What follows belongs to an exercise in optimizing a design on an open flow for small area and a short achievable clock period; a production flow would make more cautious choices. Some runs may be left out. An edit can pass the tests and still lose a function that they never use. No run shown here included a check of the RTL's function; only the layout flow was run.

Fig. 1: run 1, close-up of the layout
Window x 34 to 84, y 152 to 202 um. Cells in grey, sequential cells in the stronger grey; small squares are vias.
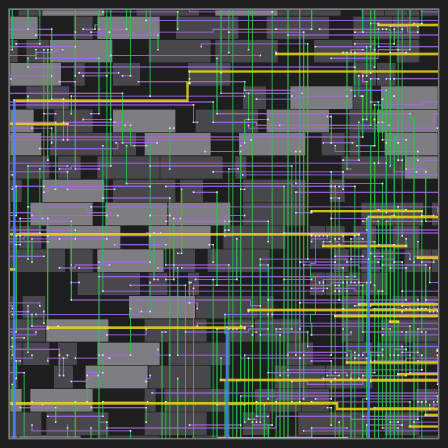
Fig. 2: run 1, logic cells by family
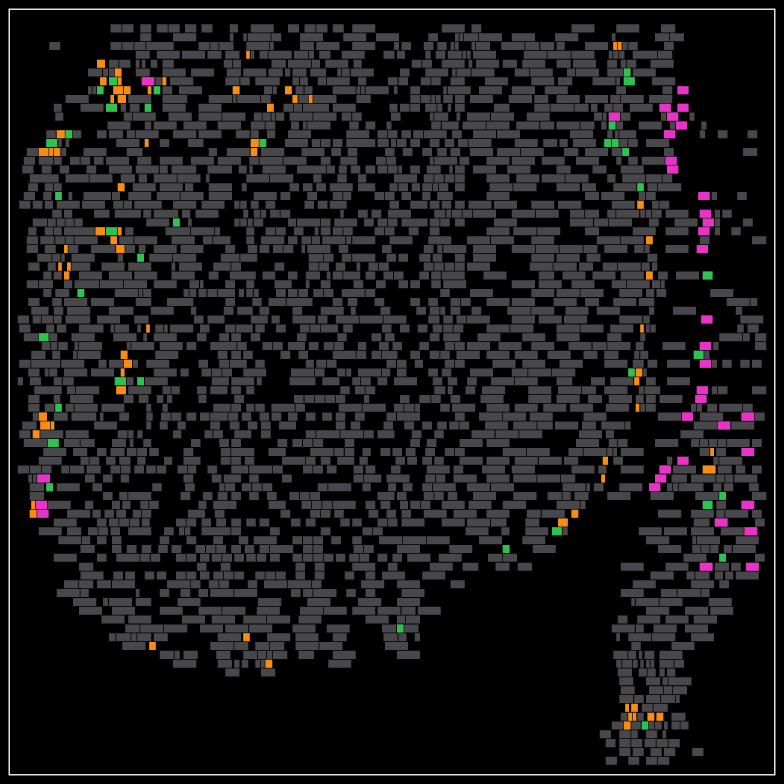
Fig. 3: run 1, clock wires, drivers and flops
The bar under the picture is 50 um long.
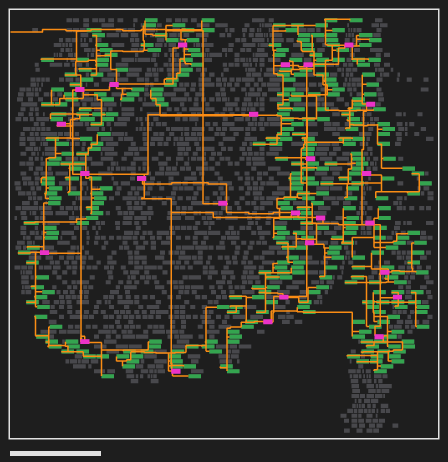
Fig. 4: run 1, cells coloured by class
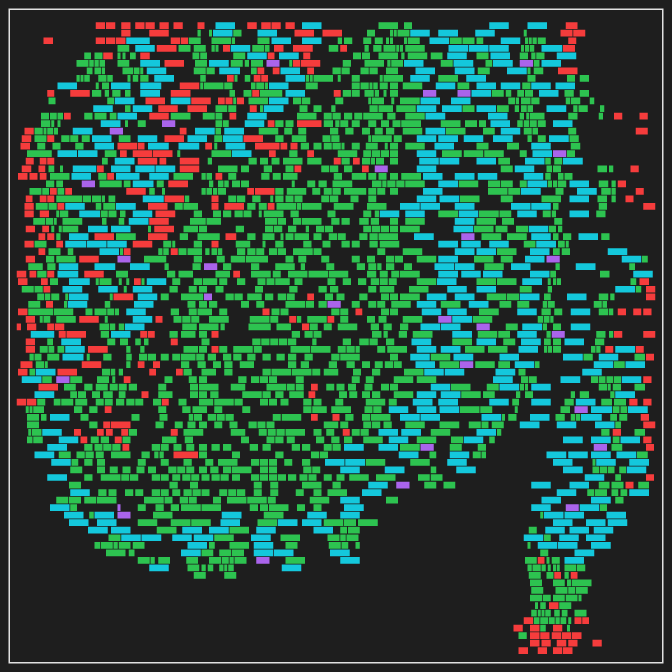
**config.mk**
```make
export PLATFORM = sky130hd
export DESIGN_NAME = fp_multiplier
export DESIGN_NICKNAME = fp_multiplier
export VERILOG_FILES = /design/flow/design.v
export SDC_FILE = /design/flow/constraint.sdc
export NUM_CORES = 4
export LEC_CHECK = 0
export CAP_MARGIN = 20
export CORE_MARGIN = 2
export CORE_UTILIZATION = 40
export CTS_BUF_LIST = sky130_fd_sc_hd__clkbuf_8
export CTS_CLUSTER_DIAMETER = 100
export CTS_CLUSTER_SIZE = 16
export SETUP_SLACK_MARGIN = 0.05
export SLEW_MARGIN = 20
export SYNTH_HIERARCHICAL = 1
```
**constraint.sdc**
```tcl
create_clock -name core_clock -period 2.5 [get_ports {clk}]
set_input_delay 0.5000 -clock core_clock [delete_from_list [all_inputs] [get_ports {clk}]]
set_output_delay 0.5000 -clock core_clock [all_outputs]
set_load 0.01 [all_outputs]
```
**design.v**
```verilog
module fp_multiplier(input [31:0] a, input [31:0] b, output [31:0] out, input clk,
	input rst, input in_valid, output out_valid);
	wire [7:0] ea = a[30:23], eb = b[30:23];
	wire za = ~|ea, zb = ~|eb, ia = &ea, ib = &eb;
	wire fn = (ia & zb) | (za & ib);            
	wire fo = ia | ib;                          
	wire fz = (za | zb) & ~fo;                  
	wire [1:0] cl_s0 = {fo, fz | fn};           
	wire sg_s0 = (a[31] ^ b[31]) & ~fz & ~fn;
	wire [7:0] e_s0 = ea + eb + 8'd129;         
	reg a1_r1, a0_r1, n119_r1, n199_r1, n163_r1, n231_r1, n236_r1, b2_r1, n235_r1, a2_r1, n201_r1, n237_r1, a3_r1, n202_r1, a4_r1, n203_r1, a5_r1, n204_r1, a6_r1, n205_r1, a7_r1, n206_r1, a8_r1, n207_r1, a9_r1, n208_r1, a10_r1, n209_r1, a11_r1, n210_r1, a12_r1, n211_r1, a13_r1, n212_r1, a14_r1, n213_r1, a15_r1, n214_r1, a16_r1, n215_r1, a17_r1, n216_r1, a18_r1, n217_r1, a19_r1, n218_r1, a20_r1, n219_r1, a21_r1, n220_r1, a22_r1, n221_r1, n277_r1, n282_r1, n268_r1, n281_r1, n283_r1, n323_r1, n328_r1, n314_r1, n327_r1, n329_r1, n369_r1, n374_r1, n360_r1, n373_r1, n375_r1, n415_r1, n420_r1, n406_r1, n419_r1, n421_r1, n461_r1, n465_r1, n466_r1, n452_r1, n467_r1, n507_r1, n512_r1, n498_r1, n511_r1, n513_r1, n552_r1, n556_r1, n557_r1, n543_r1, n558_r1, n601_r2, n606_r2, n607_r2, n618_r2, n613_r2, n619_r2, n626_r2, n625_r2, n630_r2, n632_r2, n627_r2, n631_r2, n633_r2, n640_r2, n468_r1, n425_r1, n648_r2, n641_r2, n650_r2, n658_r2, n651_r2, n660_r2, n668_r2, n661_r2, n670_r2, n680_r2, n671_r2, n682_r2, n688_r2, n690_r2, n681_r2, n692_r2, n683_r2, n691_r2, n702_r2, n693_r2, n704_r2, n559_r1, n517_r1, n703_r2, n716_r2, n705_r2, n718_r2, n717_r2, n730_r2, n719_r2, n732_r2, n731_r2, n744_r2, n733_r2, n746_r2, n743_r2, n758_r2, n745_r2, n760_r2, n747_r2, n770_r2, n759_r2, n772_r2, n774_r2, n761_r2, n784_r2, n786_r2, n773_r2, n775_r2, n788_r2, n796_r1, n787_r2, n802_r2, n789_r2, n804_r2, n812_r1, n803_r2, n818_r2, n805_r2, n820_r2, n813_r1, n819_r2, n834_r2, n821_r2, n836_r2, n829_r1, n833_r2, n848_r2, n835_r2, n850_r2, n837_r2, n849_r2, n862_r2, n851_r2, n864_r2, n876_r2, n863_r2, n865_r2, n878_r2, n873_r1, n890_r2, n892_r2, n879_r2, n902_r2, n893_r2, n904_r2, n914_r2, n905_r2, n916_r2, n911_r1, n924_r2, n915_r2, n926_r2, n917_r2, n925_r2, n936_r2, n927_r2, n944_r2, n937_r2, n946_r2, n943_r1, n947_r2, n956_r2, n957_r2, n964_r2, n972_r2, n965_r2, n971_r2, n978_r2, n973_r2, n592_r2, n594_r2, n603_r2, n612_r2, n967_r3, n974_r3, n975_r3, n980_r3, n986_r2, n987_r2, n992_r2, n993_r2, n996_r2, n997_r2, n1000_r2, n1100_r2, n1015_r2, n1014_r2, n1017_r2, n1016_r2, n1118_r3, n1116_r3, n1117_r3, n1045_r3, n1119_r3, n1044_r3, n1120_r3, n1049_r3, n1046_r3, n1048_r3, n1047_r3, n1053_r3, n1050_r3, n1052_r3, n1051_r3, n1057_r3, n1054_r3, n1056_r3, n1055_r3, n1061_r3, n1058_r3, n1060_r3, n1059_r3, n1065_r3, n1062_r3, n1064_r3, n1063_r3, n1069_r3, n1066_r3, n1068_r3, n1067_r3, n1073_r3, n1071_r3, n1077_r3, n1075_r3, n1081_r3, n1079_r3, n1089_r3, n1087_r3, n1093_r3, n1091_r3, n1137_r3, n1139_r3, n1141_r3, n1145_r3, n1147_r3, n1070_r3, n1074_r3, n1078_r3, n1086_r3, n1090_r3, n1095_r2, n1095_r3, n1257_r4, n1211_r4, n1209_r4, n1213_r4, n1215_r4, n1217_r4, n1219_r4, n1221_r4, n1223_r4, n1225_r4, n1227_r4, n1229_r4, n1231_r4, n1233_r4, n1235_r4, n1237_r4, n1239_r4, n1241_r4, n1243_r4, n1245_r4, n1247_r4, n1249_r4, n1251_r4, n1253_r4, n1255_r4, e_s01_r1, e_s01_r2, e_s01_r3, e_s00_r1, e_s00_r2, e_s00_r3, e_s03_r1, e_s03_r2, e_s03_r3, e_s02_r1, e_s02_r2, e_s02_r3, e_s05_r1, e_s05_r2, e_s05_r3, e_s04_r1, e_s04_r2, e_s04_r3, e_s06_r1, e_s06_r2, e_s06_r3, e_s07_r1, e_s07_r2, e_s07_r3, cl_s01_r1, cl_s01_r2, cl_s01_r3, cl_s00_r1, cl_s00_r2, cl_s00_r3, n1319_r4, n1303_r4, n1321_r4, n1305_r4, n1323_r4, n1307_r4, n1325_r4, n1309_r4, n1327_r4, n1311_r4, n1329_r4, n1313_r4, n1331_r4, n1315_r4, n1333_r4, n1317_r4, cl_s01_r4, cl_s00_r4, sg_s0_r1, sg_s0_r2, sg_s0_r3, sg_s0_r4;
	always @(posedge clk) begin
		a1_r1 <= a[1];
		a0_r1 <= a[0];
		n119_r1 <= n119;
		n199_r1 <= n199;
		n163_r1 <= n163;
		n231_r1 <= n231;
		n236_r1 <= n236;
		b2_r1 <= b[2];
		n235_r1 <= n235;
		a2_r1 <= a[2];
		n201_r1 <= n201;
		n237_r1 <= n237;
		a3_r1 <= a[3];
		n202_r1 <= n202;
		a4_r1 <= a[4];
		n203_r1 <= n203;
		a5_r1 <= a[5];
		n204_r1 <= n204;
		a6_r1 <= a[6];
		n205_r1 <= n205;
		a7_r1 <= a[7];
		n206_r1 <= n206;
		a8_r1 <= a[8];
		n207_r1 <= n207;
		a9_r1 <= a[9];
		n208_r1 <= n208;
		a10_r1 <= a[10];
		n209_r1 <= n209;
		a11_r1 <= a[11];
		n210_r1 <= n210;
		a12_r1 <= a[12];
		n211_r1 <= n211;
		a13_r1 <= a[13];
		n212_r1 <= n212;
		a14_r1 <= a[14];
		n213_r1 <= n213;
		a15_r1 <= a[15];
		n214_r1 <= n214;
		a16_r1 <= a[16];
		n215_r1 <= n215;
		a17_r1 <= a[17];
		n216_r1 <= n216;
		a18_r1 <= a[18];
		n217_r1 <= n217;
		a19_r1 <= a[19];
		n218_r1 <= n218;
		a20_r1 <= a[20];
		n219_r1 <= n219;
		a21_r1 <= a[21];
		n220_r1 <= n220;
		a22_r1 <= a[22];
		n221_r1 <= n221;
		n277_r1 <= n277;
		n282_r1 <= n282;
		n268_r1 <= n268;
		n281_r1 <= n281;
		n283_r1 <= n283;
		n323_r1 <= n323;
		n328_r1 <= n328;
		n314_r1 <= n314;
		n327_r1 <= n327;
		n329_r1 <= n329;
		n369_r1 <= n369;
		n374_r1 <= n374;
		n360_r1 <= n360;
		n373_r1 <= n373;
		n375_r1 <= n375;
		n415_r1 <= n415;
		n420_r1 <= n420;
		n406_r1 <= n406;
		n419_r1 <= n419;
		n421_r1 <= n421;
		n461_r1 <= n461;
		n465_r1 <= n465;
		n466_r1 <= n466;
		n452_r1 <= n452;
		n467_r1 <= n467;
		n507_r1 <= n507;
		n512_r1 <= n512;
		n498_r1 <= n498;
		n511_r1 <= n511;
		n513_r1 <= n513;
		n552_r1 <= n552;
		n556_r1 <= n556;
		n557_r1 <= n557;
		n543_r1 <= n543;
		n558_r1 <= n558;
		n601_r2 <= n601;
		n606_r2 <= n606;
		n607_r2 <= n607;
		n618_r2 <= n618;
		n613_r2 <= n613;
		n619_r2 <= n619;
		n626_r2 <= n626;
		n625_r2 <= n625;
		n630_r2 <= n630;
		n632_r2 <= n632;
		n627_r2 <= n627;
		n631_r2 <= n631;
		n633_r2 <= n633;
		n640_r2 <= n640;
		n468_r1 <= n468;
		n425_r1 <= n425;
		n648_r2 <= n648;
		n641_r2 <= n641;
		n650_r2 <= n650;
		n658_r2 <= n658;
		n651_r2 <= n651;
		n660_r2 <= n660;
		n668_r2 <= n668;
		n661_r2 <= n661;
		n670_r2 <= n670;
		n680_r2 <= n680;
		n671_r2 <= n671;
		n682_r2 <= n682;
		n688_r2 <= n688;
		n690_r2 <= n690;
		n681_r2 <= n681;
		n692_r2 <= n692;
		n683_r2 <= n683;
		n691_r2 <= n691;
		n702_r2 <= n702;
		n693_r2 <= n693;
		n704_r2 <= n704;
		n559_r1 <= n559;
		n517_r1 <= n517;
		n703_r2 <= n703;
		n716_r2 <= n716;
		n705_r2 <= n705;
		n718_r2 <= n718;
		n717_r2 <= n717;
		n730_r2 <= n730;
		n719_r2 <= n719;
		n732_r2 <= n732;
		n731_r2 <= n731;
		n744_r2 <= n744;
		n733_r2 <= n733;
		n746_r2 <= n746;
		n743_r2 <= n743;
		n758_r2 <= n758;
		n745_r2 <= n745;
		n760_r2 <= n760;
		n747_r2 <= n747;
		n770_r2 <= n770;
		n759_r2 <= n759;
		n772_r2 <= n772;
		n774_r2 <= n774;
		n761_r2 <= n761;
		n784_r2 <= n784;
		n786_r2 <= n786;
		n773_r2 <= n773;
		n775_r2 <= n775;
		n788_r2 <= n788;
		n796_r1 <= n796;
		n787_r2 <= n787;
		n802_r2 <= n802;
		n789_r2 <= n789;
		n804_r2 <= n804;
		n812_r1 <= n812;
		n803_r2 <= n803;
		n818_r2 <= n818;
		n805_r2 <= n805;
		n820_r2 <= n820;
		n813_r1 <= n813;
		n819_r2 <= n819;
		n834_r2 <= n834;
		n821_r2 <= n821;
		n836_r2 <= n836;
		n829_r1 <= n829;
		n833_r2 <= n833;
		n848_r2 <= n848;
		n835_r2 <= n835;
		n850_r2 <= n850;
		n837_r2 <= n837;
		n849_r2 <= n849;
		n862_r2 <= n862;
		n851_r2 <= n851;
		n864_r2 <= n864;
		n876_r2 <= n876;
		n863_r2 <= n863;
		n865_r2 <= n865;
		n878_r2 <= n878;
		n873_r1 <= n873;
		n890_r2 <= n890;
		n892_r2 <= n892;
		n879_r2 <= n879;
		n902_r2 <= n902;
		n893_r2 <= n893;
		n904_r2 <= n904;
		n914_r2 <= n914;
		n905_r2 <= n905;
		n916_r2 <= n916;
		n911_r1 <= n911;
		n924_r2 <= n924;
		n915_r2 <= n915;
		n926_r2 <= n926;
		n917_r2 <= n917;
		n925_r2 <= n925;
		n936_r2 <= n936;
		n927_r2 <= n927;
		n944_r2 <= n944;
		n937_r2 <= n937;
		n946_r2 <= n946;
		n943_r1 <= n943;
		n947_r2 <= n947;
		n956_r2 <= n956;
		n957_r2 <= n957;
		n964_r2 <= n964;
		n972_r2 <= n972;
		n965_r2 <= n965;
		n971_r2 <= n971;
		n978_r2 <= n978;
		n973_r2 <= n973;
		n592_r2 <= n592;
		n594_r2 <= n594;
		n603_r2 <= n603;
		n612_r2 <= n612;
		n967_r3 <= n967;
		n974_r3 <= n974;
		n975_r3 <= n975;
		n980_r3 <= n980;
		n986_r2 <= n986;
		n987_r2 <= n987;
		n992_r2 <= n992;
		n993_r2 <= n993;
		n996_r2 <= n996;
		n997_r2 <= n997;
		n1000_r2 <= n1000;
		n1100_r2 <= n1100;
		n1015_r2 <= n1015;
		n1014_r2 <= n1014;
		n1017_r2 <= n1017;
		n1016_r2 <= n1016;
		n1118_r3 <= n1118;
		n1116_r3 <= n1116;
		n1117_r3 <= n1117;
		n1045_r3 <= n1045;
		n1119_r3 <= n1119;
		n1044_r3 <= n1044;
		n1120_r3 <= n1120;
		n1049_r3 <= n1049;
		n1046_r3 <= n1046;
		n1048_r3 <= n1048;
		n1047_r3 <= n1047;
		n1053_r3 <= n1053;
		n1050_r3 <= n1050;
		n1052_r3 <= n1052;
		n1051_r3 <= n1051;
		n1057_r3 <= n1057;
		n1054_r3 <= n1054;
		n1056_r3 <= n1056;
		n1055_r3 <= n1055;
		n1061_r3 <= n1061;
		n1058_r3 <= n1058;
		n1060_r3 <= n1060;
		n1059_r3 <= n1059;
		n1065_r3 <= n1065;
		n1062_r3 <= n1062;
		n1064_r3 <= n1064;
		n1063_r3 <= n1063;
		n1069_r3 <= n1069;
		n1066_r3 <= n1066;
		n1068_r3 <= n1068;
		n1067_r3 <= n1067;
		n1073_r3 <= n1073;
		n1071_r3 <= n1071;
		n1077_r3 <= n1077;
		n1075_r3 <= n1075;
		n1081_r3 <= n1081;
		n1079_r3 <= n1079;
		n1089_r3 <= n1089;
		n1087_r3 <= n1087;
		n1093_r3 <= n1093;
		n1091_r3 <= n1091;
		n1137_r3 <= n1137;
		n1139_r3 <= n1139;
		n1141_r3 <= n1141;
		n1145_r3 <= n1145;
		n1147_r3 <= n1147;
		n1070_r3 <= n1070;
		n1074_r3 <= n1074;
		n1078_r3 <= n1078;
		n1086_r3 <= n1086;
		n1090_r3 <= n1090;
		n1095_r2 <= n1095;
		n1095_r3 <= n1095_r2;
		n1257_r4 <= n1257;
		n1211_r4 <= n1211;
		n1209_r4 <= n1209;
		n1213_r4 <= n1213;
		n1215_r4 <= n1215;
		n1217_r4 <= n1217;
		n1219_r4 <= n1219;
		n1221_r4 <= n1221;
		n1223_r4 <= n1223;
		n1225_r4 <= n1225;
		n1227_r4 <= n1227;
		n1229_r4 <= n1229;
		n1231_r4 <= n1231;
		n1233_r4 <= n1233;
		n1235_r4 <= n1235;
		n1237_r4 <= n1237;
		n1239_r4 <= n1239;
		n1241_r4 <= n1241;
		n1243_r4 <= n1243;
		n1245_r4 <= n1245;
		n1247_r4 <= n1247;
		n1249_r4 <= n1249;
		n1251_r4 <= n1251;
		n1253_r4 <= n1253;
		n1255_r4 <= n1255;
		e_s01_r1 <= e_s0[1];
		e_s01_r2 <= e_s01_r1;
		e_s01_r3 <= e_s01_r2;
		e_s00_r1 <= e_s0[0];
		e_s00_r2 <= e_s00_r1;
		e_s00_r3 <= e_s00_r2;
		e_s03_r1 <= e_s0[3];
		e_s03_r2 <= e_s03_r1;
		e_s03_r3 <= e_s03_r2;
		e_s02_r1 <= e_s0[2];
		e_s02_r2 <= e_s02_r1;
		e_s02_r3 <= e_s02_r2;
		e_s05_r1 <= e_s0[5];
		e_s05_r2 <= e_s05_r1;
		e_s05_r3 <= e_s05_r2;
		e_s04_r1 <= e_s0[4];
		e_s04_r2 <= e_s04_r1;
		e_s04_r3 <= e_s04_r2;
		e_s06_r1 <= e_s0[6];
		e_s06_r2 <= e_s06_r1;
		e_s06_r3 <= e_s06_r2;
		e_s07_r1 <= e_s0[7];
		e_s07_r2 <= e_s07_r1;
		e_s07_r3 <= e_s07_r2;
		cl_s01_r1 <= cl_s0[1];
		cl_s01_r2 <= cl_s01_r1;
		cl_s01_r3 <= cl_s01_r2;
		cl_s00_r1 <= cl_s0[0];
		cl_s00_r2 <= cl_s00_r1;
		cl_s00_r3 <= cl_s00_r2;
		n1319_r4 <= n1319;
		n1303_r4 <= n1303;
		n1321_r4 <= n1321;
		n1305_r4 <= n1305;
		n1323_r4 <= n1323;
		n1307_r4 <= n1307;
		n1325_r4 <= n1325;
		n1309_r4 <= n1309;
		n1327_r4 <= n1327;
		n1311_r4 <= n1311;
		n1329_r4 <= n1329;
		n1313_r4 <= n1313;
		n1331_r4 <= n1331;
		n1315_r4 <= n1315;
		n1333_r4 <= n1333;
		n1317_r4 <= n1317;
		cl_s01_r4 <= cl_s01_r3;
		cl_s00_r4 <= cl_s00_r3;
		sg_s0_r1 <= sg_s0;
		sg_s0_r2 <= sg_s0_r1;
		sg_s0_r3 <= sg_s0_r2;
		sg_s0_r4 <= sg_s0_r3;
	end
	wire n75, n76, n77, n78, n79, n80, n81, n82, n83, n84, n85, n86, n87, n88, n89, n90;
	wire n91, n92, n93, n94, n95, n96, n97, n98, n99, n100, n101, n102, n103, n104, n105, n106;
	wire n107, n108, n109, n110, n111, n112, n113, n114, n115, n116, n117, n118, n119, n121, n122, n123;
	wire n124, n125, n126, n127, n128, n129, n130, n131, n132, n133, n134, n135, n136, n137, n138, n139;
	wire n140, n141, n142, n143, n145, n146, n147, n148, n149, n150, n151, n152, n153, n154, n155, n157;
	wire n158, n159, n160, n161, n163, n165, n167, n169, n171, n173, n175, n177, n179, n181, n183, n185;
	wire n187, n189, n191, n193, n195, n197, n199, n201, n202, n203, n204, n205, n206, n207, n208, n209;
	wire n210, n211, n212, n213, n214, n215, n216, n217, n218, n219, n220, n221, n222, n223, n224, n225;
	wire n226, n227, n228, n229, n230, n231, n232, n233, n234, n235, n236, n237, n238, n239, n240, n241;
	wire n242, n243, n244, n245, n246, n247, n248, n249, n250, n251, n252, n253, n254, n255, n256, n257;
	wire n258, n259, n260, n261, n262, n263, n264, n265, n266, n267, n268, n269, n270, n271, n272, n273;
	wire n274, n275, n276, n277, n278, n279, n280, n281, n282, n283, n284, n285, n286, n287, n288, n289;
	wire n290, n291, n292, n293, n294, n295, n296, n297, n298, n299, n300, n301, n302, n303, n304, n305;
	wire n306, n307, n308, n309, n310, n311, n312, n313, n314, n315, n316, n317, n318, n319, n320, n321;
	wire n322, n323, n324, n325, n326, n327, n328, n329, n330, n331, n332, n333, n334, n335, n336, n337;
	wire n338, n339, n340, n341, n342, n343, n344, n345, n346, n347, n348, n349, n350, n351, n352, n353;
	wire n354, n355, n356, n357, n358, n359, n360, n361, n362, n363, n364, n365, n366, n367, n368, n369;
	wire n370, n371, n372, n373, n374, n375, n376, n377, n378, n379, n380, n381, n382, n383, n384, n385;
	wire n386, n387, n388, n389, n390, n391, n392, n393, n394, n395, n396, n397, n398, n399, n400, n401;
	wire n402, n403, n404, n405, n406, n407, n408, n409, n410, n411, n412, n413, n414, n415, n416, n417;
	wire n418, n419, n420, n421, n422, n423, n424, n425, n426, n427, n428, n429, n430, n431, n432, n433;
	wire n434, n435, n436, n437, n438, n439, n440, n441, n442, n443, n444, n445, n446, n447, n448, n449;
	wire n450, n451, n452, n453, n454, n455, n456, n457, n458, n459, n460, n461, n462, n463, n464, n465;
	wire n466, n467, n468, n469, n470, n471, n472, n473, n474, n475, n476, n477, n478, n479, n480, n481;
	wire n482, n483, n484, n485, n486, n487, n488, n489, n490, n491, n492, n493, n494, n495, n496, n497;
	wire n498, n499, n500, n501, n502, n503, n504, n505, n506, n507, n508, n509, n510, n511, n512, n513;
	wire n514, n515, n516, n517, n518, n519, n520, n521, n522, n523, n524, n525, n526, n527, n528, n529;
	wire n530, n531, n532, n533, n534, n535, n536, n537, n538, n539, n540, n541, n542, n543, n544, n545;
	wire n546, n547, n548, n549, n550, n551, n552, n553, n554, n555, n556, n557, n558, n559, n560, n561;
	wire n562, n563, n564, n565, n566, n567, n568, n569, n570, n571, n572, n573, n574, n575, n576, n577;
	wire n578, n579, n580, n581, n582, n583, n584, n586, n587, n588, n589, n590, n591, n592, n593, n594;
	wire n595, n596, n597, n598, n599, n600, n601, n602, n603, n604, n605, n606, n607, n608, n609, n610;
	wire n611, n612, n613, n614, n615, n616, n617, n618, n619, n620, n621, n622, n623, n624, n625, n626;
	wire n627, n628, n629, n630, n631, n632, n633, n634, n635, n636, n637, n638, n639, n640, n641, n642;
	wire n643, n644, n645, n646, n647, n648, n649, n650, n651, n652, n653, n654, n655, n656, n657, n658;
	wire n659, n660, n661, n662, n663, n664, n665, n666, n667, n668, n669, n670, n671, n672, n673, n674;
	wire n675, n676, n677, n678, n679, n680, n681, n682, n683, n684, n685, n686, n687, n688, n689, n690;
	wire n691, n692, n693, n694, n695, n696, n697, n698, n699, n700, n701, n702, n703, n704, n705, n706;
	wire n707, n708, n709, n710, n711, n712, n713, n714, n715, n716, n717, n718, n719, n720, n721, n722;
	wire n723, n724, n725, n726, n727, n728, n729, n730, n731, n732, n733, n734, n735, n736, n737, n738;
	wire n739, n740, n741, n742, n743, n744, n745, n746, n747, n748, n749, n750, n751, n752, n753, n754;
	wire n755, n756, n757, n758, n759, n760, n761, n762, n763, n764, n765, n766, n767, n768, n769, n770;
	wire n771, n772, n773, n774, n775, n776, n777, n778, n779, n780, n781, n782, n783, n784, n785, n786;
	wire n787, n788, n789, n790, n791, n792, n793, n794, n795, n796, n797, n798, n799, n800, n801, n802;
	wire n803, n804, n805, n806, n807, n808, n809, n810, n811, n812, n813, n814, n815, n816, n817, n818;
	wire n819, n820, n821, n822, n823, n824, n825, n826, n827, n828, n829, n830, n831, n832, n833, n834;
	wire n835, n836, n837, n838, n839, n840, n841, n842, n843, n844, n845, n846, n847, n848, n849, n850;
	wire n851, n852, n853, n854, n855, n856, n857, n858, n859, n860, n861, n862, n863, n864, n865, n866;
	wire n867, n868, n869, n870, n871, n872, n873, n874, n875, n876, n877, n878, n879, n880, n881, n882;
	wire n883, n884, n885, n886, n887, n888, n889, n890, n891, n892, n893, n894, n895, n896, n897, n898;
	wire n899, n900, n901, n902, n903, n904, n905, n906, n907, n908, n909, n910, n911, n912, n913, n914;
	wire n915, n916, n917, n918, n919, n920, n921, n922, n923, n924, n925, n926, n927, n928, n929, n930;
	wire n931, n932, n933, n934, n935, n936, n937, n938, n939, n940, n941, n942, n943, n944, n945, n946;
	wire n947, n948, n949, n950, n951, n952, n953, n954, n955, n956, n957, n958, n959, n960, n961, n962;
	wire n963, n964, n965, n966, n967, n968, n969, n970, n971, n972, n973, n974, n975, n976, n977, n978;
	wire n979, n980, n981, n982, n983, n984, n985, n986, n987, n988, n989, n990, n991, n992, n993, n994;
	wire n995, n996, n997, n998, n999, n1000, n1001, n1002, n1004, n1006, n1007, n1008, n1009, n1010, n1011, n1012;
	wire n1013, n1014, n1015, n1016, n1017, n1018, n1019, n1020, n1021, n1022, n1023, n1024, n1025, n1026, n1027, n1028;
	wire n1029, n1030, n1031, n1032, n1033, n1034, n1035, n1036, n1037, n1038, n1039, n1040, n1041, n1042, n1043, n1044;
	wire n1045, n1046, n1047, n1048, n1049, n1050, n1051, n1052, n1053, n1054, n1055, n1056, n1057, n1058, n1059, n1060;
	wire n1061, n1062, n1063, n1064, n1065, n1066, n1067, n1068, n1069, n1070, n1071, n1072, n1073, n1074, n1075, n1076;
	wire n1077, n1078, n1079, n1080, n1081, n1082, n1083, n1084, n1085, n1086, n1087, n1088, n1089, n1090, n1091, n1092;
	wire n1093, n1095, n1096, n1097, n1098, n1099, n1100, n1101, n1102, n1103, n1104, n1105, n1106, n1107, n1108, n1109;
	wire n1110, n1111, n1112, n1113, n1114, n1115, n1116, n1117, n1118, n1119, n1120, n1121, n1122, n1123, n1124, n1125;
	wire n1126, n1127, n1128, n1129, n1130, n1131, n1132, n1133, n1134, n1135, n1136, n1137, n1138, n1139, n1140, n1141;
	wire n1142, n1143, n1144, n1145, n1146, n1147, n1148, n1149, n1150, n1151, n1152, n1153, n1154, n1155, n1156, n1157;
	wire n1158, n1159, n1160, n1161, n1162, n1163, n1164, n1165, n1166, n1167, n1168, n1169, n1170, n1171, n1172, n1173;
	wire n1174, n1175, n1176, n1177, n1178, n1179, n1180, n1181, n1182, n1183, n1184, n1185, n1186, n1187, n1188, n1189;
	wire n1190, n1191, n1192, n1193, n1194, n1195, n1196, n1197, n1198, n1199, n1200, n1201, n1202, n1203, n1204, n1205;
	wire n1206, n1209, n1210, n1211, n1212, n1213, n1214, n1215, n1216, n1217, n1218, n1219, n1220, n1221, n1222, n1223;
	wire n1224, n1225, n1226, n1227, n1228, n1229, n1230, n1231, n1232, n1233, n1234, n1235, n1236, n1237, n1238, n1239;
	wire n1240, n1241, n1242, n1243, n1244, n1245, n1246, n1247, n1248, n1249, n1250, n1251, n1252, n1253, n1254, n1255;
	wire n1256, n1257, n1258, n1259, n1260, n1261, n1262, n1263, n1264, n1265, n1266, n1267, n1268, n1269, n1270, n1271;
	wire n1272, n1273, n1274, n1275, n1276, n1277, n1278, n1279, n1280, n1281, n1282, n1283, n1285, n1286, n1287, n1289;
	wire n1290, n1291, n1293, n1294, n1295, n1296, n1297, n1298, n1299, n1300, n1301, n1302, n1303, n1304, n1305, n1306;
	wire n1307, n1308, n1309, n1310, n1311, n1312, n1313, n1314, n1315, n1316, n1317, n1318, n1319, n1320, n1321, n1322;
	wire n1323, n1324, n1325, n1326, n1327, n1328, n1329, n1330, n1331, n1332, n1333, n1334, n1335, n1336, n1337, n1338;
	wire n1339, n1340, n1341, n1342, n1343, n1344, n1345, n1346, n1347, n1348, n1349, n1350, n1351, n1352, n1353, n1354;
	wire n1355, n1356, n1357, n1358, n1359, n1360, n1361, n1362, n1363, n1364, n1365, n1366, n1367, n1368, n1369, n1370;
	wire n1371, n1372, n1373, n1374, n1375, n1376, n1377, n1378, n1379, n1380, n1381, n1382, n1383, n1384, n1385, n1386;
	wire n1387, n1388, n1389;
	wire n1002_nc;    
	assign n75 = a[1] & a[0];
	assign n76 = a1_r1 ^ a0_r1;
	assign n77 = a[2] & a[1];
	assign n78 = a[2] ^ a[1];
	assign n79 = a[3] & a[2];
	assign n80 = a[3] ^ a[2];
	assign n81 = a[4] & a[3];
	assign n82 = a[4] ^ a[3];
	assign n83 = a[5] & a[4];
	assign n84 = a[5] ^ a[4];
	assign n85 = a[6] & a[5];
	assign n86 = a[6] ^ a[5];
	assign n87 = a[7] & a[6];
	assign n88 = a[7] ^ a[6];
	assign n89 = a[8] & a[7];
	assign n90 = a[8] ^ a[7];
	assign n91 = a[9] & a[8];
	assign n92 = a[9] ^ a[8];
	assign n93 = a[10] & a[9];
	assign n94 = a[10] ^ a[9];
	assign n95 = a[11] & a[10];
	assign n96 = a[11] ^ a[10];
	assign n97 = a[12] & a[11];
	assign n98 = a[12] ^ a[11];
	assign n99 = a[13] & a[12];
	assign n100 = a[13] ^ a[12];
	assign n101 = a[14] & a[13];
	assign n102 = a[14] ^ a[13];
	assign n103 = a[15] & a[14];
	assign n104 = a[15] ^ a[14];
	assign n105 = a[16] & a[15];
	assign n106 = a[16] ^ a[15];
	assign n107 = a[17] & a[16];
	assign n108 = a[17] ^ a[16];
	assign n109 = a[18] & a[17];
	assign n110 = a[18] ^ a[17];
	assign n111 = a[19] & a[18];
	assign n112 = a[19] ^ a[18];
	assign n113 = a[20] & a[19];
	assign n114 = a[20] ^ a[19];
	assign n115 = a[21] & a[20];
	assign n116 = a[21] ^ a[20];
	assign n117 = a[22] & a[21];
	assign n118 = a[22] ^ a[21];
	assign n119 = ~a[22];
	assign n121 = (n80 & n77) | n79;
	assign n122 = n80 & n78;
	assign n123 = (n84 & n81) | n83;
	assign n124 = n84 & n82;
	assign n125 = (n88 & n85) | n87;
	assign n126 = n88 & n86;
	assign n127 = (n92 & n89) | n91;
	assign n128 = n92 & n90;
	assign n129 = (n96 & n93) | n95;
	assign n130 = n96 & n94;
	assign n131 = (n100 & n97) | n99;
	assign n132 = n100 & n98;
	assign n133 = (n104 & n101) | n103;
	assign n134 = n104 & n102;
	assign n135 = (n108 & n105) | n107;
	assign n136 = n108 & n106;
	assign n137 = (n112 & n109) | n111;
	assign n138 = n112 & n110;
	assign n139 = (n116 & n113) | n115;
	assign n140 = n116 & n114;
	assign n141 = (n119 & n117) | a[22];
	assign n142 = n119 & n118;
	assign n143 = (n122 & n75) | n121;
	assign n145 = (n126 & n123) | n125;
	assign n146 = n126 & n124;
	assign n147 = (n130 & n127) | n129;
	assign n148 = n130 & n128;
	assign n149 = (n134 & n131) | n133;
	assign n150 = n134 & n132;
	assign n151 = (n138 & n135) | n137;
	assign n152 = n138 & n136;
	assign n153 = (n142 & n139) | n141;
	assign n154 = n142 & n140;
	assign n155 = (n146 & n143) | n145;
	assign n157 = (n150 & n147) | n149;
	assign n158 = n150 & n148;
	assign n159 = (n154 & n151) | n153;
	assign n160 = n154 & n152;
	assign n161 = (n158 & n155) | n157;
	assign n163 = (n160 & n161) | n159;
	assign n165 = (n148 & n155) | n147;
	assign n167 = (n152 & n161) | n151;
	assign n169 = (n124 & n143) | n123;
	assign n171 = (n128 & n155) | n127;
	assign n173 = (n132 & n165) | n131;
	assign n175 = (n136 & n161) | n135;
	assign n177 = (n140 & n167) | n139;
	assign n179 = (n78 & n75) | n77;
	assign n181 = (n82 & n143) | n81;
	assign n183 = (n86 & n169) | n85;
	assign n185 = (n90 & n155) | n89;
	assign n187 = (n94 & n171) | n93;
	assign n189 = (n98 & n165) | n97;
	assign n191 = (n102 & n173) | n101;
	assign n193 = (n106 & n161) | n105;
	assign n195 = (n110 & n175) | n109;
	assign n197 = (n114 & n167) | n113;
	assign n199 = (n118 & n177) | n117;
	assign n201 = n78 ^ n75;
	assign n202 = n80 ^ n179;
	assign n203 = n82 ^ n143;
	assign n204 = n84 ^ n181;
	assign n205 = n86 ^ n169;
	assign n206 = n88 ^ n183;
	assign n207 = n90 ^ n155;
	assign n208 = n92 ^ n185;
	assign n209 = n94 ^ n171;
	assign n210 = n96 ^ n187;
	assign n211 = n98 ^ n165;
	assign n212 = n100 ^ n189;
	assign n213 = n102 ^ n173;
	assign n214 = n104 ^ n191;
	assign n215 = n106 ^ n161;
	assign n216 = n108 ^ n193;
	assign n217 = n110 ^ n175;
	assign n218 = n112 ^ n195;
	assign n219 = n114 ^ n167;
	assign n220 = n116 ^ n197;
	assign n221 = n118 ^ n177;
	assign n222 = n119_r1 ^ n199_r1;
	assign n223 = ~n163_r1;
	assign n224 = b[1] ^ b[2];
	assign n225 = b[0] ^ b[2];
	assign n226 = n225 ^ b[2];
	assign n227 = n225 & b[2];
	assign n228 = n225 | b[2];
	assign n229 = ~n228;
	assign n230 = ~n224;
	assign n231 = n230 & n226;
	assign n232 = ~n224;
	assign n233 = n232 & n227;
	assign n234 = n224 & n229;
	assign n235 = n233 | n234;
	assign n236 = n224 & n226;
	assign n237 = n224 & n227;
	assign n238 = ((n231_r1 & a0_r1) | (n236_r1 & a0_r1)) ^ b2_r1;
	assign n239 = ((n231_r1 & a1_r1) | (n235_r1 & a0_r1) | (n236_r1 & n76)) ^ b2_r1;
	assign n240 = ((n231_r1 & a2_r1) | (n235_r1 & a1_r1) | (n236_r1 & n201_r1) | (n237_r1 & a0_r1)) ^ b2_r1;
	assign n241 = ((n231_r1 & a3_r1) | (n235_r1 & a2_r1) | (n236_r1 & n202_r1) | (n237_r1 & a1_r1)) ^ b2_r1;
	assign n242 = ((n231_r1 & a4_r1) | (n235_r1 & a3_r1) | (n236_r1 & n203_r1) | (n237_r1 & a2_r1)) ^ b2_r1;
	assign n243 = ((n231_r1 & a5_r1) | (n235_r1 & a4_r1) | (n236_r1 & n204_r1) | (n237_r1 & a3_r1)) ^ b2_r1;
	assign n244 = ((n231_r1 & a6_r1) | (n235_r1 & a5_r1) | (n236_r1 & n205_r1) | (n237_r1 & a4_r1)) ^ b2_r1;
	assign n245 = ((n231_r1 & a7_r1) | (n235_r1 & a6_r1) | (n236_r1 & n206_r1) | (n237_r1 & a5_r1)) ^ b2_r1;
	assign n246 = ((n231_r1 & a8_r1) | (n235_r1 & a7_r1) | (n236_r1 & n207_r1) | (n237_r1 & a6_r1)) ^ b2_r1;
	assign n247 = ((n231_r1 & a9_r1) | (n235_r1 & a8_r1) | (n236_r1 & n208_r1) | (n237_r1 & a7_r1)) ^ b2_r1;
	assign n248 = ((n231_r1 & a10_r1) | (n235_r1 & a9_r1) | (n236_r1 & n209_r1) | (n237_r1 & a8_r1)) ^ b2_r1;
	assign n249 = ((n231_r1 & a11_r1) | (n235_r1 & a10_r1) | (n236_r1 & n210_r1) | (n237_r1 & a9_r1)) ^ b2_r1;
	assign n250 = ((n231_r1 & a12_r1) | (n235_r1 & a11_r1) | (n236_r1 & n211_r1) | (n237_r1 & a10_r1)) ^ b2_r1;
	assign n251 = ((n231_r1 & a13_r1) | (n235_r1 & a12_r1) | (n236_r1 & n212_r1) | (n237_r1 & a11_r1)) ^ b2_r1;
	assign n252 = ((n231_r1 & a14_r1) | (n235_r1 & a13_r1) | (n236_r1 & n213_r1) | (n237_r1 & a12_r1)) ^ b2_r1;
	assign n253 = ((n231_r1 & a15_r1) | (n235_r1 & a14_r1) | (n236_r1 & n214_r1) | (n237_r1 & a13_r1)) ^ b2_r1;
	assign n254 = ((n231_r1 & a16_r1) | (n235_r1 & a15_r1) | (n236_r1 & n215_r1) | (n237_r1 & a14_r1)) ^ b2_r1;
	assign n255 = ((n231_r1 & a17_r1) | (n235_r1 & a16_r1) | (n236_r1 & n216_r1) | (n237_r1 & a15_r1)) ^ b2_r1;
	assign n256 = ((n231_r1 & a18_r1) | (n235_r1 & a17_r1) | (n236_r1 & n217_r1) | (n237_r1 & a16_r1)) ^ b2_r1;
	assign n257 = ((n231_r1 & a19_r1) | (n235_r1 & a18_r1) | (n236_r1 & n218_r1) | (n237_r1 & a17_r1)) ^ b2_r1;
	assign n258 = ((n231_r1 & a20_r1) | (n235_r1 & a19_r1) | (n236_r1 & n219_r1) | (n237_r1 & a18_r1)) ^ b2_r1;
	assign n259 = ((n231_r1 & a21_r1) | (n235_r1 & a20_r1) | (n236_r1 & n220_r1) | (n237_r1 & a19_r1)) ^ b2_r1;
	assign n260 = ((n231_r1 & a22_r1) | (n235_r1 & a21_r1) | (n236_r1 & n221_r1) | (n237_r1 & a20_r1)) ^ b2_r1;
	assign n261 = (n231_r1 | (n235_r1 & a22_r1) | (n236_r1 & n222) | (n237_r1 & a21_r1)) ^ b2_r1;
	assign n262 = (n235_r1 | (n236_r1 & n223) | (n237_r1 & a22_r1)) ^ b2_r1;
	assign n263 = ((n236_r1 & n163_r1) | n237_r1) ^ b2_r1;
	assign n264 = ~b[2];
	assign n265 = b[3] & b[2];
	assign n266 = b[4] & n265;
	assign n267 = ~n266;
	assign n268 = b[5] & n267;
	assign n269 = b[4] ^ b[5];
	assign n270 = b[3] ^ b[5];
	assign n271 = b[2] ^ b[5];
	assign n272 = n270 ^ n271;
	assign n273 = n270 & n271;
	assign n274 = n270 | n271;
	assign n275 = ~n274;
	assign n276 = ~n269;
	assign n277 = n276 & n272;
	assign n278 = ~n269;
	assign n279 = n278 & n273;
	assign n280 = n269 & n275;
	assign n281 = n279 | n280;
	assign n282 = n269 & n272;
	assign n283 = n269 & n273;
	assign n284 = ((n277_r1 & a0_r1) | (n282_r1 & a0_r1)) ^ n268_r1;
	assign n285 = ((n277_r1 & a1_r1) | (n281_r1 & a0_r1) | (n282_r1 & n76)) ^ n268_r1;
	assign n286 = ((n277_r1 & a2_r1) | (n281_r1 & a1_r1) | (n282_r1 & n201_r1) | (n283_r1 & a0_r1)) ^ n268_r1;
	assign n287 = ((n277_r1 & a3_r1) | (n281_r1 & a2_r1) | (n282_r1 & n202_r1) | (n283_r1 & a1_r1)) ^ n268_r1;
	assign n288 = ((n277_r1 & a4_r1) | (n281_r1 & a3_r1) | (n282_r1 & n203_r1) | (n283_r1 & a2_r1)) ^ n268_r1;
	assign n289 = ((n277_r1 & a5_r1) | (n281_r1 & a4_r1) | (n282_r1 & n204_r1) | (n283_r1 & a3_r1)) ^ n268_r1;
	assign n290 = ((n277_r1 & a6_r1) | (n281_r1 & a5_r1) | (n282_r1 & n205_r1) | (n283_r1 & a4_r1)) ^ n268_r1;
	assign n291 = ((n277_r1 & a7_r1) | (n281_r1 & a6_r1) | (n282_r1 & n206_r1) | (n283_r1 & a5_r1)) ^ n268_r1;
	assign n292 = ((n277_r1 & a8_r1) | (n281_r1 & a7_r1) | (n282_r1 & n207_r1) | (n283_r1 & a6_r1)) ^ n268_r1;
	assign n293 = ((n277_r1 & a9_r1) | (n281_r1 & a8_r1) | (n282_r1 & n208_r1) | (n283_r1 & a7_r1)) ^ n268_r1;
	assign n294 = ((n277_r1 & a10_r1) | (n281_r1 & a9_r1) | (n282_r1 & n209_r1) | (n283_r1 & a8_r1)) ^ n268_r1;
	assign n295 = ((n277_r1 & a11_r1) | (n281_r1 & a10_r1) | (n282_r1 & n210_r1) | (n283_r1 & a9_r1)) ^ n268_r1;
	assign n296 = ((n277_r1 & a12_r1) | (n281_r1 & a11_r1) | (n282_r1 & n211_r1) | (n283_r1 & a10_r1)) ^ n268_r1;
	assign n297 = ((n277_r1 & a13_r1) | (n281_r1 & a12_r1) | (n282_r1 & n212_r1) | (n283_r1 & a11_r1)) ^ n268_r1;
	assign n298 = ((n277_r1 & a14_r1) | (n281_r1 & a13_r1) | (n282_r1 & n213_r1) | (n283_r1 & a12_r1)) ^ n268_r1;
	assign n299 = ((n277_r1 & a15_r1) | (n281_r1 & a14_r1) | (n282_r1 & n214_r1) | (n283_r1 & a13_r1)) ^ n268_r1;
	assign n300 = ((n277_r1 & a16_r1) | (n281_r1 & a15_r1) | (n282_r1 & n215_r1) | (n283_r1 & a14_r1)) ^ n268_r1;
	assign n301 = ((n277_r1 & a17_r1) | (n281_r1 & a16_r1) | (n282_r1 & n216_r1) | (n283_r1 & a15_r1)) ^ n268_r1;
	assign n302 = ((n277_r1 & a18_r1) | (n281_r1 & a17_r1) | (n282_r1 & n217_r1) | (n283_r1 & a16_r1)) ^ n268_r1;
	assign n303 = ((n277_r1 & a19_r1) | (n281_r1 & a18_r1) | (n282_r1 & n218_r1) | (n283_r1 & a17_r1)) ^ n268_r1;
	assign n304 = ((n277_r1 & a20_r1) | (n281_r1 & a19_r1) | (n282_r1 & n219_r1) | (n283_r1 & a18_r1)) ^ n268_r1;
	assign n305 = ((n277_r1 & a21_r1) | (n281_r1 & a20_r1) | (n282_r1 & n220_r1) | (n283_r1 & a19_r1)) ^ n268_r1;
	assign n306 = ((n277_r1 & a22_r1) | (n281_r1 & a21_r1) | (n282_r1 & n221_r1) | (n283_r1 & a20_r1)) ^ n268_r1;
	assign n307 = (n277_r1 | (n281_r1 & a22_r1) | (n282_r1 & n222) | (n283_r1 & a21_r1)) ^ n268_r1;
	assign n308 = (n281_r1 | (n282_r1 & n223) | (n283_r1 & a22_r1)) ^ n268_r1;
	assign n309 = ((n282_r1 & n163_r1) | n283_r1) ^ n268_r1;
	assign n310 = ~n268_r1;
	assign n311 = b[6] & b[5];
	assign n312 = b[7] & n311;
	assign n313 = ~n312;
	assign n314 = b[8] & n313;
	assign n315 = b[7] ^ b[8];
	assign n316 = b[6] ^ b[8];
	assign n317 = b[5] ^ b[8];
	assign n318 = n316 ^ n317;
	assign n319 = n316 & n317;
	assign n320 = n316 | n317;
	assign n321 = ~n320;
	assign n322 = ~n315;
	assign n323 = n322 & n318;
	assign n324 = ~n315;
	assign n325 = n324 & n319;
	assign n326 = n315 & n321;
	assign n327 = n325 | n326;
	assign n328 = n315 & n318;
	assign n329 = n315 & n319;
	assign n330 = ((n323_r1 & a0_r1) | (n328_r1 & a0_r1)) ^ n314_r1;
	assign n331 = ((n323_r1 & a1_r1) | (n327_r1 & a0_r1) | (n328_r1 & n76)) ^ n314_r1;
	assign n332 = ((n323_r1 & a2_r1) | (n327_r1 & a1_r1) | (n328_r1 & n201_r1) | (n329_r1 & a0_r1)) ^ n314_r1;
	assign n333 = ((n323_r1 & a3_r1) | (n327_r1 & a2_r1) | (n328_r1 & n202_r1) | (n329_r1 & a1_r1)) ^ n314_r1;
	assign n334 = ((n323_r1 & a4_r1) | (n327_r1 & a3_r1) | (n328_r1 & n203_r1) | (n329_r1 & a2_r1)) ^ n314_r1;
	assign n335 = ((n323_r1 & a5_r1) | (n327_r1 & a4_r1) | (n328_r1 & n204_r1) | (n329_r1 & a3_r1)) ^ n314_r1;
	assign n336 = ((n323_r1 & a6_r1) | (n327_r1 & a5_r1) | (n328_r1 & n205_r1) | (n329_r1 & a4_r1)) ^ n314_r1;
	assign n337 = ((n323_r1 & a7_r1) | (n327_r1 & a6_r1) | (n328_r1 & n206_r1) | (n329_r1 & a5_r1)) ^ n314_r1;
	assign n338 = ((n323_r1 & a8_r1) | (n327_r1 & a7_r1) | (n328_r1 & n207_r1) | (n329_r1 & a6_r1)) ^ n314_r1;
	assign n339 = ((n323_r1 & a9_r1) | (n327_r1 & a8_r1) | (n328_r1 & n208_r1) | (n329_r1 & a7_r1)) ^ n314_r1;
	assign n340 = ((n323_r1 & a10_r1) | (n327_r1 & a9_r1) | (n328_r1 & n209_r1) | (n329_r1 & a8_r1)) ^ n314_r1;
	assign n341 = ((n323_r1 & a11_r1) | (n327_r1 & a10_r1) | (n328_r1 & n210_r1) | (n329_r1 & a9_r1)) ^ n314_r1;
	assign n342 = ((n323_r1 & a12_r1) | (n327_r1 & a11_r1) | (n328_r1 & n211_r1) | (n329_r1 & a10_r1)) ^ n314_r1;
	assign n343 = ((n323_r1 & a13_r1) | (n327_r1 & a12_r1) | (n328_r1 & n212_r1) | (n329_r1 & a11_r1)) ^ n314_r1;
	assign n344 = ((n323_r1 & a14_r1) | (n327_r1 & a13_r1) | (n328_r1 & n213_r1) | (n329_r1 & a12_r1)) ^ n314_r1;
	assign n345 = ((n323_r1 & a15_r1) | (n327_r1 & a14_r1) | (n328_r1 & n214_r1) | (n329_r1 & a13_r1)) ^ n314_r1;
	assign n346 = ((n323_r1 & a16_r1) | (n327_r1 & a15_r1) | (n328_r1 & n215_r1) | (n329_r1 & a14_r1)) ^ n314_r1;
	assign n347 = ((n323_r1 & a17_r1) | (n327_r1 & a16_r1) | (n328_r1 & n216_r1) | (n329_r1 & a15_r1)) ^ n314_r1;
	assign n348 = ((n323_r1 & a18_r1) | (n327_r1 & a17_r1) | (n328_r1 & n217_r1) | (n329_r1 & a16_r1)) ^ n314_r1;
	assign n349 = ((n323_r1 & a19_r1) | (n327_r1 & a18_r1) | (n328_r1 & n218_r1) | (n329_r1 & a17_r1)) ^ n314_r1;
	assign n350 = ((n323_r1 & a20_r1) | (n327_r1 & a19_r1) | (n328_r1 & n219_r1) | (n329_r1 & a18_r1)) ^ n314_r1;
	assign n351 = ((n323_r1 & a21_r1) | (n327_r1 & a20_r1) | (n328_r1 & n220_r1) | (n329_r1 & a19_r1)) ^ n314_r1;
	assign n352 = ((n323_r1 & a22_r1) | (n327_r1 & a21_r1) | (n328_r1 & n221_r1) | (n329_r1 & a20_r1)) ^ n314_r1;
	assign n353 = (n323_r1 | (n327_r1 & a22_r1) | (n328_r1 & n222) | (n329_r1 & a21_r1)) ^ n314_r1;
	assign n354 = (n327_r1 | (n328_r1 & n223) | (n329_r1 & a22_r1)) ^ n314_r1;
	assign n355 = ((n328_r1 & n163_r1) | n329_r1) ^ n314_r1;
	assign n356 = ~n314_r1;
	assign n357 = b[9] & b[8];
	assign n358 = b[10] & n357;
	assign n359 = ~n358;
	assign n360 = b[11] & n359;
	assign n361 = b[10] ^ b[11];
	assign n362 = b[9] ^ b[11];
	assign n363 = b[8] ^ b[11];
	assign n364 = n362 ^ n363;
	assign n365 = n362 & n363;
	assign n366 = n362 | n363;
	assign n367 = ~n366;
	assign n368 = ~n361;
	assign n369 = n368 & n364;
	assign n370 = ~n361;
	assign n371 = n370 & n365;
	assign n372 = n361 & n367;
	assign n373 = n371 | n372;
	assign n374 = n361 & n364;
	assign n375 = n361 & n365;
	assign n376 = ((n369_r1 & a0_r1) | (n374_r1 & a0_r1)) ^ n360_r1;
	assign n377 = ((n369_r1 & a1_r1) | (n373_r1 & a0_r1) | (n374_r1 & n76)) ^ n360_r1;
	assign n378 = ((n369_r1 & a2_r1) | (n373_r1 & a1_r1) | (n374_r1 & n201_r1) | (n375_r1 & a0_r1)) ^ n360_r1;
	assign n379 = ((n369_r1 & a3_r1) | (n373_r1 & a2_r1) | (n374_r1 & n202_r1) | (n375_r1 & a1_r1)) ^ n360_r1;
	assign n380 = ((n369_r1 & a4_r1) | (n373_r1 & a3_r1) | (n374_r1 & n203_r1) | (n375_r1 & a2_r1)) ^ n360_r1;
	assign n381 = ((n369_r1 & a5_r1) | (n373_r1 & a4_r1) | (n374_r1 & n204_r1) | (n375_r1 & a3_r1)) ^ n360_r1;
	assign n382 = ((n369_r1 & a6_r1) | (n373_r1 & a5_r1) | (n374_r1 & n205_r1) | (n375_r1 & a4_r1)) ^ n360_r1;
	assign n383 = ((n369_r1 & a7_r1) | (n373_r1 & a6_r1) | (n374_r1 & n206_r1) | (n375_r1 & a5_r1)) ^ n360_r1;
	assign n384 = ((n369_r1 & a8_r1) | (n373_r1 & a7_r1) | (n374_r1 & n207_r1) | (n375_r1 & a6_r1)) ^ n360_r1;
	assign n385 = ((n369_r1 & a9_r1) | (n373_r1 & a8_r1) | (n374_r1 & n208_r1) | (n375_r1 & a7_r1)) ^ n360_r1;
	assign n386 = ((n369_r1 & a10_r1) | (n373_r1 & a9_r1) | (n374_r1 & n209_r1) | (n375_r1 & a8_r1)) ^ n360_r1;
	assign n387 = ((n369_r1 & a11_r1) | (n373_r1 & a10_r1) | (n374_r1 & n210_r1) | (n375_r1 & a9_r1)) ^ n360_r1;
	assign n388 = ((n369_r1 & a12_r1) | (n373_r1 & a11_r1) | (n374_r1 & n211_r1) | (n375_r1 & a10_r1)) ^ n360_r1;
	assign n389 = ((n369_r1 & a13_r1) | (n373_r1 & a12_r1) | (n374_r1 & n212_r1) | (n375_r1 & a11_r1)) ^ n360_r1;
	assign n390 = ((n369_r1 & a14_r1) | (n373_r1 & a13_r1) | (n374_r1 & n213_r1) | (n375_r1 & a12_r1)) ^ n360_r1;
	assign n391 = ((n369_r1 & a15_r1) | (n373_r1 & a14_r1) | (n374_r1 & n214_r1) | (n375_r1 & a13_r1)) ^ n360_r1;
	assign n392 = ((n369_r1 & a16_r1) | (n373_r1 & a15_r1) | (n374_r1 & n215_r1) | (n375_r1 & a14_r1)) ^ n360_r1;
	assign n393 = ((n369_r1 & a17_r1) | (n373_r1 & a16_r1) | (n374_r1 & n216_r1) | (n375_r1 & a15_r1)) ^ n360_r1;
	assign n394 = ((n369_r1 & a18_r1) | (n373_r1 & a17_r1) | (n374_r1 & n217_r1) | (n375_r1 & a16_r1)) ^ n360_r1;
	assign n395 = ((n369_r1 & a19_r1) | (n373_r1 & a18_r1) | (n374_r1 & n218_r1) | (n375_r1 & a17_r1)) ^ n360_r1;
	assign n396 = ((n369_r1 & a20_r1) | (n373_r1 & a19_r1) | (n374_r1 & n219_r1) | (n375_r1 & a18_r1)) ^ n360_r1;
	assign n397 = ((n369_r1 & a21_r1) | (n373_r1 & a20_r1) | (n374_r1 & n220_r1) | (n375_r1 & a19_r1)) ^ n360_r1;
	assign n398 = ((n369_r1 & a22_r1) | (n373_r1 & a21_r1) | (n374_r1 & n221_r1) | (n375_r1 & a20_r1)) ^ n360_r1;
	assign n399 = (n369_r1 | (n373_r1 & a22_r1) | (n374_r1 & n222) | (n375_r1 & a21_r1)) ^ n360_r1;
	assign n400 = (n373_r1 | (n374_r1 & n223) | (n375_r1 & a22_r1)) ^ n360_r1;
	assign n401 = ((n374_r1 & n163_r1) | n375_r1) ^ n360_r1;
	assign n402 = ~n360_r1;
	assign n403 = b[12] & b[11];
	assign n404 = b[13] & n403;
	assign n405 = ~n404;
	assign n406 = b[14] & n405;
	assign n407 = b[13] ^ b[14];
	assign n408 = b[12] ^ b[14];
	assign n409 = b[11] ^ b[14];
	assign n410 = n408 ^ n409;
	assign n411 = n408 & n409;
	assign n412 = n408 | n409;
	assign n413 = ~n412;
	assign n414 = ~n407;
	assign n415 = n414 & n410;
	assign n416 = ~n407;
	assign n417 = n416 & n411;
	assign n418 = n407 & n413;
	assign n419 = n417 | n418;
	assign n420 = n407 & n410;
	assign n421 = n407 & n411;
	assign n422 = ((n415_r1 & a0_r1) | (n420_r1 & a0_r1)) ^ n406_r1;
	assign n423 = ((n415_r1 & a1_r1) | (n419_r1 & a0_r1) | (n420_r1 & n76)) ^ n406_r1;
	assign n424 = ((n415_r1 & a2_r1) | (n419_r1 & a1_r1) | (n420_r1 & n201_r1) | (n421_r1 & a0_r1)) ^ n406_r1;
	assign n425 = ((n415 & a[3]) | (n419 & a[2]) | (n420 & n202) | (n421 & a[1])) ^ n406;
	assign n426 = ((n415_r1 & a4_r1) | (n419_r1 & a3_r1) | (n420_r1 & n203_r1) | (n421_r1 & a2_r1)) ^ n406_r1;
	assign n427 = ((n415_r1 & a5_r1) | (n419_r1 & a4_r1) | (n420_r1 & n204_r1) | (n421_r1 & a3_r1)) ^ n406_r1;
	assign n428 = ((n415_r1 & a6_r1) | (n419_r1 & a5_r1) | (n420_r1 & n205_r1) | (n421_r1 & a4_r1)) ^ n406_r1;
	assign n429 = ((n415_r1 & a7_r1) | (n419_r1 & a6_r1) | (n420_r1 & n206_r1) | (n421_r1 & a5_r1)) ^ n406_r1;
	assign n430 = ((n415_r1 & a8_r1) | (n419_r1 & a7_r1) | (n420_r1 & n207_r1) | (n421_r1 & a6_r1)) ^ n406_r1;
	assign n431 = ((n415_r1 & a9_r1) | (n419_r1 & a8_r1) | (n420_r1 & n208_r1) | (n421_r1 & a7_r1)) ^ n406_r1;
	assign n432 = ((n415_r1 & a10_r1) | (n419_r1 & a9_r1) | (n420_r1 & n209_r1) | (n421_r1 & a8_r1)) ^ n406_r1;
	assign n433 = ((n415_r1 & a11_r1) | (n419_r1 & a10_r1) | (n420_r1 & n210_r1) | (n421_r1 & a9_r1)) ^ n406_r1;
	assign n434 = ((n415_r1 & a12_r1) | (n419_r1 & a11_r1) | (n420_r1 & n211_r1) | (n421_r1 & a10_r1)) ^ n406_r1;
	assign n435 = ((n415_r1 & a13_r1) | (n419_r1 & a12_r1) | (n420_r1 & n212_r1) | (n421_r1 & a11_r1)) ^ n406_r1;
	assign n436 = ((n415_r1 & a14_r1) | (n419_r1 & a13_r1) | (n420_r1 & n213_r1) | (n421_r1 & a12_r1)) ^ n406_r1;
	assign n437 = ((n415_r1 & a15_r1) | (n419_r1 & a14_r1) | (n420_r1 & n214_r1) | (n421_r1 & a13_r1)) ^ n406_r1;
	assign n438 = ((n415_r1 & a16_r1) | (n419_r1 & a15_r1) | (n420_r1 & n215_r1) | (n421_r1 & a14_r1)) ^ n406_r1;
	assign n439 = ((n415_r1 & a17_r1) | (n419_r1 & a16_r1) | (n420_r1 & n216_r1) | (n421_r1 & a15_r1)) ^ n406_r1;
	assign n440 = ((n415_r1 & a18_r1) | (n419_r1 & a17_r1) | (n420_r1 & n217_r1) | (n421_r1 & a16_r1)) ^ n406_r1;
	assign n441 = ((n415_r1 & a19_r1) | (n419_r1 & a18_r1) | (n420_r1 & n218_r1) | (n421_r1 & a17_r1)) ^ n406_r1;
	assign n442 = ((n415_r1 & a20_r1) | (n419_r1 & a19_r1) | (n420_r1 & n219_r1) | (n421_r1 & a18_r1)) ^ n406_r1;
	assign n443 = ((n415_r1 & a21_r1) | (n419_r1 & a20_r1) | (n420_r1 & n220_r1) | (n421_r1 & a19_r1)) ^ n406_r1;
	assign n444 = ((n415_r1 & a22_r1) | (n419_r1 & a21_r1) | (n420_r1 & n221_r1) | (n421_r1 & a20_r1)) ^ n406_r1;
	assign n445 = (n415_r1 | (n419_r1 & a22_r1) | (n420_r1 & n222) | (n421_r1 & a21_r1)) ^ n406_r1;
	assign n446 = (n419_r1 | (n420_r1 & n223) | (n421_r1 & a22_r1)) ^ n406_r1;
	assign n447 = ((n420_r1 & n163_r1) | n421_r1) ^ n406_r1;
	assign n448 = ~n406_r1;
	assign n449 = b[15] & b[14];
	assign n450 = b[16] & n449;
	assign n451 = ~n450;
	assign n452 = b[17] & n451;
	assign n453 = b[16] ^ b[17];
	assign n454 = b[15] ^ b[17];
	assign n455 = b[14] ^ b[17];
	assign n456 = n454 ^ n455;
	assign n457 = n454 & n455;
	assign n458 = n454 | n455;
	assign n459 = ~n458;
	assign n460 = ~n453;
	assign n461 = n460 & n456;
	assign n462 = ~n453;
	assign n463 = n462 & n457;
	assign n464 = n453 & n459;
	assign n465 = n463 | n464;
	assign n466 = n453 & n456;
	assign n467 = n453 & n457;
	assign n468 = ((n461 & a[0]) | (n466 & a[0])) ^ n452;
	assign n469 = ((n461_r1 & a1_r1) | (n465_r1 & a0_r1) | (n466_r1 & n76)) ^ n452_r1;
	assign n470 = ((n461_r1 & a2_r1) | (n465_r1 & a1_r1) | (n466_r1 & n201_r1) | (n467_r1 & a0_r1)) ^ n452_r1;
	assign n471 = ((n461_r1 & a3_r1) | (n465_r1 & a2_r1) | (n466_r1 & n202_r1) | (n467_r1 & a1_r1)) ^ n452_r1;
	assign n472 = ((n461_r1 & a4_r1) | (n465_r1 & a3_r1) | (n466_r1 & n203_r1) | (n467_r1 & a2_r1)) ^ n452_r1;
	assign n473 = ((n461_r1 & a5_r1) | (n465_r1 & a4_r1) | (n466_r1 & n204_r1) | (n467_r1 & a3_r1)) ^ n452_r1;
	assign n474 = ((n461_r1 & a6_r1) | (n465_r1 & a5_r1) | (n466_r1 & n205_r1) | (n467_r1 & a4_r1)) ^ n452_r1;
	assign n475 = ((n461_r1 & a7_r1) | (n465_r1 & a6_r1) | (n466_r1 & n206_r1) | (n467_r1 & a5_r1)) ^ n452_r1;
	assign n476 = ((n461_r1 & a8_r1) | (n465_r1 & a7_r1) | (n466_r1 & n207_r1) | (n467_r1 & a6_r1)) ^ n452_r1;
	assign n477 = ((n461_r1 & a9_r1) | (n465_r1 & a8_r1) | (n466_r1 & n208_r1) | (n467_r1 & a7_r1)) ^ n452_r1;
	assign n478 = ((n461_r1 & a10_r1) | (n465_r1 & a9_r1) | (n466_r1 & n209_r1) | (n467_r1 & a8_r1)) ^ n452_r1;
	assign n479 = ((n461_r1 & a11_r1) | (n465_r1 & a10_r1) | (n466_r1 & n210_r1) | (n467_r1 & a9_r1)) ^ n452_r1;
	assign n480 = ((n461_r1 & a12_r1) | (n465_r1 & a11_r1) | (n466_r1 & n211_r1) | (n467_r1 & a10_r1)) ^ n452_r1;
	assign n481 = ((n461_r1 & a13_r1) | (n465_r1 & a12_r1) | (n466_r1 & n212_r1) | (n467_r1 & a11_r1)) ^ n452_r1;
	assign n482 = ((n461_r1 & a14_r1) | (n465_r1 & a13_r1) | (n466_r1 & n213_r1) | (n467_r1 & a12_r1)) ^ n452_r1;
	assign n483 = ((n461_r1 & a15_r1) | (n465_r1 & a14_r1) | (n466_r1 & n214_r1) | (n467_r1 & a13_r1)) ^ n452_r1;
	assign n484 = ((n461_r1 & a16_r1) | (n465_r1 & a15_r1) | (n466_r1 & n215_r1) | (n467_r1 & a14_r1)) ^ n452_r1;
	assign n485 = ((n461_r1 & a17_r1) | (n465_r1 & a16_r1) | (n466_r1 & n216_r1) | (n467_r1 & a15_r1)) ^ n452_r1;
	assign n486 = ((n461_r1 & a18_r1) | (n465_r1 & a17_r1) | (n466_r1 & n217_r1) | (n467_r1 & a16_r1)) ^ n452_r1;
	assign n487 = ((n461_r1 & a19_r1) | (n465_r1 & a18_r1) | (n466_r1 & n218_r1) | (n467_r1 & a17_r1)) ^ n452_r1;
	assign n488 = ((n461_r1 & a20_r1) | (n465_r1 & a19_r1) | (n466_r1 & n219_r1) | (n467_r1 & a18_r1)) ^ n452_r1;
	assign n489 = ((n461_r1 & a21_r1) | (n465_r1 & a20_r1) | (n466_r1 & n220_r1) | (n467_r1 & a19_r1)) ^ n452_r1;
	assign n490 = ((n461_r1 & a22_r1) | (n465_r1 & a21_r1) | (n466_r1 & n221_r1) | (n467_r1 & a20_r1)) ^ n452_r1;
	assign n491 = (n461_r1 | (n465_r1 & a22_r1) | (n466_r1 & n222) | (n467_r1 & a21_r1)) ^ n452_r1;
	assign n492 = (n465_r1 | (n466_r1 & n223) | (n467_r1 & a22_r1)) ^ n452_r1;
	assign n493 = ((n466_r1 & n163_r1) | n467_r1) ^ n452_r1;
	assign n494 = ~n452_r1;
	assign n495 = b[18] & b[17];
	assign n496 = b[19] & n495;
	assign n497 = ~n496;
	assign n498 = b[20] & n497;
	assign n499 = b[19] ^ b[20];
	assign n500 = b[18] ^ b[20];
	assign n501 = b[17] ^ b[20];
	assign n502 = n500 ^ n501;
	assign n503 = n500 & n501;
	assign n504 = n500 | n501;
	assign n505 = ~n504;
	assign n506 = ~n499;
	assign n507 = n506 & n502;
	assign n508 = ~n499;
	assign n509 = n508 & n503;
	assign n510 = n499 & n505;
	assign n511 = n509 | n510;
	assign n512 = n499 & n502;
	assign n513 = n499 & n503;
	assign n514 = ((n507_r1 & a0_r1) | (n512_r1 & a0_r1)) ^ n498_r1;
	assign n515 = ((n507_r1 & a1_r1) | (n511_r1 & a0_r1) | (n512_r1 & n76)) ^ n498_r1;
	assign n516 = ((n507_r1 & a2_r1) | (n511_r1 & a1_r1) | (n512_r1 & n201_r1) | (n513_r1 & a0_r1)) ^ n498_r1;
	assign n517 = ((n507 & a[3]) | (n511 & a[2]) | (n512 & n202) | (n513 & a[1])) ^ n498;
	assign n518 = ((n507_r1 & a4_r1) | (n511_r1 & a3_r1) | (n512_r1 & n203_r1) | (n513_r1 & a2_r1)) ^ n498_r1;
	assign n519 = ((n507_r1 & a5_r1) | (n511_r1 & a4_r1) | (n512_r1 & n204_r1) | (n513_r1 & a3_r1)) ^ n498_r1;
	assign n520 = ((n507_r1 & a6_r1) | (n511_r1 & a5_r1) | (n512_r1 & n205_r1) | (n513_r1 & a4_r1)) ^ n498_r1;
	assign n521 = ((n507_r1 & a7_r1) | (n511_r1 & a6_r1) | (n512_r1 & n206_r1) | (n513_r1 & a5_r1)) ^ n498_r1;
	assign n522 = ((n507_r1 & a8_r1) | (n511_r1 & a7_r1) | (n512_r1 & n207_r1) | (n513_r1 & a6_r1)) ^ n498_r1;
	assign n523 = ((n507_r1 & a9_r1) | (n511_r1 & a8_r1) | (n512_r1 & n208_r1) | (n513_r1 & a7_r1)) ^ n498_r1;
	assign n524 = ((n507_r1 & a10_r1) | (n511_r1 & a9_r1) | (n512_r1 & n209_r1) | (n513_r1 & a8_r1)) ^ n498_r1;
	assign n525 = ((n507_r1 & a11_r1) | (n511_r1 & a10_r1) | (n512_r1 & n210_r1) | (n513_r1 & a9_r1)) ^ n498_r1;
	assign n526 = ((n507_r1 & a12_r1) | (n511_r1 & a11_r1) | (n512_r1 & n211_r1) | (n513_r1 & a10_r1)) ^ n498_r1;
	assign n527 = ((n507_r1 & a13_r1) | (n511_r1 & a12_r1) | (n512_r1 & n212_r1) | (n513_r1 & a11_r1)) ^ n498_r1;
	assign n528 = ((n507_r1 & a14_r1) | (n511_r1 & a13_r1) | (n512_r1 & n213_r1) | (n513_r1 & a12_r1)) ^ n498_r1;
	assign n529 = ((n507_r1 & a15_r1) | (n511_r1 & a14_r1) | (n512_r1 & n214_r1) | (n513_r1 & a13_r1)) ^ n498_r1;
	assign n530 = ((n507_r1 & a16_r1) | (n511_r1 & a15_r1) | (n512_r1 & n215_r1) | (n513_r1 & a14_r1)) ^ n498_r1;
	assign n531 = ((n507_r1 & a17_r1) | (n511_r1 & a16_r1) | (n512_r1 & n216_r1) | (n513_r1 & a15_r1)) ^ n498_r1;
	assign n532 = ((n507_r1 & a18_r1) | (n511_r1 & a17_r1) | (n512_r1 & n217_r1) | (n513_r1 & a16_r1)) ^ n498_r1;
	assign n533 = ((n507_r1 & a19_r1) | (n511_r1 & a18_r1) | (n512_r1 & n218_r1) | (n513_r1 & a17_r1)) ^ n498_r1;
	assign n534 = ((n507_r1 & a20_r1) | (n511_r1 & a19_r1) | (n512_r1 & n219_r1) | (n513_r1 & a18_r1)) ^ n498_r1;
	assign n535 = ((n507_r1 & a21_r1) | (n511_r1 & a20_r1) | (n512_r1 & n220_r1) | (n513_r1 & a19_r1)) ^ n498_r1;
	assign n536 = ((n507_r1 & a22_r1) | (n511_r1 & a21_r1) | (n512_r1 & n221_r1) | (n513_r1 & a20_r1)) ^ n498_r1;
	assign n537 = (n507_r1 | (n511_r1 & a22_r1) | (n512_r1 & n222) | (n513_r1 & a21_r1)) ^ n498_r1;
	assign n538 = (n511_r1 | (n512_r1 & n223) | (n513_r1 & a22_r1)) ^ n498_r1;
	assign n539 = ((n512_r1 & n163_r1) | n513_r1) ^ n498_r1;
	assign n540 = ~n498_r1;
	assign n541 = b[21] & b[20];
	assign n542 = b[22] & n541;
	assign n543 = ~n542;
	assign n544 = ~b[22];
	assign n545 = ~b[21];
	assign n546 = ~b[20];
	assign n547 = n545 ^ n546;
	assign n548 = n545 & n546;
	assign n549 = n545 | n546;
	assign n550 = ~n549;
	assign n551 = ~n544;
	assign n552 = n551 & n547;
	assign n553 = ~n544;
	assign n554 = n553 & n548;
	assign n555 = n544 & n550;
	assign n556 = n554 | n555;
	assign n557 = n544 & n547;
	assign n558 = n544 & n548;
	assign n559 = ((n552 & a[0]) | (n557 & a[0])) ^ n543;
	assign n560 = ((n552_r1 & a1_r1) | (n556_r1 & a0_r1) | (n557_r1 & n76)) ^ n543_r1;
	assign n561 = ((n552_r1 & a2_r1) | (n556_r1 & a1_r1) | (n557_r1 & n201_r1) | (n558_r1 & a0_r1)) ^ n543_r1;
	assign n562 = ((n552_r1 & a3_r1) | (n556_r1 & a2_r1) | (n557_r1 & n202_r1) | (n558_r1 & a1_r1)) ^ n543_r1;
	assign n563 = ((n552_r1 & a4_r1) | (n556_r1 & a3_r1) | (n557_r1 & n203_r1) | (n558_r1 & a2_r1)) ^ n543_r1;
	assign n564 = ((n552_r1 & a5_r1) | (n556_r1 & a4_r1) | (n557_r1 & n204_r1) | (n558_r1 & a3_r1)) ^ n543_r1;
	assign n565 = ((n552_r1 & a6_r1) | (n556_r1 & a5_r1) | (n557_r1 & n205_r1) | (n558_r1 & a4_r1)) ^ n543_r1;
	assign n566 = ((n552_r1 & a7_r1) | (n556_r1 & a6_r1) | (n557_r1 & n206_r1) | (n558_r1 & a5_r1)) ^ n543_r1;
	assign n567 = ((n552_r1 & a8_r1) | (n556_r1 & a7_r1) | (n557_r1 & n207_r1) | (n558_r1 & a6_r1)) ^ n543_r1;
	assign n568 = ((n552_r1 & a9_r1) | (n556_r1 & a8_r1) | (n557_r1 & n208_r1) | (n558_r1 & a7_r1)) ^ n543_r1;
	assign n569 = ((n552_r1 & a10_r1) | (n556_r1 & a9_r1) | (n557_r1 & n209_r1) | (n558_r1 & a8_r1)) ^ n543_r1;
	assign n570 = ((n552_r1 & a11_r1) | (n556_r1 & a10_r1) | (n557_r1 & n210_r1) | (n558_r1 & a9_r1)) ^ n543_r1;
	assign n571 = ((n552_r1 & a12_r1) | (n556_r1 & a11_r1) | (n557_r1 & n211_r1) | (n558_r1 & a10_r1)) ^ n543_r1;
	assign n572 = ((n552_r1 & a13_r1) | (n556_r1 & a12_r1) | (n557_r1 & n212_r1) | (n558_r1 & a11_r1)) ^ n543_r1;
	assign n573 = ((n552_r1 & a14_r1) | (n556_r1 & a13_r1) | (n557_r1 & n213_r1) | (n558_r1 & a12_r1)) ^ n543_r1;
	assign n574 = ((n552_r1 & a15_r1) | (n556_r1 & a14_r1) | (n557_r1 & n214_r1) | (n558_r1 & a13_r1)) ^ n543_r1;
	assign n575 = ((n552_r1 & a16_r1) | (n556_r1 & a15_r1) | (n557_r1 & n215_r1) | (n558_r1 & a14_r1)) ^ n543_r1;
	assign n576 = ((n552_r1 & a17_r1) | (n556_r1 & a16_r1) | (n557_r1 & n216_r1) | (n558_r1 & a15_r1)) ^ n543_r1;
	assign n577 = ((n552_r1 & a18_r1) | (n556_r1 & a17_r1) | (n557_r1 & n217_r1) | (n558_r1 & a16_r1)) ^ n543_r1;
	assign n578 = ((n552_r1 & a19_r1) | (n556_r1 & a18_r1) | (n557_r1 & n218_r1) | (n558_r1 & a17_r1)) ^ n543_r1;
	assign n579 = ((n552_r1 & a20_r1) | (n556_r1 & a19_r1) | (n557_r1 & n219_r1) | (n558_r1 & a18_r1)) ^ n543_r1;
	assign n580 = ((n552_r1 & a21_r1) | (n556_r1 & a20_r1) | (n557_r1 & n220_r1) | (n558_r1 & a19_r1)) ^ n543_r1;
	assign n581 = ((n552_r1 & a22_r1) | (n556_r1 & a21_r1) | (n557_r1 & n221_r1) | (n558_r1 & a20_r1)) ^ n543_r1;
	assign n582 = (n552_r1 | (n556_r1 & a22_r1) | (n557_r1 & n222) | (n558_r1 & a21_r1)) ^ n543_r1;
	assign n583 = (n556_r1 | (n557_r1 & n223) | (n558_r1 & a22_r1)) ^ n543_r1;
	assign n584 = ((n557_r1 & n163_r1) | n558_r1) ^ n543_r1;
	ha2 u_n586 (n268_r1, n284, n586, n587);
	ha2 u_n588 (n242, n285, n588, n589);
	ha2 u_n590 (n286, n243, n590, n591);
	fa3 u_n592 (n314_r1, n330, n287, n592, n593);
	ha2 u_n594 (n244, n591, n594, n595);
	fa3 u_n596 (n288, n331, n245, n596, n597);
	ha2 u_n598 (n593, n595, n598, n599);
	fa3 u_n600 (n332, n246, n289, n600, n601);
	ha2 u_n602 (n600, n597, n602, n603);
	fa3 u_n604 (n360_r1, n376, n333, n604, n605);
	fa3 u_n606 (n290, n247, n604, n606, n607);
	ha2 u_n608 (n601_r2, n606_r2, n608, n609);
	fa3 u_n610 (n334, n377, n248, n610, n611);
	fa3 u_n612 (n291, n605, n610, n612, n613);
	ha2 u_n614 (n607_r2, n609, n614, n615);
	fa3 u_n616 (n378, n292, n335, n616, n617);
	fa3 u_n618 (n249, n616, n611, n618, n619);
	ha2 u_n620 (n618_r2, n613_r2, n620, n621);
	fa3 u_n622 (n406_r1, n422, n379, n622, n623);
	fa3 u_n624 (n336, n250, n293, n624, n625);
	fa3 u_n626 (n622, n617, n624, n626, n627);
	ha2 u_n628 (n619_r2, n626_r2, n628, n629);
	fa3 u_n630 (n380, n423, n294, n630, n631);
	fa3 u_n632 (n337, n623, n251, n632, n633);
	fa3 u_n634 (n625_r2, n630_r2, n632_r2, n634, n635);
	ha2 u_n636 (n627_r2, n634, n636, n637);
	fa3 u_n638 (n424, n338, n381, n638, n639);
	fa3 u_n640 (n252, n295, n638, n640, n641);
	fa3 u_n642 (n631_r2, n633_r2, n640_r2, n642, n643);
	ha2 u_n644 (n635, n642, n644, n645);
	fa3 u_n646 (n452_r1, n468_r1, n425_r1, n646, n647);
	fa3 u_n648 (n382, n296, n339, n648, n649);
	fa3 u_n650 (n646, n639, n253, n650, n651);
	fa3 u_n652 (n648_r2, n641_r2, n650_r2, n652, n653);
	ha2 u_n654 (n643, n652, n654, n655);
	fa3 u_n656 (n426, n469, n254, n656, n657);
	fa3 u_n658 (n340, n383, n647, n658, n659);
	fa3 u_n660 (n297, n649, n656, n660, n661);
	fa3 u_n662 (n658_r2, n651_r2, n660_r2, n662, n663);
	ha2 u_n664 (n653, n662, n664, n665);
	fa3 u_n666 (n470, n384, n427, n666, n667);
	fa3 u_n668 (n255, n298, n341, n668, n669);
	fa3 u_n670 (n666, n657, n659, n670, n671);
	fa3 u_n672 (n668_r2, n661_r2, n670_r2, n672, n673);
	ha2 u_n674 (n663, n672, n674, n675);
	fa3 u_n676 (n498_r1, n514, n471, n676, n677);
	fa3 u_n678 (n428, n342, n385, n678, n679);
	fa3 u_n680 (n676, n256, n667, n680, n681);
	fa3 u_n682 (n299, n678, n669, n682, n683);
	fa3 u_n684 (n680_r2, n671_r2, n682_r2, n684, n685);
	ha2 u_n686 (n673, n684, n686, n687);
	fa3 u_n688 (n472, n515, n300, n688, n689);
	fa3 u_n690 (n386, n429, n677, n690, n691);
	fa3 u_n692 (n343, n257, n679, n692, n693);
	fa3 u_n694 (n688_r2, n690_r2, n681_r2, n694, n695);
	fa3 u_n696 (n692_r2, n683_r2, n694, n696, n697);
	ha2 u_n698 (n685, n696, n698, n699);
	fa3 u_n700 (n516, n430, n473, n700, n701);
	fa3 u_n702 (n258, n301, n344, n702, n703);
	fa3 u_n704 (n387, n700, n689, n704, n705);
	fa3 u_n706 (n691_r2, n702_r2, n693_r2, n706, n707);
	fa3 u_n708 (n704_r2, n695, n706, n708, n709);
	ha2 u_n710 (n697, n708, n710, n711);
	fa3 u_n712 (n543_r1, n559_r1, n517_r1, n712, n713);
	fa3 u_n714 (n474, n388, n431, n714, n715);
	fa3 u_n716 (n712, n302, n701, n716, n717);
	fa3 u_n718 (n259, n345, n714, n718, n719);
	fa3 u_n720 (n703_r2, n716_r2, n705_r2, n720, n721);
	fa3 u_n722 (n718_r2, n707, n720, n722, n723);
	ha2 u_n724 (n709, n722, n724, n725);
	fa3 u_n726 (n560, n518, n346, n726, n727);
	fa3 u_n728 (n432, n475, n713, n728, n729);
	fa3 u_n730 (n389, n260, n303, n730, n731);
	fa3 u_n732 (n715, n726, n728, n732, n733);
	fa3 u_n734 (n717_r2, n730_r2, n719_r2, n734, n735);
	fa3 u_n736 (n732_r2, n721, n734, n736, n737);
	ha2 u_n738 (n723, n736, n738, n739);
	fa3 u_n740 (n561, n476, n519, n740, n741);
	fa3 u_n742 (n304, n347, n390, n742, n743);
	fa3 u_n744 (n433, n740, n727, n744, n745);
	fa3 u_n746 (n729, n261, n742, n746, n747);
	fa3 u_n748 (n731_r2, n744_r2, n733_r2, n748, n749);
	fa3 u_n750 (n746_r2, n735, n748, n750, n751);
	ha2 u_n752 (n737, n750, n752, n753);
	fa3 u_n754 (a0_r1, n562, n520, n754, n755);
	fa3 u_n756 (n434, n477, n262, n756, n757);
	fa3 u_n758 (n348, n741, n754, n758, n759);
	fa3 u_n760 (n305, n391, n756, n760, n761);
	fa3 u_n762 (n743_r2, n758_r2, n745_r2, n762, n763);
	fa3 u_n764 (n760_r2, n747_r2, n762, n764, n765);
	fa3 u_n766 (n749, n764, n751, n766, n767);
	fa3 u_n768 (a1_r1, n563, n263, n768, n769);
	fa3 u_n770 (n392, n478, n521, n770, n771);
	fa3 u_n772 (n435, n755, n306, n772, n773);
	fa3 u_n774 (n349, n768, n757, n774, n775);
	fa3 u_n776 (n770_r2, n759_r2, n772_r2, n776, n777);
	fa3 u_n778 (n774_r2, n761_r2, n763, n778, n779);
	fa3 u_n780 (n776, n765, n778, n780, n781);
	fa3 u_n782 (b2_r1, a2_r1, n522, n782, n783);
	fa3 u_n784 (n564, n350, n393, n784, n785);
	fa3 u_n786 (n436, n479, n782, n786, n787);
	fa3 u_n788 (n769, n771, n307, n788, n789);
	fa3 u_n790 (n784_r2, n786_r2, n773_r2, n790, n791);
	fa3 u_n792 (n775_r2, n788_r2, n790, n792, n793);
	fa3 u_n794 (n777, n779, n792, n794, n795);
	assign n796 = ~(a[3] ^ n264);
	assign n797 = a[3] | n264;
	fa3 u_n798 (n796_r1, n565, n480, n798, n799);
	fa3 u_n800 (n523, n308, n394, n800, n801);
	fa3 u_n802 (n783, n351, n437, n802, n803);
	fa3 u_n804 (n798, n785, n800, n804, n805);
	fa3 u_n806 (n787_r2, n802_r2, n789_r2, n806, n807);
	fa3 u_n808 (n804_r2, n791, n806, n808, n809);
	ha2 u_n810 (n793, n808, n810, n811);
	assign n812 = ~(a[4] ^ n797);
	assign n813 = a[4] | n797;
	fa3 u_n814 (n812_r1, n309, n438, n814, n815);
	fa3 u_n816 (n524, n566, n481, n816, n817);
	fa3 u_n818 (n352, n395, n799, n818, n819);
	fa3 u_n820 (n814, n801, n816, n820, n821);
	fa3 u_n822 (n803_r2, n818_r2, n805_r2, n822, n823);
	fa3 u_n824 (n820_r2, n807, n822, n824, n825);
	ha2 u_n826 (n809, n824, n826, n827);
	assign n828 = ~(a5_r1 ^ n813_r1);
	assign n829 = a[5] | n813;
	fa3 u_n830 (n268_r1, n828, n567, n830, n831);
	fa3 u_n832 (n396, n439, n482, n832, n833);
	fa3 u_n834 (n525, n830, n815, n834, n835);
	fa3 u_n836 (n353, n817, n832, n836, n837);
	fa3 u_n838 (n819_r2, n834_r2, n821_r2, n838, n839);
	fa3 u_n840 (n836_r2, n823, n838, n840, n841);
	ha2 u_n842 (n825, n840, n842, n843);
	fa3 u_n844 (a6_r1, n829_r1, n310, n844, n845);
	fa3 u_n846 (n844, n526, n568, n846, n847);
	fa3 u_n848 (n354, n440, n831, n848, n849);
	fa3 u_n850 (n397, n483, n846, n850, n851);
	fa3 u_n852 (n833_r2, n848_r2, n835_r2, n852, n853);
	fa3 u_n854 (n850_r2, n837_r2, n852, n854, n855);
	fa3 u_n856 (n839, n854, n841, n856, n857);
	assign n858 = ~(a7_r1 ^ n845);
	assign n859 = a7_r1 | n845;
	fa3 u_n860 (n858, n355, n484, n860, n861);
	fa3 u_n862 (n569, n527, n398, n862, n863);
	fa3 u_n864 (n441, n847, n860, n864, n865);
	fa3 u_n866 (n849_r2, n862_r2, n851_r2, n866, n867);
	fa3 u_n868 (n864_r2, n853, n866, n868, n869);
	ha2 u_n870 (n855, n868, n870, n871);
	assign n872 = ~(a8_r1 ^ n314_r1);
	assign n873 = a[8] | n314;
	fa3 u_n874 (n872, n859, n442, n874, n875);
	fa3 u_n876 (n485, n528, n570, n876, n877);
	fa3 u_n878 (n861, n399, n874, n878, n879);
	fa3 u_n880 (n876_r2, n863_r2, n865_r2, n880, n881);
	fa3 u_n882 (n878_r2, n867, n880, n882, n883);
	ha2 u_n884 (n869, n882, n884, n885);
	fa3 u_n886 (a9_r1, n356, n873_r1, n886, n887);
	fa3 u_n888 (n886, n571, n400, n888, n889);
	fa3 u_n890 (n486, n443, n529, n890, n891);
	fa3 u_n892 (n888, n875, n877, n892, n893);
	fa3 u_n894 (n890_r2, n892_r2, n879_r2, n894, n895);
	fa3 u_n896 (n881, n894, n883, n896, n897);
	assign n898 = ~(a10_r1 ^ n887);
	assign n899 = a10_r1 | n887;
	fa3 u_n900 (n898, n401, n530, n900, n901);
	fa3 u_n902 (n572, n444, n487, n902, n903);
	fa3 u_n904 (n889, n900, n891, n904, n905);
	fa3 u_n906 (n902_r2, n893_r2, n904_r2, n906, n907);
	ha2 u_n908 (n895, n906, n908, n909);
	assign n910 = ~(a11_r1 ^ n360_r1);
	assign n911 = a[11] | n360;
	fa3 u_n912 (n910, n899, n488, n912, n913);
	fa3 u_n914 (n531, n573, n901, n914, n915);
	fa3 u_n916 (n445, n912, n903, n916, n917);
	fa3 u_n918 (n914_r2, n905_r2, n916_r2, n918, n919);
	ha2 u_n920 (n907, n918, n920, n921);
	fa3 u_n922 (a12_r1, n402, n911_r1, n922, n923);
	fa3 u_n924 (n922, n446, n532, n924, n925);
	fa3 u_n926 (n489, n574, n913, n926, n927);
	fa3 u_n928 (n924_r2, n915_r2, n926_r2, n928, n929);
	fa3 u_n930 (n917_r2, n928, n919, n930, n931);
	assign n932 = ~(a13_r1 ^ n923);
	assign n933 = a13_r1 | n923;
	fa3 u_n934 (n932, n447, n575, n934, n935);
	fa3 u_n936 (n490, n533, n934, n936, n937);
	fa3 u_n938 (n925_r2, n936_r2, n927_r2, n938, n939);
	ha2 u_n940 (n929, n938, n940, n941);
	assign n942 = ~(a14_r1 ^ n406_r1);
	assign n943 = a[14] | n406;
	fa3 u_n944 (n942, n933, n534, n944, n945);
	fa3 u_n946 (n576, n935, n491, n946, n947);
	fa3 u_n948 (n944_r2, n937_r2, n946_r2, n948, n949);
	ha2 u_n950 (n939, n948, n950, n951);
	fa3 u_n952 (a15_r1, n448, n943_r1, n952, n953);
	fa3 u_n954 (n952, n492, n577, n954, n955);
	fa3 u_n956 (n535, n945, n954, n956, n957);
	fa3 u_n958 (n947_r2, n956_r2, n949, n958, n959);
	assign n960 = ~(a16_r1 ^ n953);
	assign n961 = a16_r1 | n953;
	fa3 u_n962 (n960, n493, n536, n962, n963);
	fa3 u_n964 (n578, n955, n962, n964, n965);
	ha2 u_n966 (n957_r2, n964_r2, n966, n967);
	assign n968 = ~(a17_r1 ^ n452_r1);
	assign n969 = a17_r1 | n452_r1;
	fa3 u_n970 (n968, n961, n579, n970, n971);
	fa3 u_n972 (n537, n970, n963, n972, n973);
	ha2 u_n974 (n972_r2, n965_r2, n974, n975);
	fa3 u_n976 (a18_r1, n494, n969, n976, n977);
	fa3 u_n978 (n976, n538, n580, n978, n979);
	fa3 u_n980 (n971_r2, n978_r2, n973_r2, n980, n981);
	assign n982 = ~(a19_r1 ^ n977);
	assign n983 = a19_r1 | n977;
	fa3 u_n984 (n982, n539, n581, n984, n985);
	ha2 u_n986 (n979, n984, n986, n987);
	assign n988 = ~(a20_r1 ^ n498_r1);
	assign n989 = a20_r1 | n498_r1;
	fa3 u_n990 (n988, n983, n582, n990, n991);
	ha2 u_n992 (n985, n990, n992, n993);
	fa3 u_n994 (a21_r1, n540, n989, n994, n995);
	fa3 u_n996 (n994, n583, n991, n996, n997);
	assign n998 = ~(a22_r1 ^ n995);
	assign n999 = a22_r1 | n995;
	ha2 u_n1000 (n998, n584, n1000, n1001);
	ha2 u_n1002 (n543_r1, n999, n1002, n1002_nc);
	assign n1004 = n238 & b2_r1;
	assign n1006 = n241 & n586;
	assign n1007 = n241 ^ n586;
	assign n1008 = n587 & n588;
	assign n1009 = n587 ^ n588;
	assign n1010 = n589 & n590;
	assign n1011 = n589 ^ n590;
	assign n1012 = n592_r2 & n594_r2;
	assign n1013 = n592_r2 ^ n594_r2;
	assign n1014 = n596 & n598;
	assign n1015 = n596 ^ n598;
	assign n1016 = n599 & n602;
	assign n1017 = n599 ^ n602;
	assign n1018 = n603_r2 & n608;
	assign n1019 = n603_r2 ^ n608;
	assign n1020 = n612_r2 & n614;
	assign n1021 = n612_r2 ^ n614;
	assign n1022 = n615 & n620;
	assign n1023 = n615 ^ n620;
	assign n1024 = n621 & n628;
	assign n1025 = n621 ^ n628;
	assign n1026 = n629 & n636;
	assign n1027 = n629 ^ n636;
	assign n1028 = n637 & n644;
	assign n1029 = n637 ^ n644;
	assign n1030 = n645 & n654;
	assign n1031 = n645 ^ n654;
	assign n1032 = n655 & n664;
	assign n1033 = n655 ^ n664;
	assign n1034 = n665 & n674;
	assign n1035 = n665 ^ n674;
	assign n1036 = n675 & n686;
	assign n1037 = n675 ^ n686;
	assign n1038 = n687 & n698;
	assign n1039 = n687 ^ n698;
	assign n1040 = n699 & n710;
	assign n1041 = n699 ^ n710;
	assign n1042 = n711 & n724;
	assign n1043 = n711 ^ n724;
	assign n1044 = n725 & n738;
	assign n1045 = n725 ^ n738;
	assign n1046 = n739 & n752;
	assign n1047 = n739 ^ n752;
	assign n1048 = n753 & n766;
	assign n1049 = n753 ^ n766;
	assign n1050 = n767 & n780;
	assign n1051 = n767 ^ n780;
	assign n1052 = n781 & n794;
	assign n1053 = n781 ^ n794;
	assign n1054 = n795 & n810;
	assign n1055 = n795 ^ n810;
	assign n1056 = n811 & n826;
	assign n1057 = n811 ^ n826;
	assign n1058 = n827 & n842;
	assign n1059 = n827 ^ n842;
	assign n1060 = n843 & n856;
	assign n1061 = n843 ^ n856;
	assign n1062 = n857 & n870;
	assign n1063 = n857 ^ n870;
	assign n1064 = n871 & n884;
	assign n1065 = n871 ^ n884;
	assign n1066 = n885 & n896;
	assign n1067 = n885 ^ n896;
	assign n1068 = n897 & n908;
	assign n1069 = n897 ^ n908;
	assign n1070 = n909 & n920;
	assign n1071 = n909 ^ n920;
	assign n1072 = n921 & n930;
	assign n1073 = n921 ^ n930;
	assign n1074 = n931 & n940;
	assign n1075 = n931 ^ n940;
	assign n1076 = n941 & n950;
	assign n1077 = n941 ^ n950;
	assign n1078 = n951 & n958;
	assign n1079 = n951 ^ n958;
	assign n1080 = n959 & n966;
	assign n1081 = n959 ^ n966;
	assign n1082 = n967_r3 & n974_r3;
	assign n1083 = n967_r3 ^ n974_r3;
	assign n1084 = n975_r3 & n980_r3;
	assign n1085 = n975_r3 ^ n980_r3;
	assign n1086 = n981 & n986_r2;
	assign n1087 = n981 ^ n986_r2;
	assign n1088 = n987_r2 & n992_r2;
	assign n1089 = n987_r2 ^ n992_r2;
	assign n1090 = n993_r2 & n996_r2;
	assign n1091 = n993_r2 ^ n996_r2;
	assign n1092 = n997_r2 & n1000_r2;
	assign n1093 = n997_r2 ^ n1000_r2;
	assign n1095 = n1001 ^ n1002;
	assign n1096 = n239 & n1004;
	assign n1097 = n240 & n1096;
	assign n1098 = (n1007 & n1097) | n1006;
	assign n1099 = (n1009 & n1098) | n1008;
	assign n1100 = (n1011 & n1099) | n1010;
	assign n1101 = (n1013 & n1100_r2) | n1012;
	assign n1102 = (n1015_r2 & n1101) | n1014_r2;
	assign n1103 = (n1017_r2 & n1102) | n1016_r2;
	assign n1104 = (n1019 & n1103) | n1018;
	assign n1105 = (n1021 & n1104) | n1020;
	assign n1106 = (n1025 & n1022) | n1024;
	assign n1107 = n1025 & n1023;
	assign n1108 = (n1107 & n1105) | n1106;
	assign n1109 = (n1029 & n1026) | n1028;
	assign n1110 = n1029 & n1027;
	assign n1111 = (n1110 & n1108) | n1109;
	assign n1112 = (n1033 & n1030) | n1032;
	assign n1113 = n1033 & n1031;
	assign n1114 = (n1037 & n1034) | n1036;
	assign n1115 = n1037 & n1035;
	assign n1116 = (n1113 & n1111) | n1112;
	assign n1117 = (n1039 & n1114) | n1038;
	assign n1118 = n1039 & n1115;
	assign n1119 = (n1043 & n1040) | n1042;
	assign n1120 = n1043 & n1041;
	assign n1121 = (n1118_r3 & n1116_r3) | n1117_r3;
	assign n1122 = (n1045_r3 & n1119_r3) | n1044_r3;
	assign n1123 = n1045_r3 & n1120_r3;
	assign n1124 = (n1123 & n1121) | n1122;
	assign n1125 = (n1049_r3 & n1046_r3) | n1048_r3;
	assign n1126 = n1049_r3 & n1047_r3;
	assign n1127 = (n1053_r3 & n1050_r3) | n1052_r3;
	assign n1128 = n1053_r3 & n1051_r3;
	assign n1129 = (n1057_r3 & n1054_r3) | n1056_r3;
	assign n1130 = n1057_r3 & n1055_r3;
	assign n1131 = (n1061_r3 & n1058_r3) | n1060_r3;
	assign n1132 = n1061_r3 & n1059_r3;
	assign n1133 = (n1065_r3 & n1062_r3) | n1064_r3;
	assign n1134 = n1065_r3 & n1063_r3;
	assign n1135 = (n1069_r3 & n1066_r3) | n1068_r3;
	assign n1136 = n1069_r3 & n1067_r3;
	assign n1137 = (n1073 & n1070) | n1072;
	assign n1138 = n1073_r3 & n1071_r3;
	assign n1139 = (n1077 & n1074) | n1076;
	assign n1140 = n1077_r3 & n1075_r3;
	assign n1141 = (n1081 & n1078) | n1080;
	assign n1142 = n1081_r3 & n1079_r3;
	assign n1143 = (n1085 & n1082) | n1084;
	assign n1144 = n1085 & n1083;
	assign n1145 = (n1089 & n1086) | n1088;
	assign n1146 = n1089_r3 & n1087_r3;
	assign n1147 = (n1093 & n1090) | n1092;
	assign n1148 = n1093_r3 & n1091_r3;
	assign n1149 = (n1128 & n1125) | n1127;
	assign n1150 = n1128 & n1126;
	assign n1151 = (n1132 & n1129) | n1131;
	assign n1152 = n1132 & n1130;
	assign n1153 = (n1136 & n1133) | n1135;
	assign n1154 = n1136 & n1134;
	assign n1155 = (n1140 & n1137_r3) | n1139_r3;
	assign n1156 = n1140 & n1138;
	assign n1157 = (n1144 & n1141_r3) | n1143;
	assign n1158 = n1144 & n1142;
	assign n1159 = (n1148 & n1145_r3) | n1147_r3;
	assign n1160 = n1148 & n1146;
	assign n1161 = (n1152 & n1149) | n1151;
	assign n1162 = n1152 & n1150;
	assign n1163 = (n1156 & n1153) | n1155;
	assign n1164 = n1156 & n1154;
	assign n1165 = (n1160 & n1157) | n1159;
	assign n1166 = n1160 & n1158;
	assign n1167 = (n1164 & n1161) | n1163;
	assign n1168 = n1164 & n1162;
	assign n1169 = (n1166 & n1167) | n1165;
	assign n1170 = n1166 & n1168;
	assign n1171 = (n1154 & n1161) | n1153;
	assign n1172 = n1154 & n1162;
	assign n1173 = (n1158 & n1167) | n1157;
	assign n1174 = n1158 & n1168;
	assign n1175 = (n1130 & n1149) | n1129;
	assign n1176 = n1130 & n1150;
	assign n1177 = (n1134 & n1161) | n1133;
	assign n1178 = n1134 & n1162;
	assign n1179 = (n1138 & n1171) | n1137_r3;
	assign n1180 = n1138 & n1172;
	assign n1181 = (n1142 & n1167) | n1141_r3;
	assign n1182 = n1142 & n1168;
	assign n1183 = (n1146 & n1173) | n1145_r3;
	assign n1184 = n1146 & n1174;
	assign n1185 = (n1051_r3 & n1125) | n1050_r3;
	assign n1186 = n1051_r3 & n1126;
	assign n1187 = (n1055_r3 & n1149) | n1054_r3;
	assign n1188 = n1055_r3 & n1150;
	assign n1189 = (n1059_r3 & n1175) | n1058_r3;
	assign n1190 = n1059_r3 & n1176;
	assign n1191 = (n1063_r3 & n1161) | n1062_r3;
	assign n1192 = n1063_r3 & n1162;
	assign n1193 = (n1067_r3 & n1177) | n1066_r3;
	assign n1194 = n1067_r3 & n1178;
	assign n1195 = (n1071_r3 & n1171) | n1070_r3;
	assign n1196 = n1071_r3 & n1172;
	assign n1197 = (n1075_r3 & n1179) | n1074_r3;
	assign n1198 = n1075_r3 & n1180;
	assign n1199 = (n1079_r3 & n1167) | n1078_r3;
	assign n1200 = n1079_r3 & n1168;
	assign n1201 = (n1083 & n1181) | n1082;
	assign n1202 = n1083 & n1182;
	assign n1203 = (n1087_r3 & n1173) | n1086_r3;
	assign n1204 = n1087_r3 & n1174;
	assign n1205 = (n1091_r3 & n1183) | n1090_r3;
	assign n1206 = n1091_r3 & n1184;
	assign n1209 = n1047_r3 ^ n1124;
	assign n1210 = (n1047_r3 & n1124) | n1046_r3;
	assign n1211 = n1049_r3 ^ n1210;
	assign n1212 = (n1126 & n1124) | n1125;
	assign n1213 = n1051_r3 ^ n1212;
	assign n1214 = (n1186 & n1124) | n1185;
	assign n1215 = n1053_r3 ^ n1214;
	assign n1216 = (n1150 & n1124) | n1149;
	assign n1217 = n1055_r3 ^ n1216;
	assign n1218 = (n1188 & n1124) | n1187;
	assign n1219 = n1057_r3 ^ n1218;
	assign n1220 = (n1176 & n1124) | n1175;
	assign n1221 = n1059_r3 ^ n1220;
	assign n1222 = (n1190 & n1124) | n1189;
	assign n1223 = n1061_r3 ^ n1222;
	assign n1224 = (n1162 & n1124) | n1161;
	assign n1225 = n1063_r3 ^ n1224;
	assign n1226 = (n1192 & n1124) | n1191;
	assign n1227 = n1065_r3 ^ n1226;
	assign n1228 = (n1178 & n1124) | n1177;
	assign n1229 = n1067_r3 ^ n1228;
	assign n1230 = (n1194 & n1124) | n1193;
	assign n1231 = n1069_r3 ^ n1230;
	assign n1232 = (n1172 & n1124) | n1171;
	assign n1233 = n1071_r3 ^ n1232;
	assign n1234 = (n1196 & n1124) | n1195;
	assign n1235 = n1073_r3 ^ n1234;
	assign n1236 = (n1180 & n1124) | n1179;
	assign n1237 = n1075_r3 ^ n1236;
	assign n1238 = (n1198 & n1124) | n1197;
	assign n1239 = n1077_r3 ^ n1238;
	assign n1240 = (n1168 & n1124) | n1167;
	assign n1241 = n1079_r3 ^ n1240;
	assign n1242 = (n1200 & n1124) | n1199;
	assign n1243 = n1081_r3 ^ n1242;
	assign n1244 = (n1182 & n1124) | n1181;
	assign n1245 = n1083 ^ n1244;
	assign n1246 = (n1202 & n1124) | n1201;
	assign n1247 = n1085 ^ n1246;
	assign n1248 = (n1174 & n1124) | n1173;
	assign n1249 = n1087_r3 ^ n1248;
	assign n1250 = (n1204 & n1124) | n1203;
	assign n1251 = n1089_r3 ^ n1250;
	assign n1252 = (n1184 & n1124) | n1183;
	assign n1253 = n1091_r3 ^ n1252;
	assign n1254 = (n1206 & n1124) | n1205;
	assign n1255 = n1093_r3 ^ n1254;
	assign n1256 = (n1170 & n1124) | n1169;
	assign n1257 = n1095_r3 ^ n1256;
	assign n1258 = n1257_r4 ? n1211_r4 : n1209_r4;
	assign n1259 = n1257_r4 ? n1213_r4 : n1211_r4;
	assign n1260 = n1257_r4 ? n1215_r4 : n1213_r4;
	assign n1261 = n1257_r4 ? n1217_r4 : n1215_r4;
	assign n1262 = n1257_r4 ? n1219_r4 : n1217_r4;
	assign n1263 = n1257_r4 ? n1221_r4 : n1219_r4;
	assign n1264 = n1257_r4 ? n1223_r4 : n1221_r4;
	assign n1265 = n1257_r4 ? n1225_r4 : n1223_r4;
	assign n1266 = n1257_r4 ? n1227_r4 : n1225_r4;
	assign n1267 = n1257_r4 ? n1229_r4 : n1227_r4;
	assign n1268 = n1257_r4 ? n1231_r4 : n1229_r4;
	assign n1269 = n1257_r4 ? n1233_r4 : n1231_r4;
	assign n1270 = n1257_r4 ? n1235_r4 : n1233_r4;
	assign n1271 = n1257_r4 ? n1237_r4 : n1235_r4;
	assign n1272 = n1257_r4 ? n1239_r4 : n1237_r4;
	assign n1273 = n1257_r4 ? n1241_r4 : n1239_r4;
	assign n1274 = n1257_r4 ? n1243_r4 : n1241_r4;
	assign n1275 = n1257_r4 ? n1245_r4 : n1243_r4;
	assign n1276 = n1257_r4 ? n1247_r4 : n1245_r4;
	assign n1277 = n1257_r4 ? n1249_r4 : n1247_r4;
	assign n1278 = n1257_r4 ? n1251_r4 : n1249_r4;
	assign n1279 = n1257_r4 ? n1253_r4 : n1251_r4;
	assign n1280 = n1257_r4 ? n1255_r4 : n1253_r4;
	assign n1281 = e_s01_r3 & e_s00_r3;
	assign n1282 = e_s03_r3 & e_s02_r3;
	assign n1283 = e_s05_r3 & e_s04_r3;
	assign n1285 = e_s02_r3 & n1281;
	assign n1286 = n1282 & n1281;
	assign n1287 = e_s06_r3 & n1283;
	assign n1289 = e_s04_r3 & n1286;
	assign n1290 = n1283 & n1286;
	assign n1291 = n1287 & n1286;
	assign n1293 = ~e_s00_r3;
	assign n1294 = e_s01_r3 ^ e_s00_r3;
	assign n1295 = e_s02_r3 ^ n1281;
	assign n1296 = e_s03_r3 ^ n1285;
	assign n1297 = e_s04_r3 ^ n1286;
	assign n1298 = e_s05_r3 ^ n1289;
	assign n1299 = e_s06_r3 ^ n1290;
	assign n1300 = e_s07_r3 ^ n1291;
	assign n1301 = cl_s01_r3 | ~cl_s00_r3;
	assign n1302 = e_s00_r3 & n1301;
	assign n1303 = n1302 | cl_s01_r3;
	assign n1304 = e_s01_r3 & n1301;
	assign n1305 = n1304 | cl_s01_r3;
	assign n1306 = e_s02_r3 & n1301;
	assign n1307 = n1306 | cl_s01_r3;
	assign n1308 = e_s03_r3 & n1301;
	assign n1309 = n1308 | cl_s01_r3;
	assign n1310 = e_s04_r3 & n1301;
	assign n1311 = n1310 | cl_s01_r3;
	assign n1312 = e_s05_r3 & n1301;
	assign n1313 = n1312 | cl_s01_r3;
	assign n1314 = e_s06_r3 & n1301;
	assign n1315 = n1314 | cl_s01_r3;
	assign n1316 = e_s07_r3 & n1301;
	assign n1317 = n1316 | cl_s01_r3;
	assign n1318 = n1293 & n1301;
	assign n1319 = n1318 | cl_s01_r3;
	assign n1320 = n1294 & n1301;
	assign n1321 = n1320 | cl_s01_r3;
	assign n1322 = n1295 & n1301;
	assign n1323 = n1322 | cl_s01_r3;
	assign n1324 = n1296 & n1301;
	assign n1325 = n1324 | cl_s01_r3;
	assign n1326 = n1297 & n1301;
	assign n1327 = n1326 | cl_s01_r3;
	assign n1328 = n1298 & n1301;
	assign n1329 = n1328 | cl_s01_r3;
	assign n1330 = n1299 & n1301;
	assign n1331 = n1330 | cl_s01_r3;
	assign n1332 = n1300 & n1301;
	assign n1333 = n1332 | cl_s01_r3;
	assign n1334 = n1257_r4 ? n1319_r4 : n1303_r4;
	assign n1335 = n1257_r4 ? n1321_r4 : n1305_r4;
	assign n1336 = n1257_r4 ? n1323_r4 : n1307_r4;
	assign n1337 = n1257_r4 ? n1325_r4 : n1309_r4;
	assign n1338 = n1257_r4 ? n1327_r4 : n1311_r4;
	assign n1339 = n1257_r4 ? n1329_r4 : n1313_r4;
	assign n1340 = n1257_r4 ? n1331_r4 : n1315_r4;
	assign n1341 = n1257_r4 ? n1333_r4 : n1317_r4;
	assign n1342 = ~(cl_s01_r4 | cl_s00_r4);
	assign n1343 = cl_s01_r4 & cl_s00_r4;
	assign n1344 = n1258 & n1342;
	assign n1345 = n1344 | n1343;
	assign n1346 = n1259 & n1342;
	assign n1347 = n1346 | n1343;
	assign n1348 = n1260 & n1342;
	assign n1349 = n1348 | n1343;
	assign n1350 = n1261 & n1342;
	assign n1351 = n1350 | n1343;
	assign n1352 = n1262 & n1342;
	assign n1353 = n1352 | n1343;
	assign n1354 = n1263 & n1342;
	assign n1355 = n1354 | n1343;
	assign n1356 = n1264 & n1342;
	assign n1357 = n1356 | n1343;
	assign n1358 = n1265 & n1342;
	assign n1359 = n1358 | n1343;
	assign n1360 = n1266 & n1342;
	assign n1361 = n1360 | n1343;
	assign n1362 = n1267 & n1342;
	assign n1363 = n1362 | n1343;
	assign n1364 = n1268 & n1342;
	assign n1365 = n1364 | n1343;
	assign n1366 = n1269 & n1342;
	assign n1367 = n1366 | n1343;
	assign n1368 = n1270 & n1342;
	assign n1369 = n1368 | n1343;
	assign n1370 = n1271 & n1342;
	assign n1371 = n1370 | n1343;
	assign n1372 = n1272 & n1342;
	assign n1373 = n1372 | n1343;
	assign n1374 = n1273 & n1342;
	assign n1375 = n1374 | n1343;
	assign n1376 = n1274 & n1342;
	assign n1377 = n1376 | n1343;
	assign n1378 = n1275 & n1342;
	assign n1379 = n1378 | n1343;
	assign n1380 = n1276 & n1342;
	assign n1381 = n1380 | n1343;
	assign n1382 = n1277 & n1342;
	assign n1383 = n1382 | n1343;
	assign n1384 = n1278 & n1342;
	assign n1385 = n1384 | n1343;
	assign n1386 = n1279 & n1342;
	assign n1387 = n1386 | n1343;
	assign n1388 = n1280 & n1342;
	assign n1389 = n1388 | n1343;
	reg [3:0] valid;
	always @(posedge clk)
		if (rst) valid <= 4'b0;
		else valid <= {valid[2:0], in_valid};
	assign out_valid = valid[3];
	assign out = {sg_s0_r4, n1341, n1340, n1339, n1338, n1337, n1336, n1335, n1334, n1389, n1387, n1385, n1383, n1381, n1379, n1377, n1375, n1373, n1371, n1369, n1367, n1365, n1363, n1361, n1359, n1357, n1355, n1353, n1351, n1349, n1347, n1345};
endmodule
module fa3(input a, input b, input c, output s, output co);
	assign s = a ^ b ^ c;
	assign co = (a & b) | (a & c) | (b & c);
endmodule
module ha2(input a, input b, output s, output co);
	assign s = a ^ b;
	assign co = a & b;
endmodule
```
**run.sh**
```bash
#!/bin/bash
# synth_recipe.tcl (not shown) runs the flow's synth.tcl, then flattens the netlist and writes it again
# the make line also repeats each setting of config.mk as NAME=value (left out here)
make -C /OpenROAD-flow-scripts/flow DESIGN_CONFIG=/design/flow/config.mk WORK_HOME=/design/flow/orfs CLKGATE_MAP_FILE= SYNTH_SCRIPT=/design/flow/synth_recipe.tcl finish
```
==> results.sh, run 1 <==
export IMPL_cp_data_required_time_ps=2990
export IMPL_drc=0
export IMPL_worstReg2RegEnd="n804_r2"
export IMPL_p_clk_w=0.00277
export IMPL_routedWlPerCell_um=21.7
export IMPL_cp_cell_sequence="buf_12 -> a22o_1 -> a221oi_2 -> xnor2_1 -> fa_2 -> fa_1"
export IMPL_worstSetupPathType="reg2reg"
export IMPL_grt_overflow_total=0
export IMPL_dp_slack_ps=-891
export IMPL_pwr_share_seq_pct=37.0
export IMPL_wl_met1_um=25200
export IMPL_hold_path_class="in2reg"
export IMPL_startpoint_type="flip-flop"
export IMPL_slew_viol_final=0
export IMPL_synth_edff_count=0
export IMPL_power_top_consumer="combinational logic"
export IMPL_min_to="a6_r1"
export IMPL_area_growth_pct=16.5
export IMPL_period_share_pct=96.9
export IMPL_maxCapViolCount=0
export IMPL_stdcell_area_um2=25000
export IMPL_register_area_um2=7380
export IMPL_nFillCells=4840
export IMPL_setup_slack_ps=76.4
export IMPL_switchingPower_w=0.00994
export IMPL_yosysSeqAreaShare_pct=34.3
export IMPL_dp_cells=2660
export IMPL_clock_latency_ps=690
export IMPL_syn_inst=1940
export IMPL_avgSynthCellArea_um2=11.1
export IMPL_rsz0062_at_grt="true"
export IMPL_drt_iter0_markers=1225
export IMPL_placed_cell_area_um2=24100
export IMPL_nClkBuffers=26
export IMPL_postCtsSetupRepairBufs=3
export IMPL_n_all_buffers=259
export IMPL_cts_root_buf="clkbuf_8"
export IMPL_peakVddDrop_mv=0.520
export IMPL_worst_pin_slew_ps=611
export IMPL_dp_hpwl_um=41700
export IMPL_cts_buffers=26
export IMPL_ant_nets=0
export IMPL_ctsResizeCount=59
export IMPL_grt_pass1_vias=15600
export IMPL_swShare_pct=38.5
export IMPL_grt_util_met3_pct=4.70
export IMPL_crit_slowest_cell="fa_2"
export IMPL_critical_path_buf_inv_count=1
export IMPL_met3_length_um=4980
export IMPL_intPower_w=0.0159
export IMPL_viasPerCell=5.72
export IMPL_die_h_um=236
export IMPL_tns_ps=0
export IMPL_start_util_pct=40.6
export IMPL_powerDensity_nw_per_um2=1030
export IMPL_finalCriticalPeriod_ps=2420
export IMPL_status="no timing/DRC/antenna violations"
export IMPL_route_met2_wl_um=26200
export IMPL_cts_max_path_buffers=3
export IMPL_fin_skew_ps=86.0
export IMPL_multi_input_comb_area_um2=13300
export IMPL_inv_count=71
export IMPL_cts_htree_levels=1
export IMPL_end_kind="flip-flop"
export IMPL_grt_use_met2_pct=32.3
export IMPL_fmaxAchievable_ghz=0.413
export IMPL_leakage_nw=10.2
export IMPL_reg2reg_slack_ps=80
export IMPL_relSlewSlack_pct=59.2
export IMPL_n_multi_input_combinational_cell=1287
export IMPL_finalPower_w=0.0258
export IMPL_placement_io_buffers=99
export IMPL_dominant_cells="multi-input combinational cells"
export IMPL_cp_top_family="adder cells"
export IMPL_ys_seq_elements=367
export IMPL_grt_pass1_wl_um=90400
export IMPL_utilization_pct=47.3
export IMPL_antenna_cells=0
export IMPL_combPwrFrac_pct=52.3
export IMPL_hp_start="a[6]"
export IMPL_nWellTaps=688
export IMPL_nets=2389
export IMPL_largest_register="valid"
export IMPL_cts_sinks=367
export IMPL_synth_distinct_cells=56
export IMPL_antenna_found_initial=1
export IMPL_seq_share_pct=29.6
export IMPL_met1_usage_pct=27.6
export IMPL_drive_above_1_share_pct=15.2
export IMPL_seq_cell_count=367
export IMPL_ios=100
export IMPL_synth_top_family_by_area="adder cells"
export IMPL_grt_usage_pct=20.5
export IMPL_timing_hold_ws_ps=32.6
export IMPL_vias=15400
export IMPL_cp_max_fo=26
export IMPL_r2r_start="n466_r1"
export IMPL_placementRows=84
export IMPL_async_reset_ff_share_pct=0
export IMPL_pg_comb_w=0.0135
export IMPL_grt_max_degree=32
export IMPL_cts_tree="built"
export IMPL_buf_share_pct=11.3
export IMPL_routed_wl_um=58600
export IMPL_crit_start="n466_r1"
export IMPL_seq_power_w=0.00954
export IMPL_synthSimpleGateAreaFrac_pct=3.83
export IMPL_worstPathArrival_ps=2910
export IMPL_layout_commonest_cell="dfxtp_1"
export IMPL_gp_congestion=0.920
export IMPL_top_layer="met5"
export IMPL_p_clk_share_pct=10.8
export IMPL_first_pass_iters=8
export IMPL_synth_compound_area_share_pct=19.9
export IMPL_cp_num_cells=6
export IMPL_ctsHoldBuffers=0
export IMPL_gr_max_usage_layer="met2"
export IMPL_clock_area_share_pct=1.48
export IMPL_syn_area_um2=21400
export IMPL_clkTransAtPathRegs_ps=100
export IMPL_multi_input_area_share_pct=53.2
export IMPL_die_width_um=236
export IMPL_design_core_area_um2=52800
export IMPL_synth_nets=2317
export IMPL_hold_viol=0
export IMPL_hold_depth=1
export IMPL_fp_dieArea_um2=55500
export IMPL_ys_flop_type="dfxtp_1"
export IMPL_crit_path_max_incr_delay_ps=670
export IMPL_synth_fa_ha_area_share_pct=24.1
export IMPL_finalNonFillerCells=2700
export IMPL_reg2reg_depth=6
export IMPL_ys_warn_count=7
export IMPL_layout_common_cells="dfxtp_1 (348), xnor2_1 (234), a22o_1 (168)"
export IMPL_largest_reg_flops=4
export IMPL_timing_critical_path_to="n804_r2"
export IMPL_setup_viol=0
export IMPL_synthMuxAreaShare_pct=1.74
export IMPL_yosys_area_share_xor_xnor_pct=10.6
-- Fig. 1 (at the start) --
| colour | layer |
|---|---|
| blue | metal 4 |
| green | metal 2 |
| purple | metal 1 |
| yellow | metal 3 |
most frequent: dfxtp_1 (20), buf_12 (20), buf_4 (10)
sequential cells in the window: 25
cells with their middle in the window: 121

-- Fig. 2 (at the start) --
| colour | family | cells |
|---|---|---|
| orange | NAND gates | 68 |
| green | AND and OR gates | 36 |
| magenta | multiplexers | 36 |

-- Fig. 3 (at the start) --
[magenta] clock drivers | count: 26
[orange] clock wires | length: 4,310 um
[green] flip-flops | count: 367
flops lie: spread over the die
routed clock nets: 27

-- Fig. 4 (at the start) --
| colour | class | cells |
|---|---|---|
| cyan | flops | 367 |
| green | combinational and other logic | 1,358 |
| red | other buffers and delay cells | 259 |
| purple | clock drivers and dummy loads | 28 |

run 1: synth_stat cells (5+ instances only):
cell	number	share of area, %
dfxtp_1	367	34
xnor2_1	235	9.6
a221oi_1	176	7.2
fa_1	171	16
a22o_1	168	6.9
clkbuf_1	162	2.8
ha_1	139	8.1
inv_1	70	1.2
a21oi_1	60	1.4
a21o_1	43	1.5
o21ai_0	41	0.96
buf_4	32	1.1
nand2_1	28	0.49
mux2i_1	26	1.2
xor2_1	25	1.0
buf_1	24	0.42
nor2b_1	16	0.47
nor2_1	14	0.25
nand2b_1	12	0.35
nand4_1	11	0.32
and2_1	10	0.29
mux2_2	10	0.53
a221o_1	9	0.42
o21bai_1	8	0.28
and3_1	7	0.20
nand3b_1	7	0.25
o22ai_1	7	0.20
nand4b_1	6	0.25
or2_2	6	0.18
a21boi_0	5	0.18
or4b_2	5	0.23
run 1: cell families (layout without fill, tap and decap cells):
| group | after synthesis | count (layout) |
|---|---|---|
| adder cells (fa/ha/maj) | 310 | 310 |
| multiplexers | 36 | 36 |
| XOR/XNOR | 260 | 260 |
| flip-flops | 367 | 367 |
| AO/OA/AOI/OAI | 538 | 538 |
| buffers and inverters | 288 | 358 |
| AND/OR/NAND/NOR | 141 | 143 |
Fig. 5: run 1, the whole layout, all layers
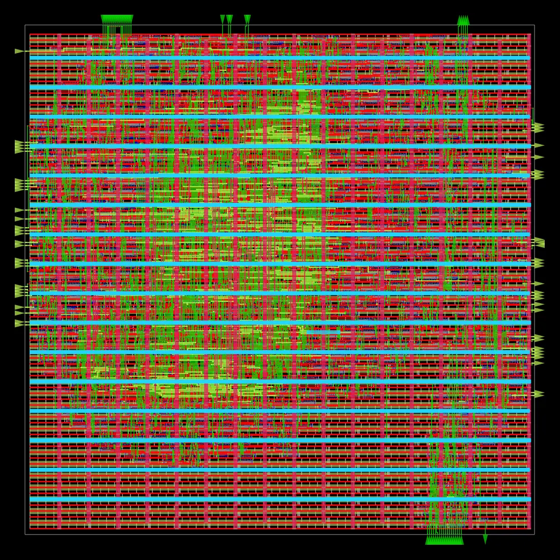

--- run 2: outline of the changes from run 1 ---
design.v: 1562 -> 1847 lines; modules unchanged: 0
  fp_multiplier: edited, 1554 -> 1847 lines
  removed: fa3, ha2
--- a/config.mk
+++ b/config.mk
@@ -9,8 +9,3 @@
 export CORE_MARGIN = 2
 export CORE_UTILIZATION = 40
-export CTS_BUF_LIST = sky130_fd_sc_hd__clkbuf_8
-export CTS_CLUSTER_DIAMETER = 100
-export CTS_CLUSTER_SIZE = 16
-export SETUP_SLACK_MARGIN = 0.05
 export SLEW_MARGIN = 20
-export SYNTH_HIERARCHICAL = 1
Fig. 6: run 2, the whole layout, all layers
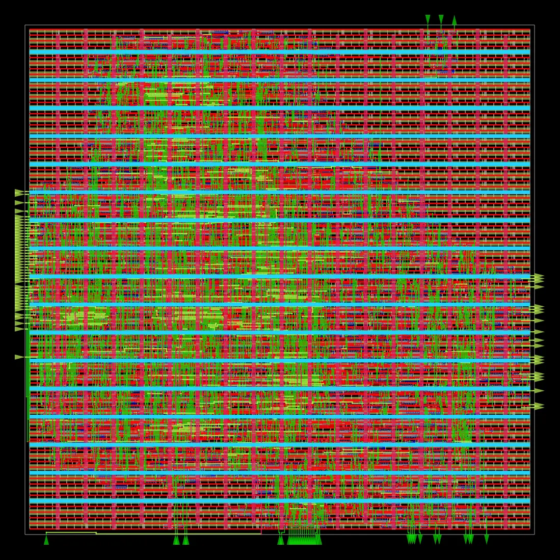
Non-Filler Instances: 3,199
final instance area: 28,600 um^2

Fig. 7: run 2, cells coloured by class
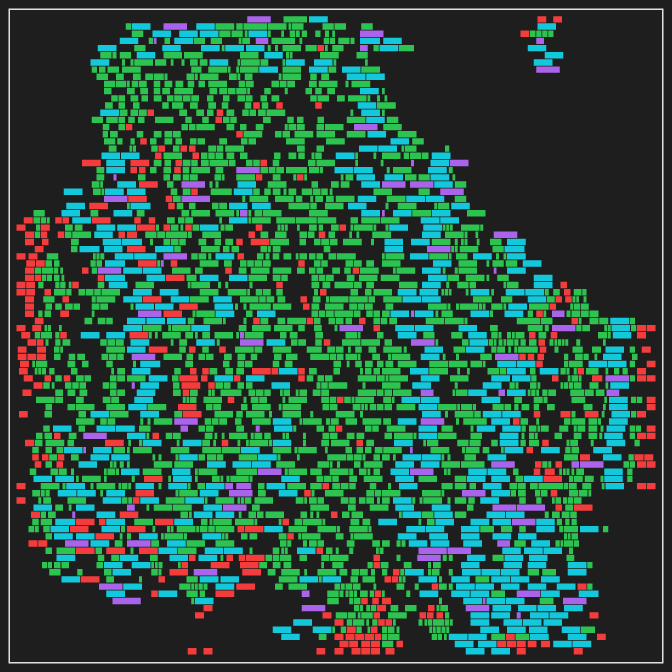
CORE AREA: 58,700 um^2
sequential portion of the cell area: 28.6%
Finished Core Util: 48.7%
Cell Rows: 89

==> results.sh, run 2 <==
export IMPL_synth_top_area_cell="dfxtp_1"
export IMPL_cp_top_family="compound AO/OA/AOI/OAI gates"
export IMPL_setup_slack_ps=-119
export IMPL_crit_path_max_incr_delay_ps=340
export IMPL_area_growth_pct=21.1
export IMPL_cp_cell_sequence="ha_4 -> nand2_2 -> nor3_2 -> o211ai_1 -> a31oi_4 -> o21ai_2 -> a21o_1 -> a221oi_4 -> buf_12 -> mux2_2 -> a311oi_2"
export IMPL_ios=100
export IMPL_synthSimpleGateAreaFrac_pct=4.85
export IMPL_fmaxAchievable_ghz=0.382
export IMPL_async_reset_ff_share_pct=0
export IMPL_ys_warn_count=1
export IMPL_grt_usage_pct=21.4
export IMPL_synth_compound_area_share_pct=12.0
export IMPL_synth_top_cell_area_share_pct=34.6
export IMPL_critical_path_buf_inv_count=1
export IMPL_violations="negative setup slack"
export IMPL_grt_pass1_vias=17100
export IMPL_p_clk_w=0.00659
export IMPL_tns_ps=-1580
export IMPL_pwr_share_seq_pct=28.5
export IMPL_synth_edff_count=0
export IMPL_reg2reg_slack_ps=-120
export IMPL_first_pass_iters=5
export IMPL_placed_cell_area_um2=26800
export IMPL_grt_max_degree=25
export IMPL_die_width_um=247
export IMPL_hold_path_class="reg2reg"
export IMPL_r2r_start="n919_r3"
export IMPL_status="finished with violations"
export IMPL_largest_register="valid"
export IMPL_setup_viol=31
export IMPL_synth_nets=2635
export IMPL_drc=0
export IMPL_ant_nets=0
export IMPL_peakVddDrop_mv=1.01
export IMPL_maxCapViolCount=0
export IMPL_antenna_found_initial=0
export IMPL_startpoint_type="flip-flop"
export IMPL_leakage_nw=12.4
export IMPL_hold_viol=0
export IMPL_layout_common_cells="dfxtp_1 (397), xnor2_1 (290), inv_1 (284)"
export IMPL_powerDensity_nw_per_um2=1300
export IMPL_antenna_cells=0
export IMPL_clkTransAtPathRegs_ps=60
export IMPL_start_util_pct=40.2
export IMPL_dp_cells=3114
export IMPL_fp_dieArea_um2=61000
export IMPL_finalCriticalPeriod_ps=2620
export IMPL_cts_tree="built"
export IMPL_yosys_area_share_xor_xnor_pct=12.4
export IMPL_syn_inst=2215
export IMPL_cts_htree_levels=2
export IMPL_routed_wl_um=63900
export IMPL_cts_root_buf="clkbuf_16"
export IMPL_nets=2813
export IMPL_synthMuxAreaShare_pct=1.75
export IMPL_yosysMostFrequentCell="dfxtp_1"
export IMPL_fin_skew_ps=16.6
export IMPL_swShare_pct=39.1
export IMPL_cts_max_path_buffers=3
export IMPL_grt_overflow_total=0
export IMPL_power_top_consumer="combinational logic"
Fig. 8: run 2, logic cells by family
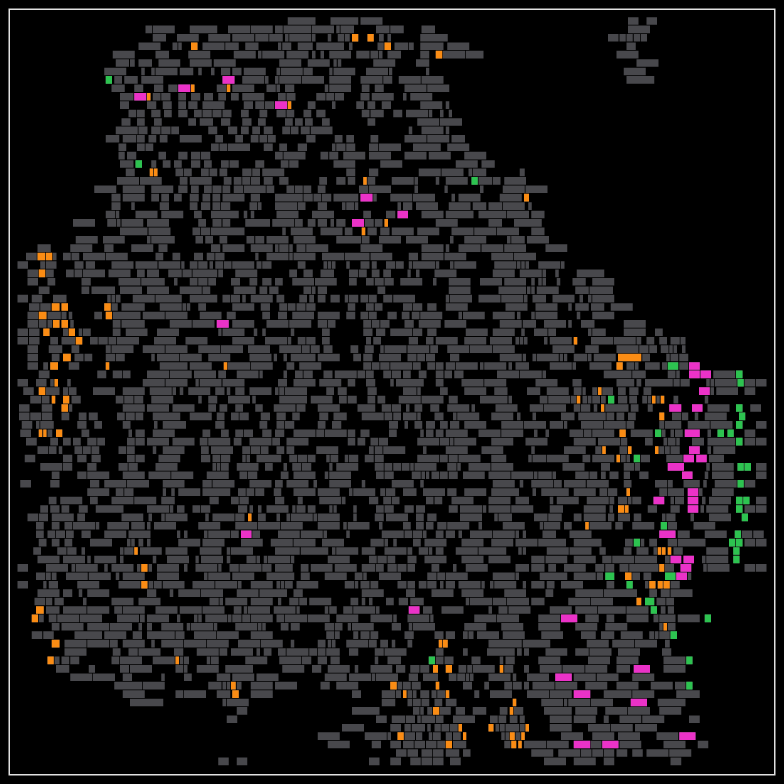
| colour | family | cells |
|---|---|---|
| magenta | multiplexers | 39 |
| orange | NAND gates | 101 |
| green | AND and OR gates | 39 |

-- run 2: changes by cell type after synthesis, sizes merged, moves of 23 or more --
cell	change
ha	-28
a22oi	+255
clkbuf	-59
nor2	+38
inv	+227
a21o	-23
fa	+71
xnor2	+56
a22o	-166
a221oi	-170
dfxtp	+41
-- run 2: area by class of cell --
type,instances,area [um^2]
fill,5252,30100
multi-input combinational,1343,13800
sequential,408,8180
timing repair buffer,296,3050
clock buffer,62,1240
inverter,299,1120
tap,773,967
clock inverter,18,249
-- run 2: how the worst max path moves through the flow --
stage | start | end | slack (ps) | cells past startpoint
final | n919_r3 | n1479_r4 | -120 | 11
after global routing | n919_r3 | n1479_r4 | -210 | 11
after CTS | n919_r3 | n1491_r4 | -140 | 11
after detailed placement | b[23] | e_s07_r1 | -470 | 12
after global placement | b[23] | e_s07_r1 | -420 | 12
after floorplan | n178_r1 | n912_r2 | -10 | 8
-- run 2: routing by layer --
metal | track usage (%) | up-vias | wire length, um
met5 | 0 | - | 0
met4 | 7.69 | 0 | 2150
met1 | 28.0 | 8023 | 27700
met2 | 35.4 | 601 | 30100
li1 | - | 7524 | -
met3 | 3.54 | 133 | 3990

==> afterwards: timing with drivers on the ports <==
The flow's constraints put no driver on any port. The routed layouts listed below were extracted and timed again, unchanged, in two steps. Step 1 assumes that a clkbuf_16 drives the clock port and a buf_2 every other input. Step 2, shift: input delay + t, output delay - t, t = (earliest + latest rising clock arrival at the registers) / 2. This alone moves slack from input paths to output paths. a / b / c = no drivers / after step 1 / after step 2; a / b = the first two.
| run | t (ns) | slack for setup (ns) | worst hold slack (ns) | worst setup path after step 2 | worst slew at a driven data input, ns |
|---|---|---|---|---|---|
| run 1 | 0.702 | 0.076 / 0.076 / -0.545 | 0.033 / -0.003 / 0.335 | input to register | 0.04 |
| run 2 | 0.641 | -0.119 / -0.119 / -0.419 | 0.320 / 0.320 / 0.320 | input to register | 0.10 |
Met with ideal ports but missed after step 2: setup timing in run 1. The setup slack of run 1, which loses most, moves by 0.000 ns with the drivers and by -0.621 ns with both steps.
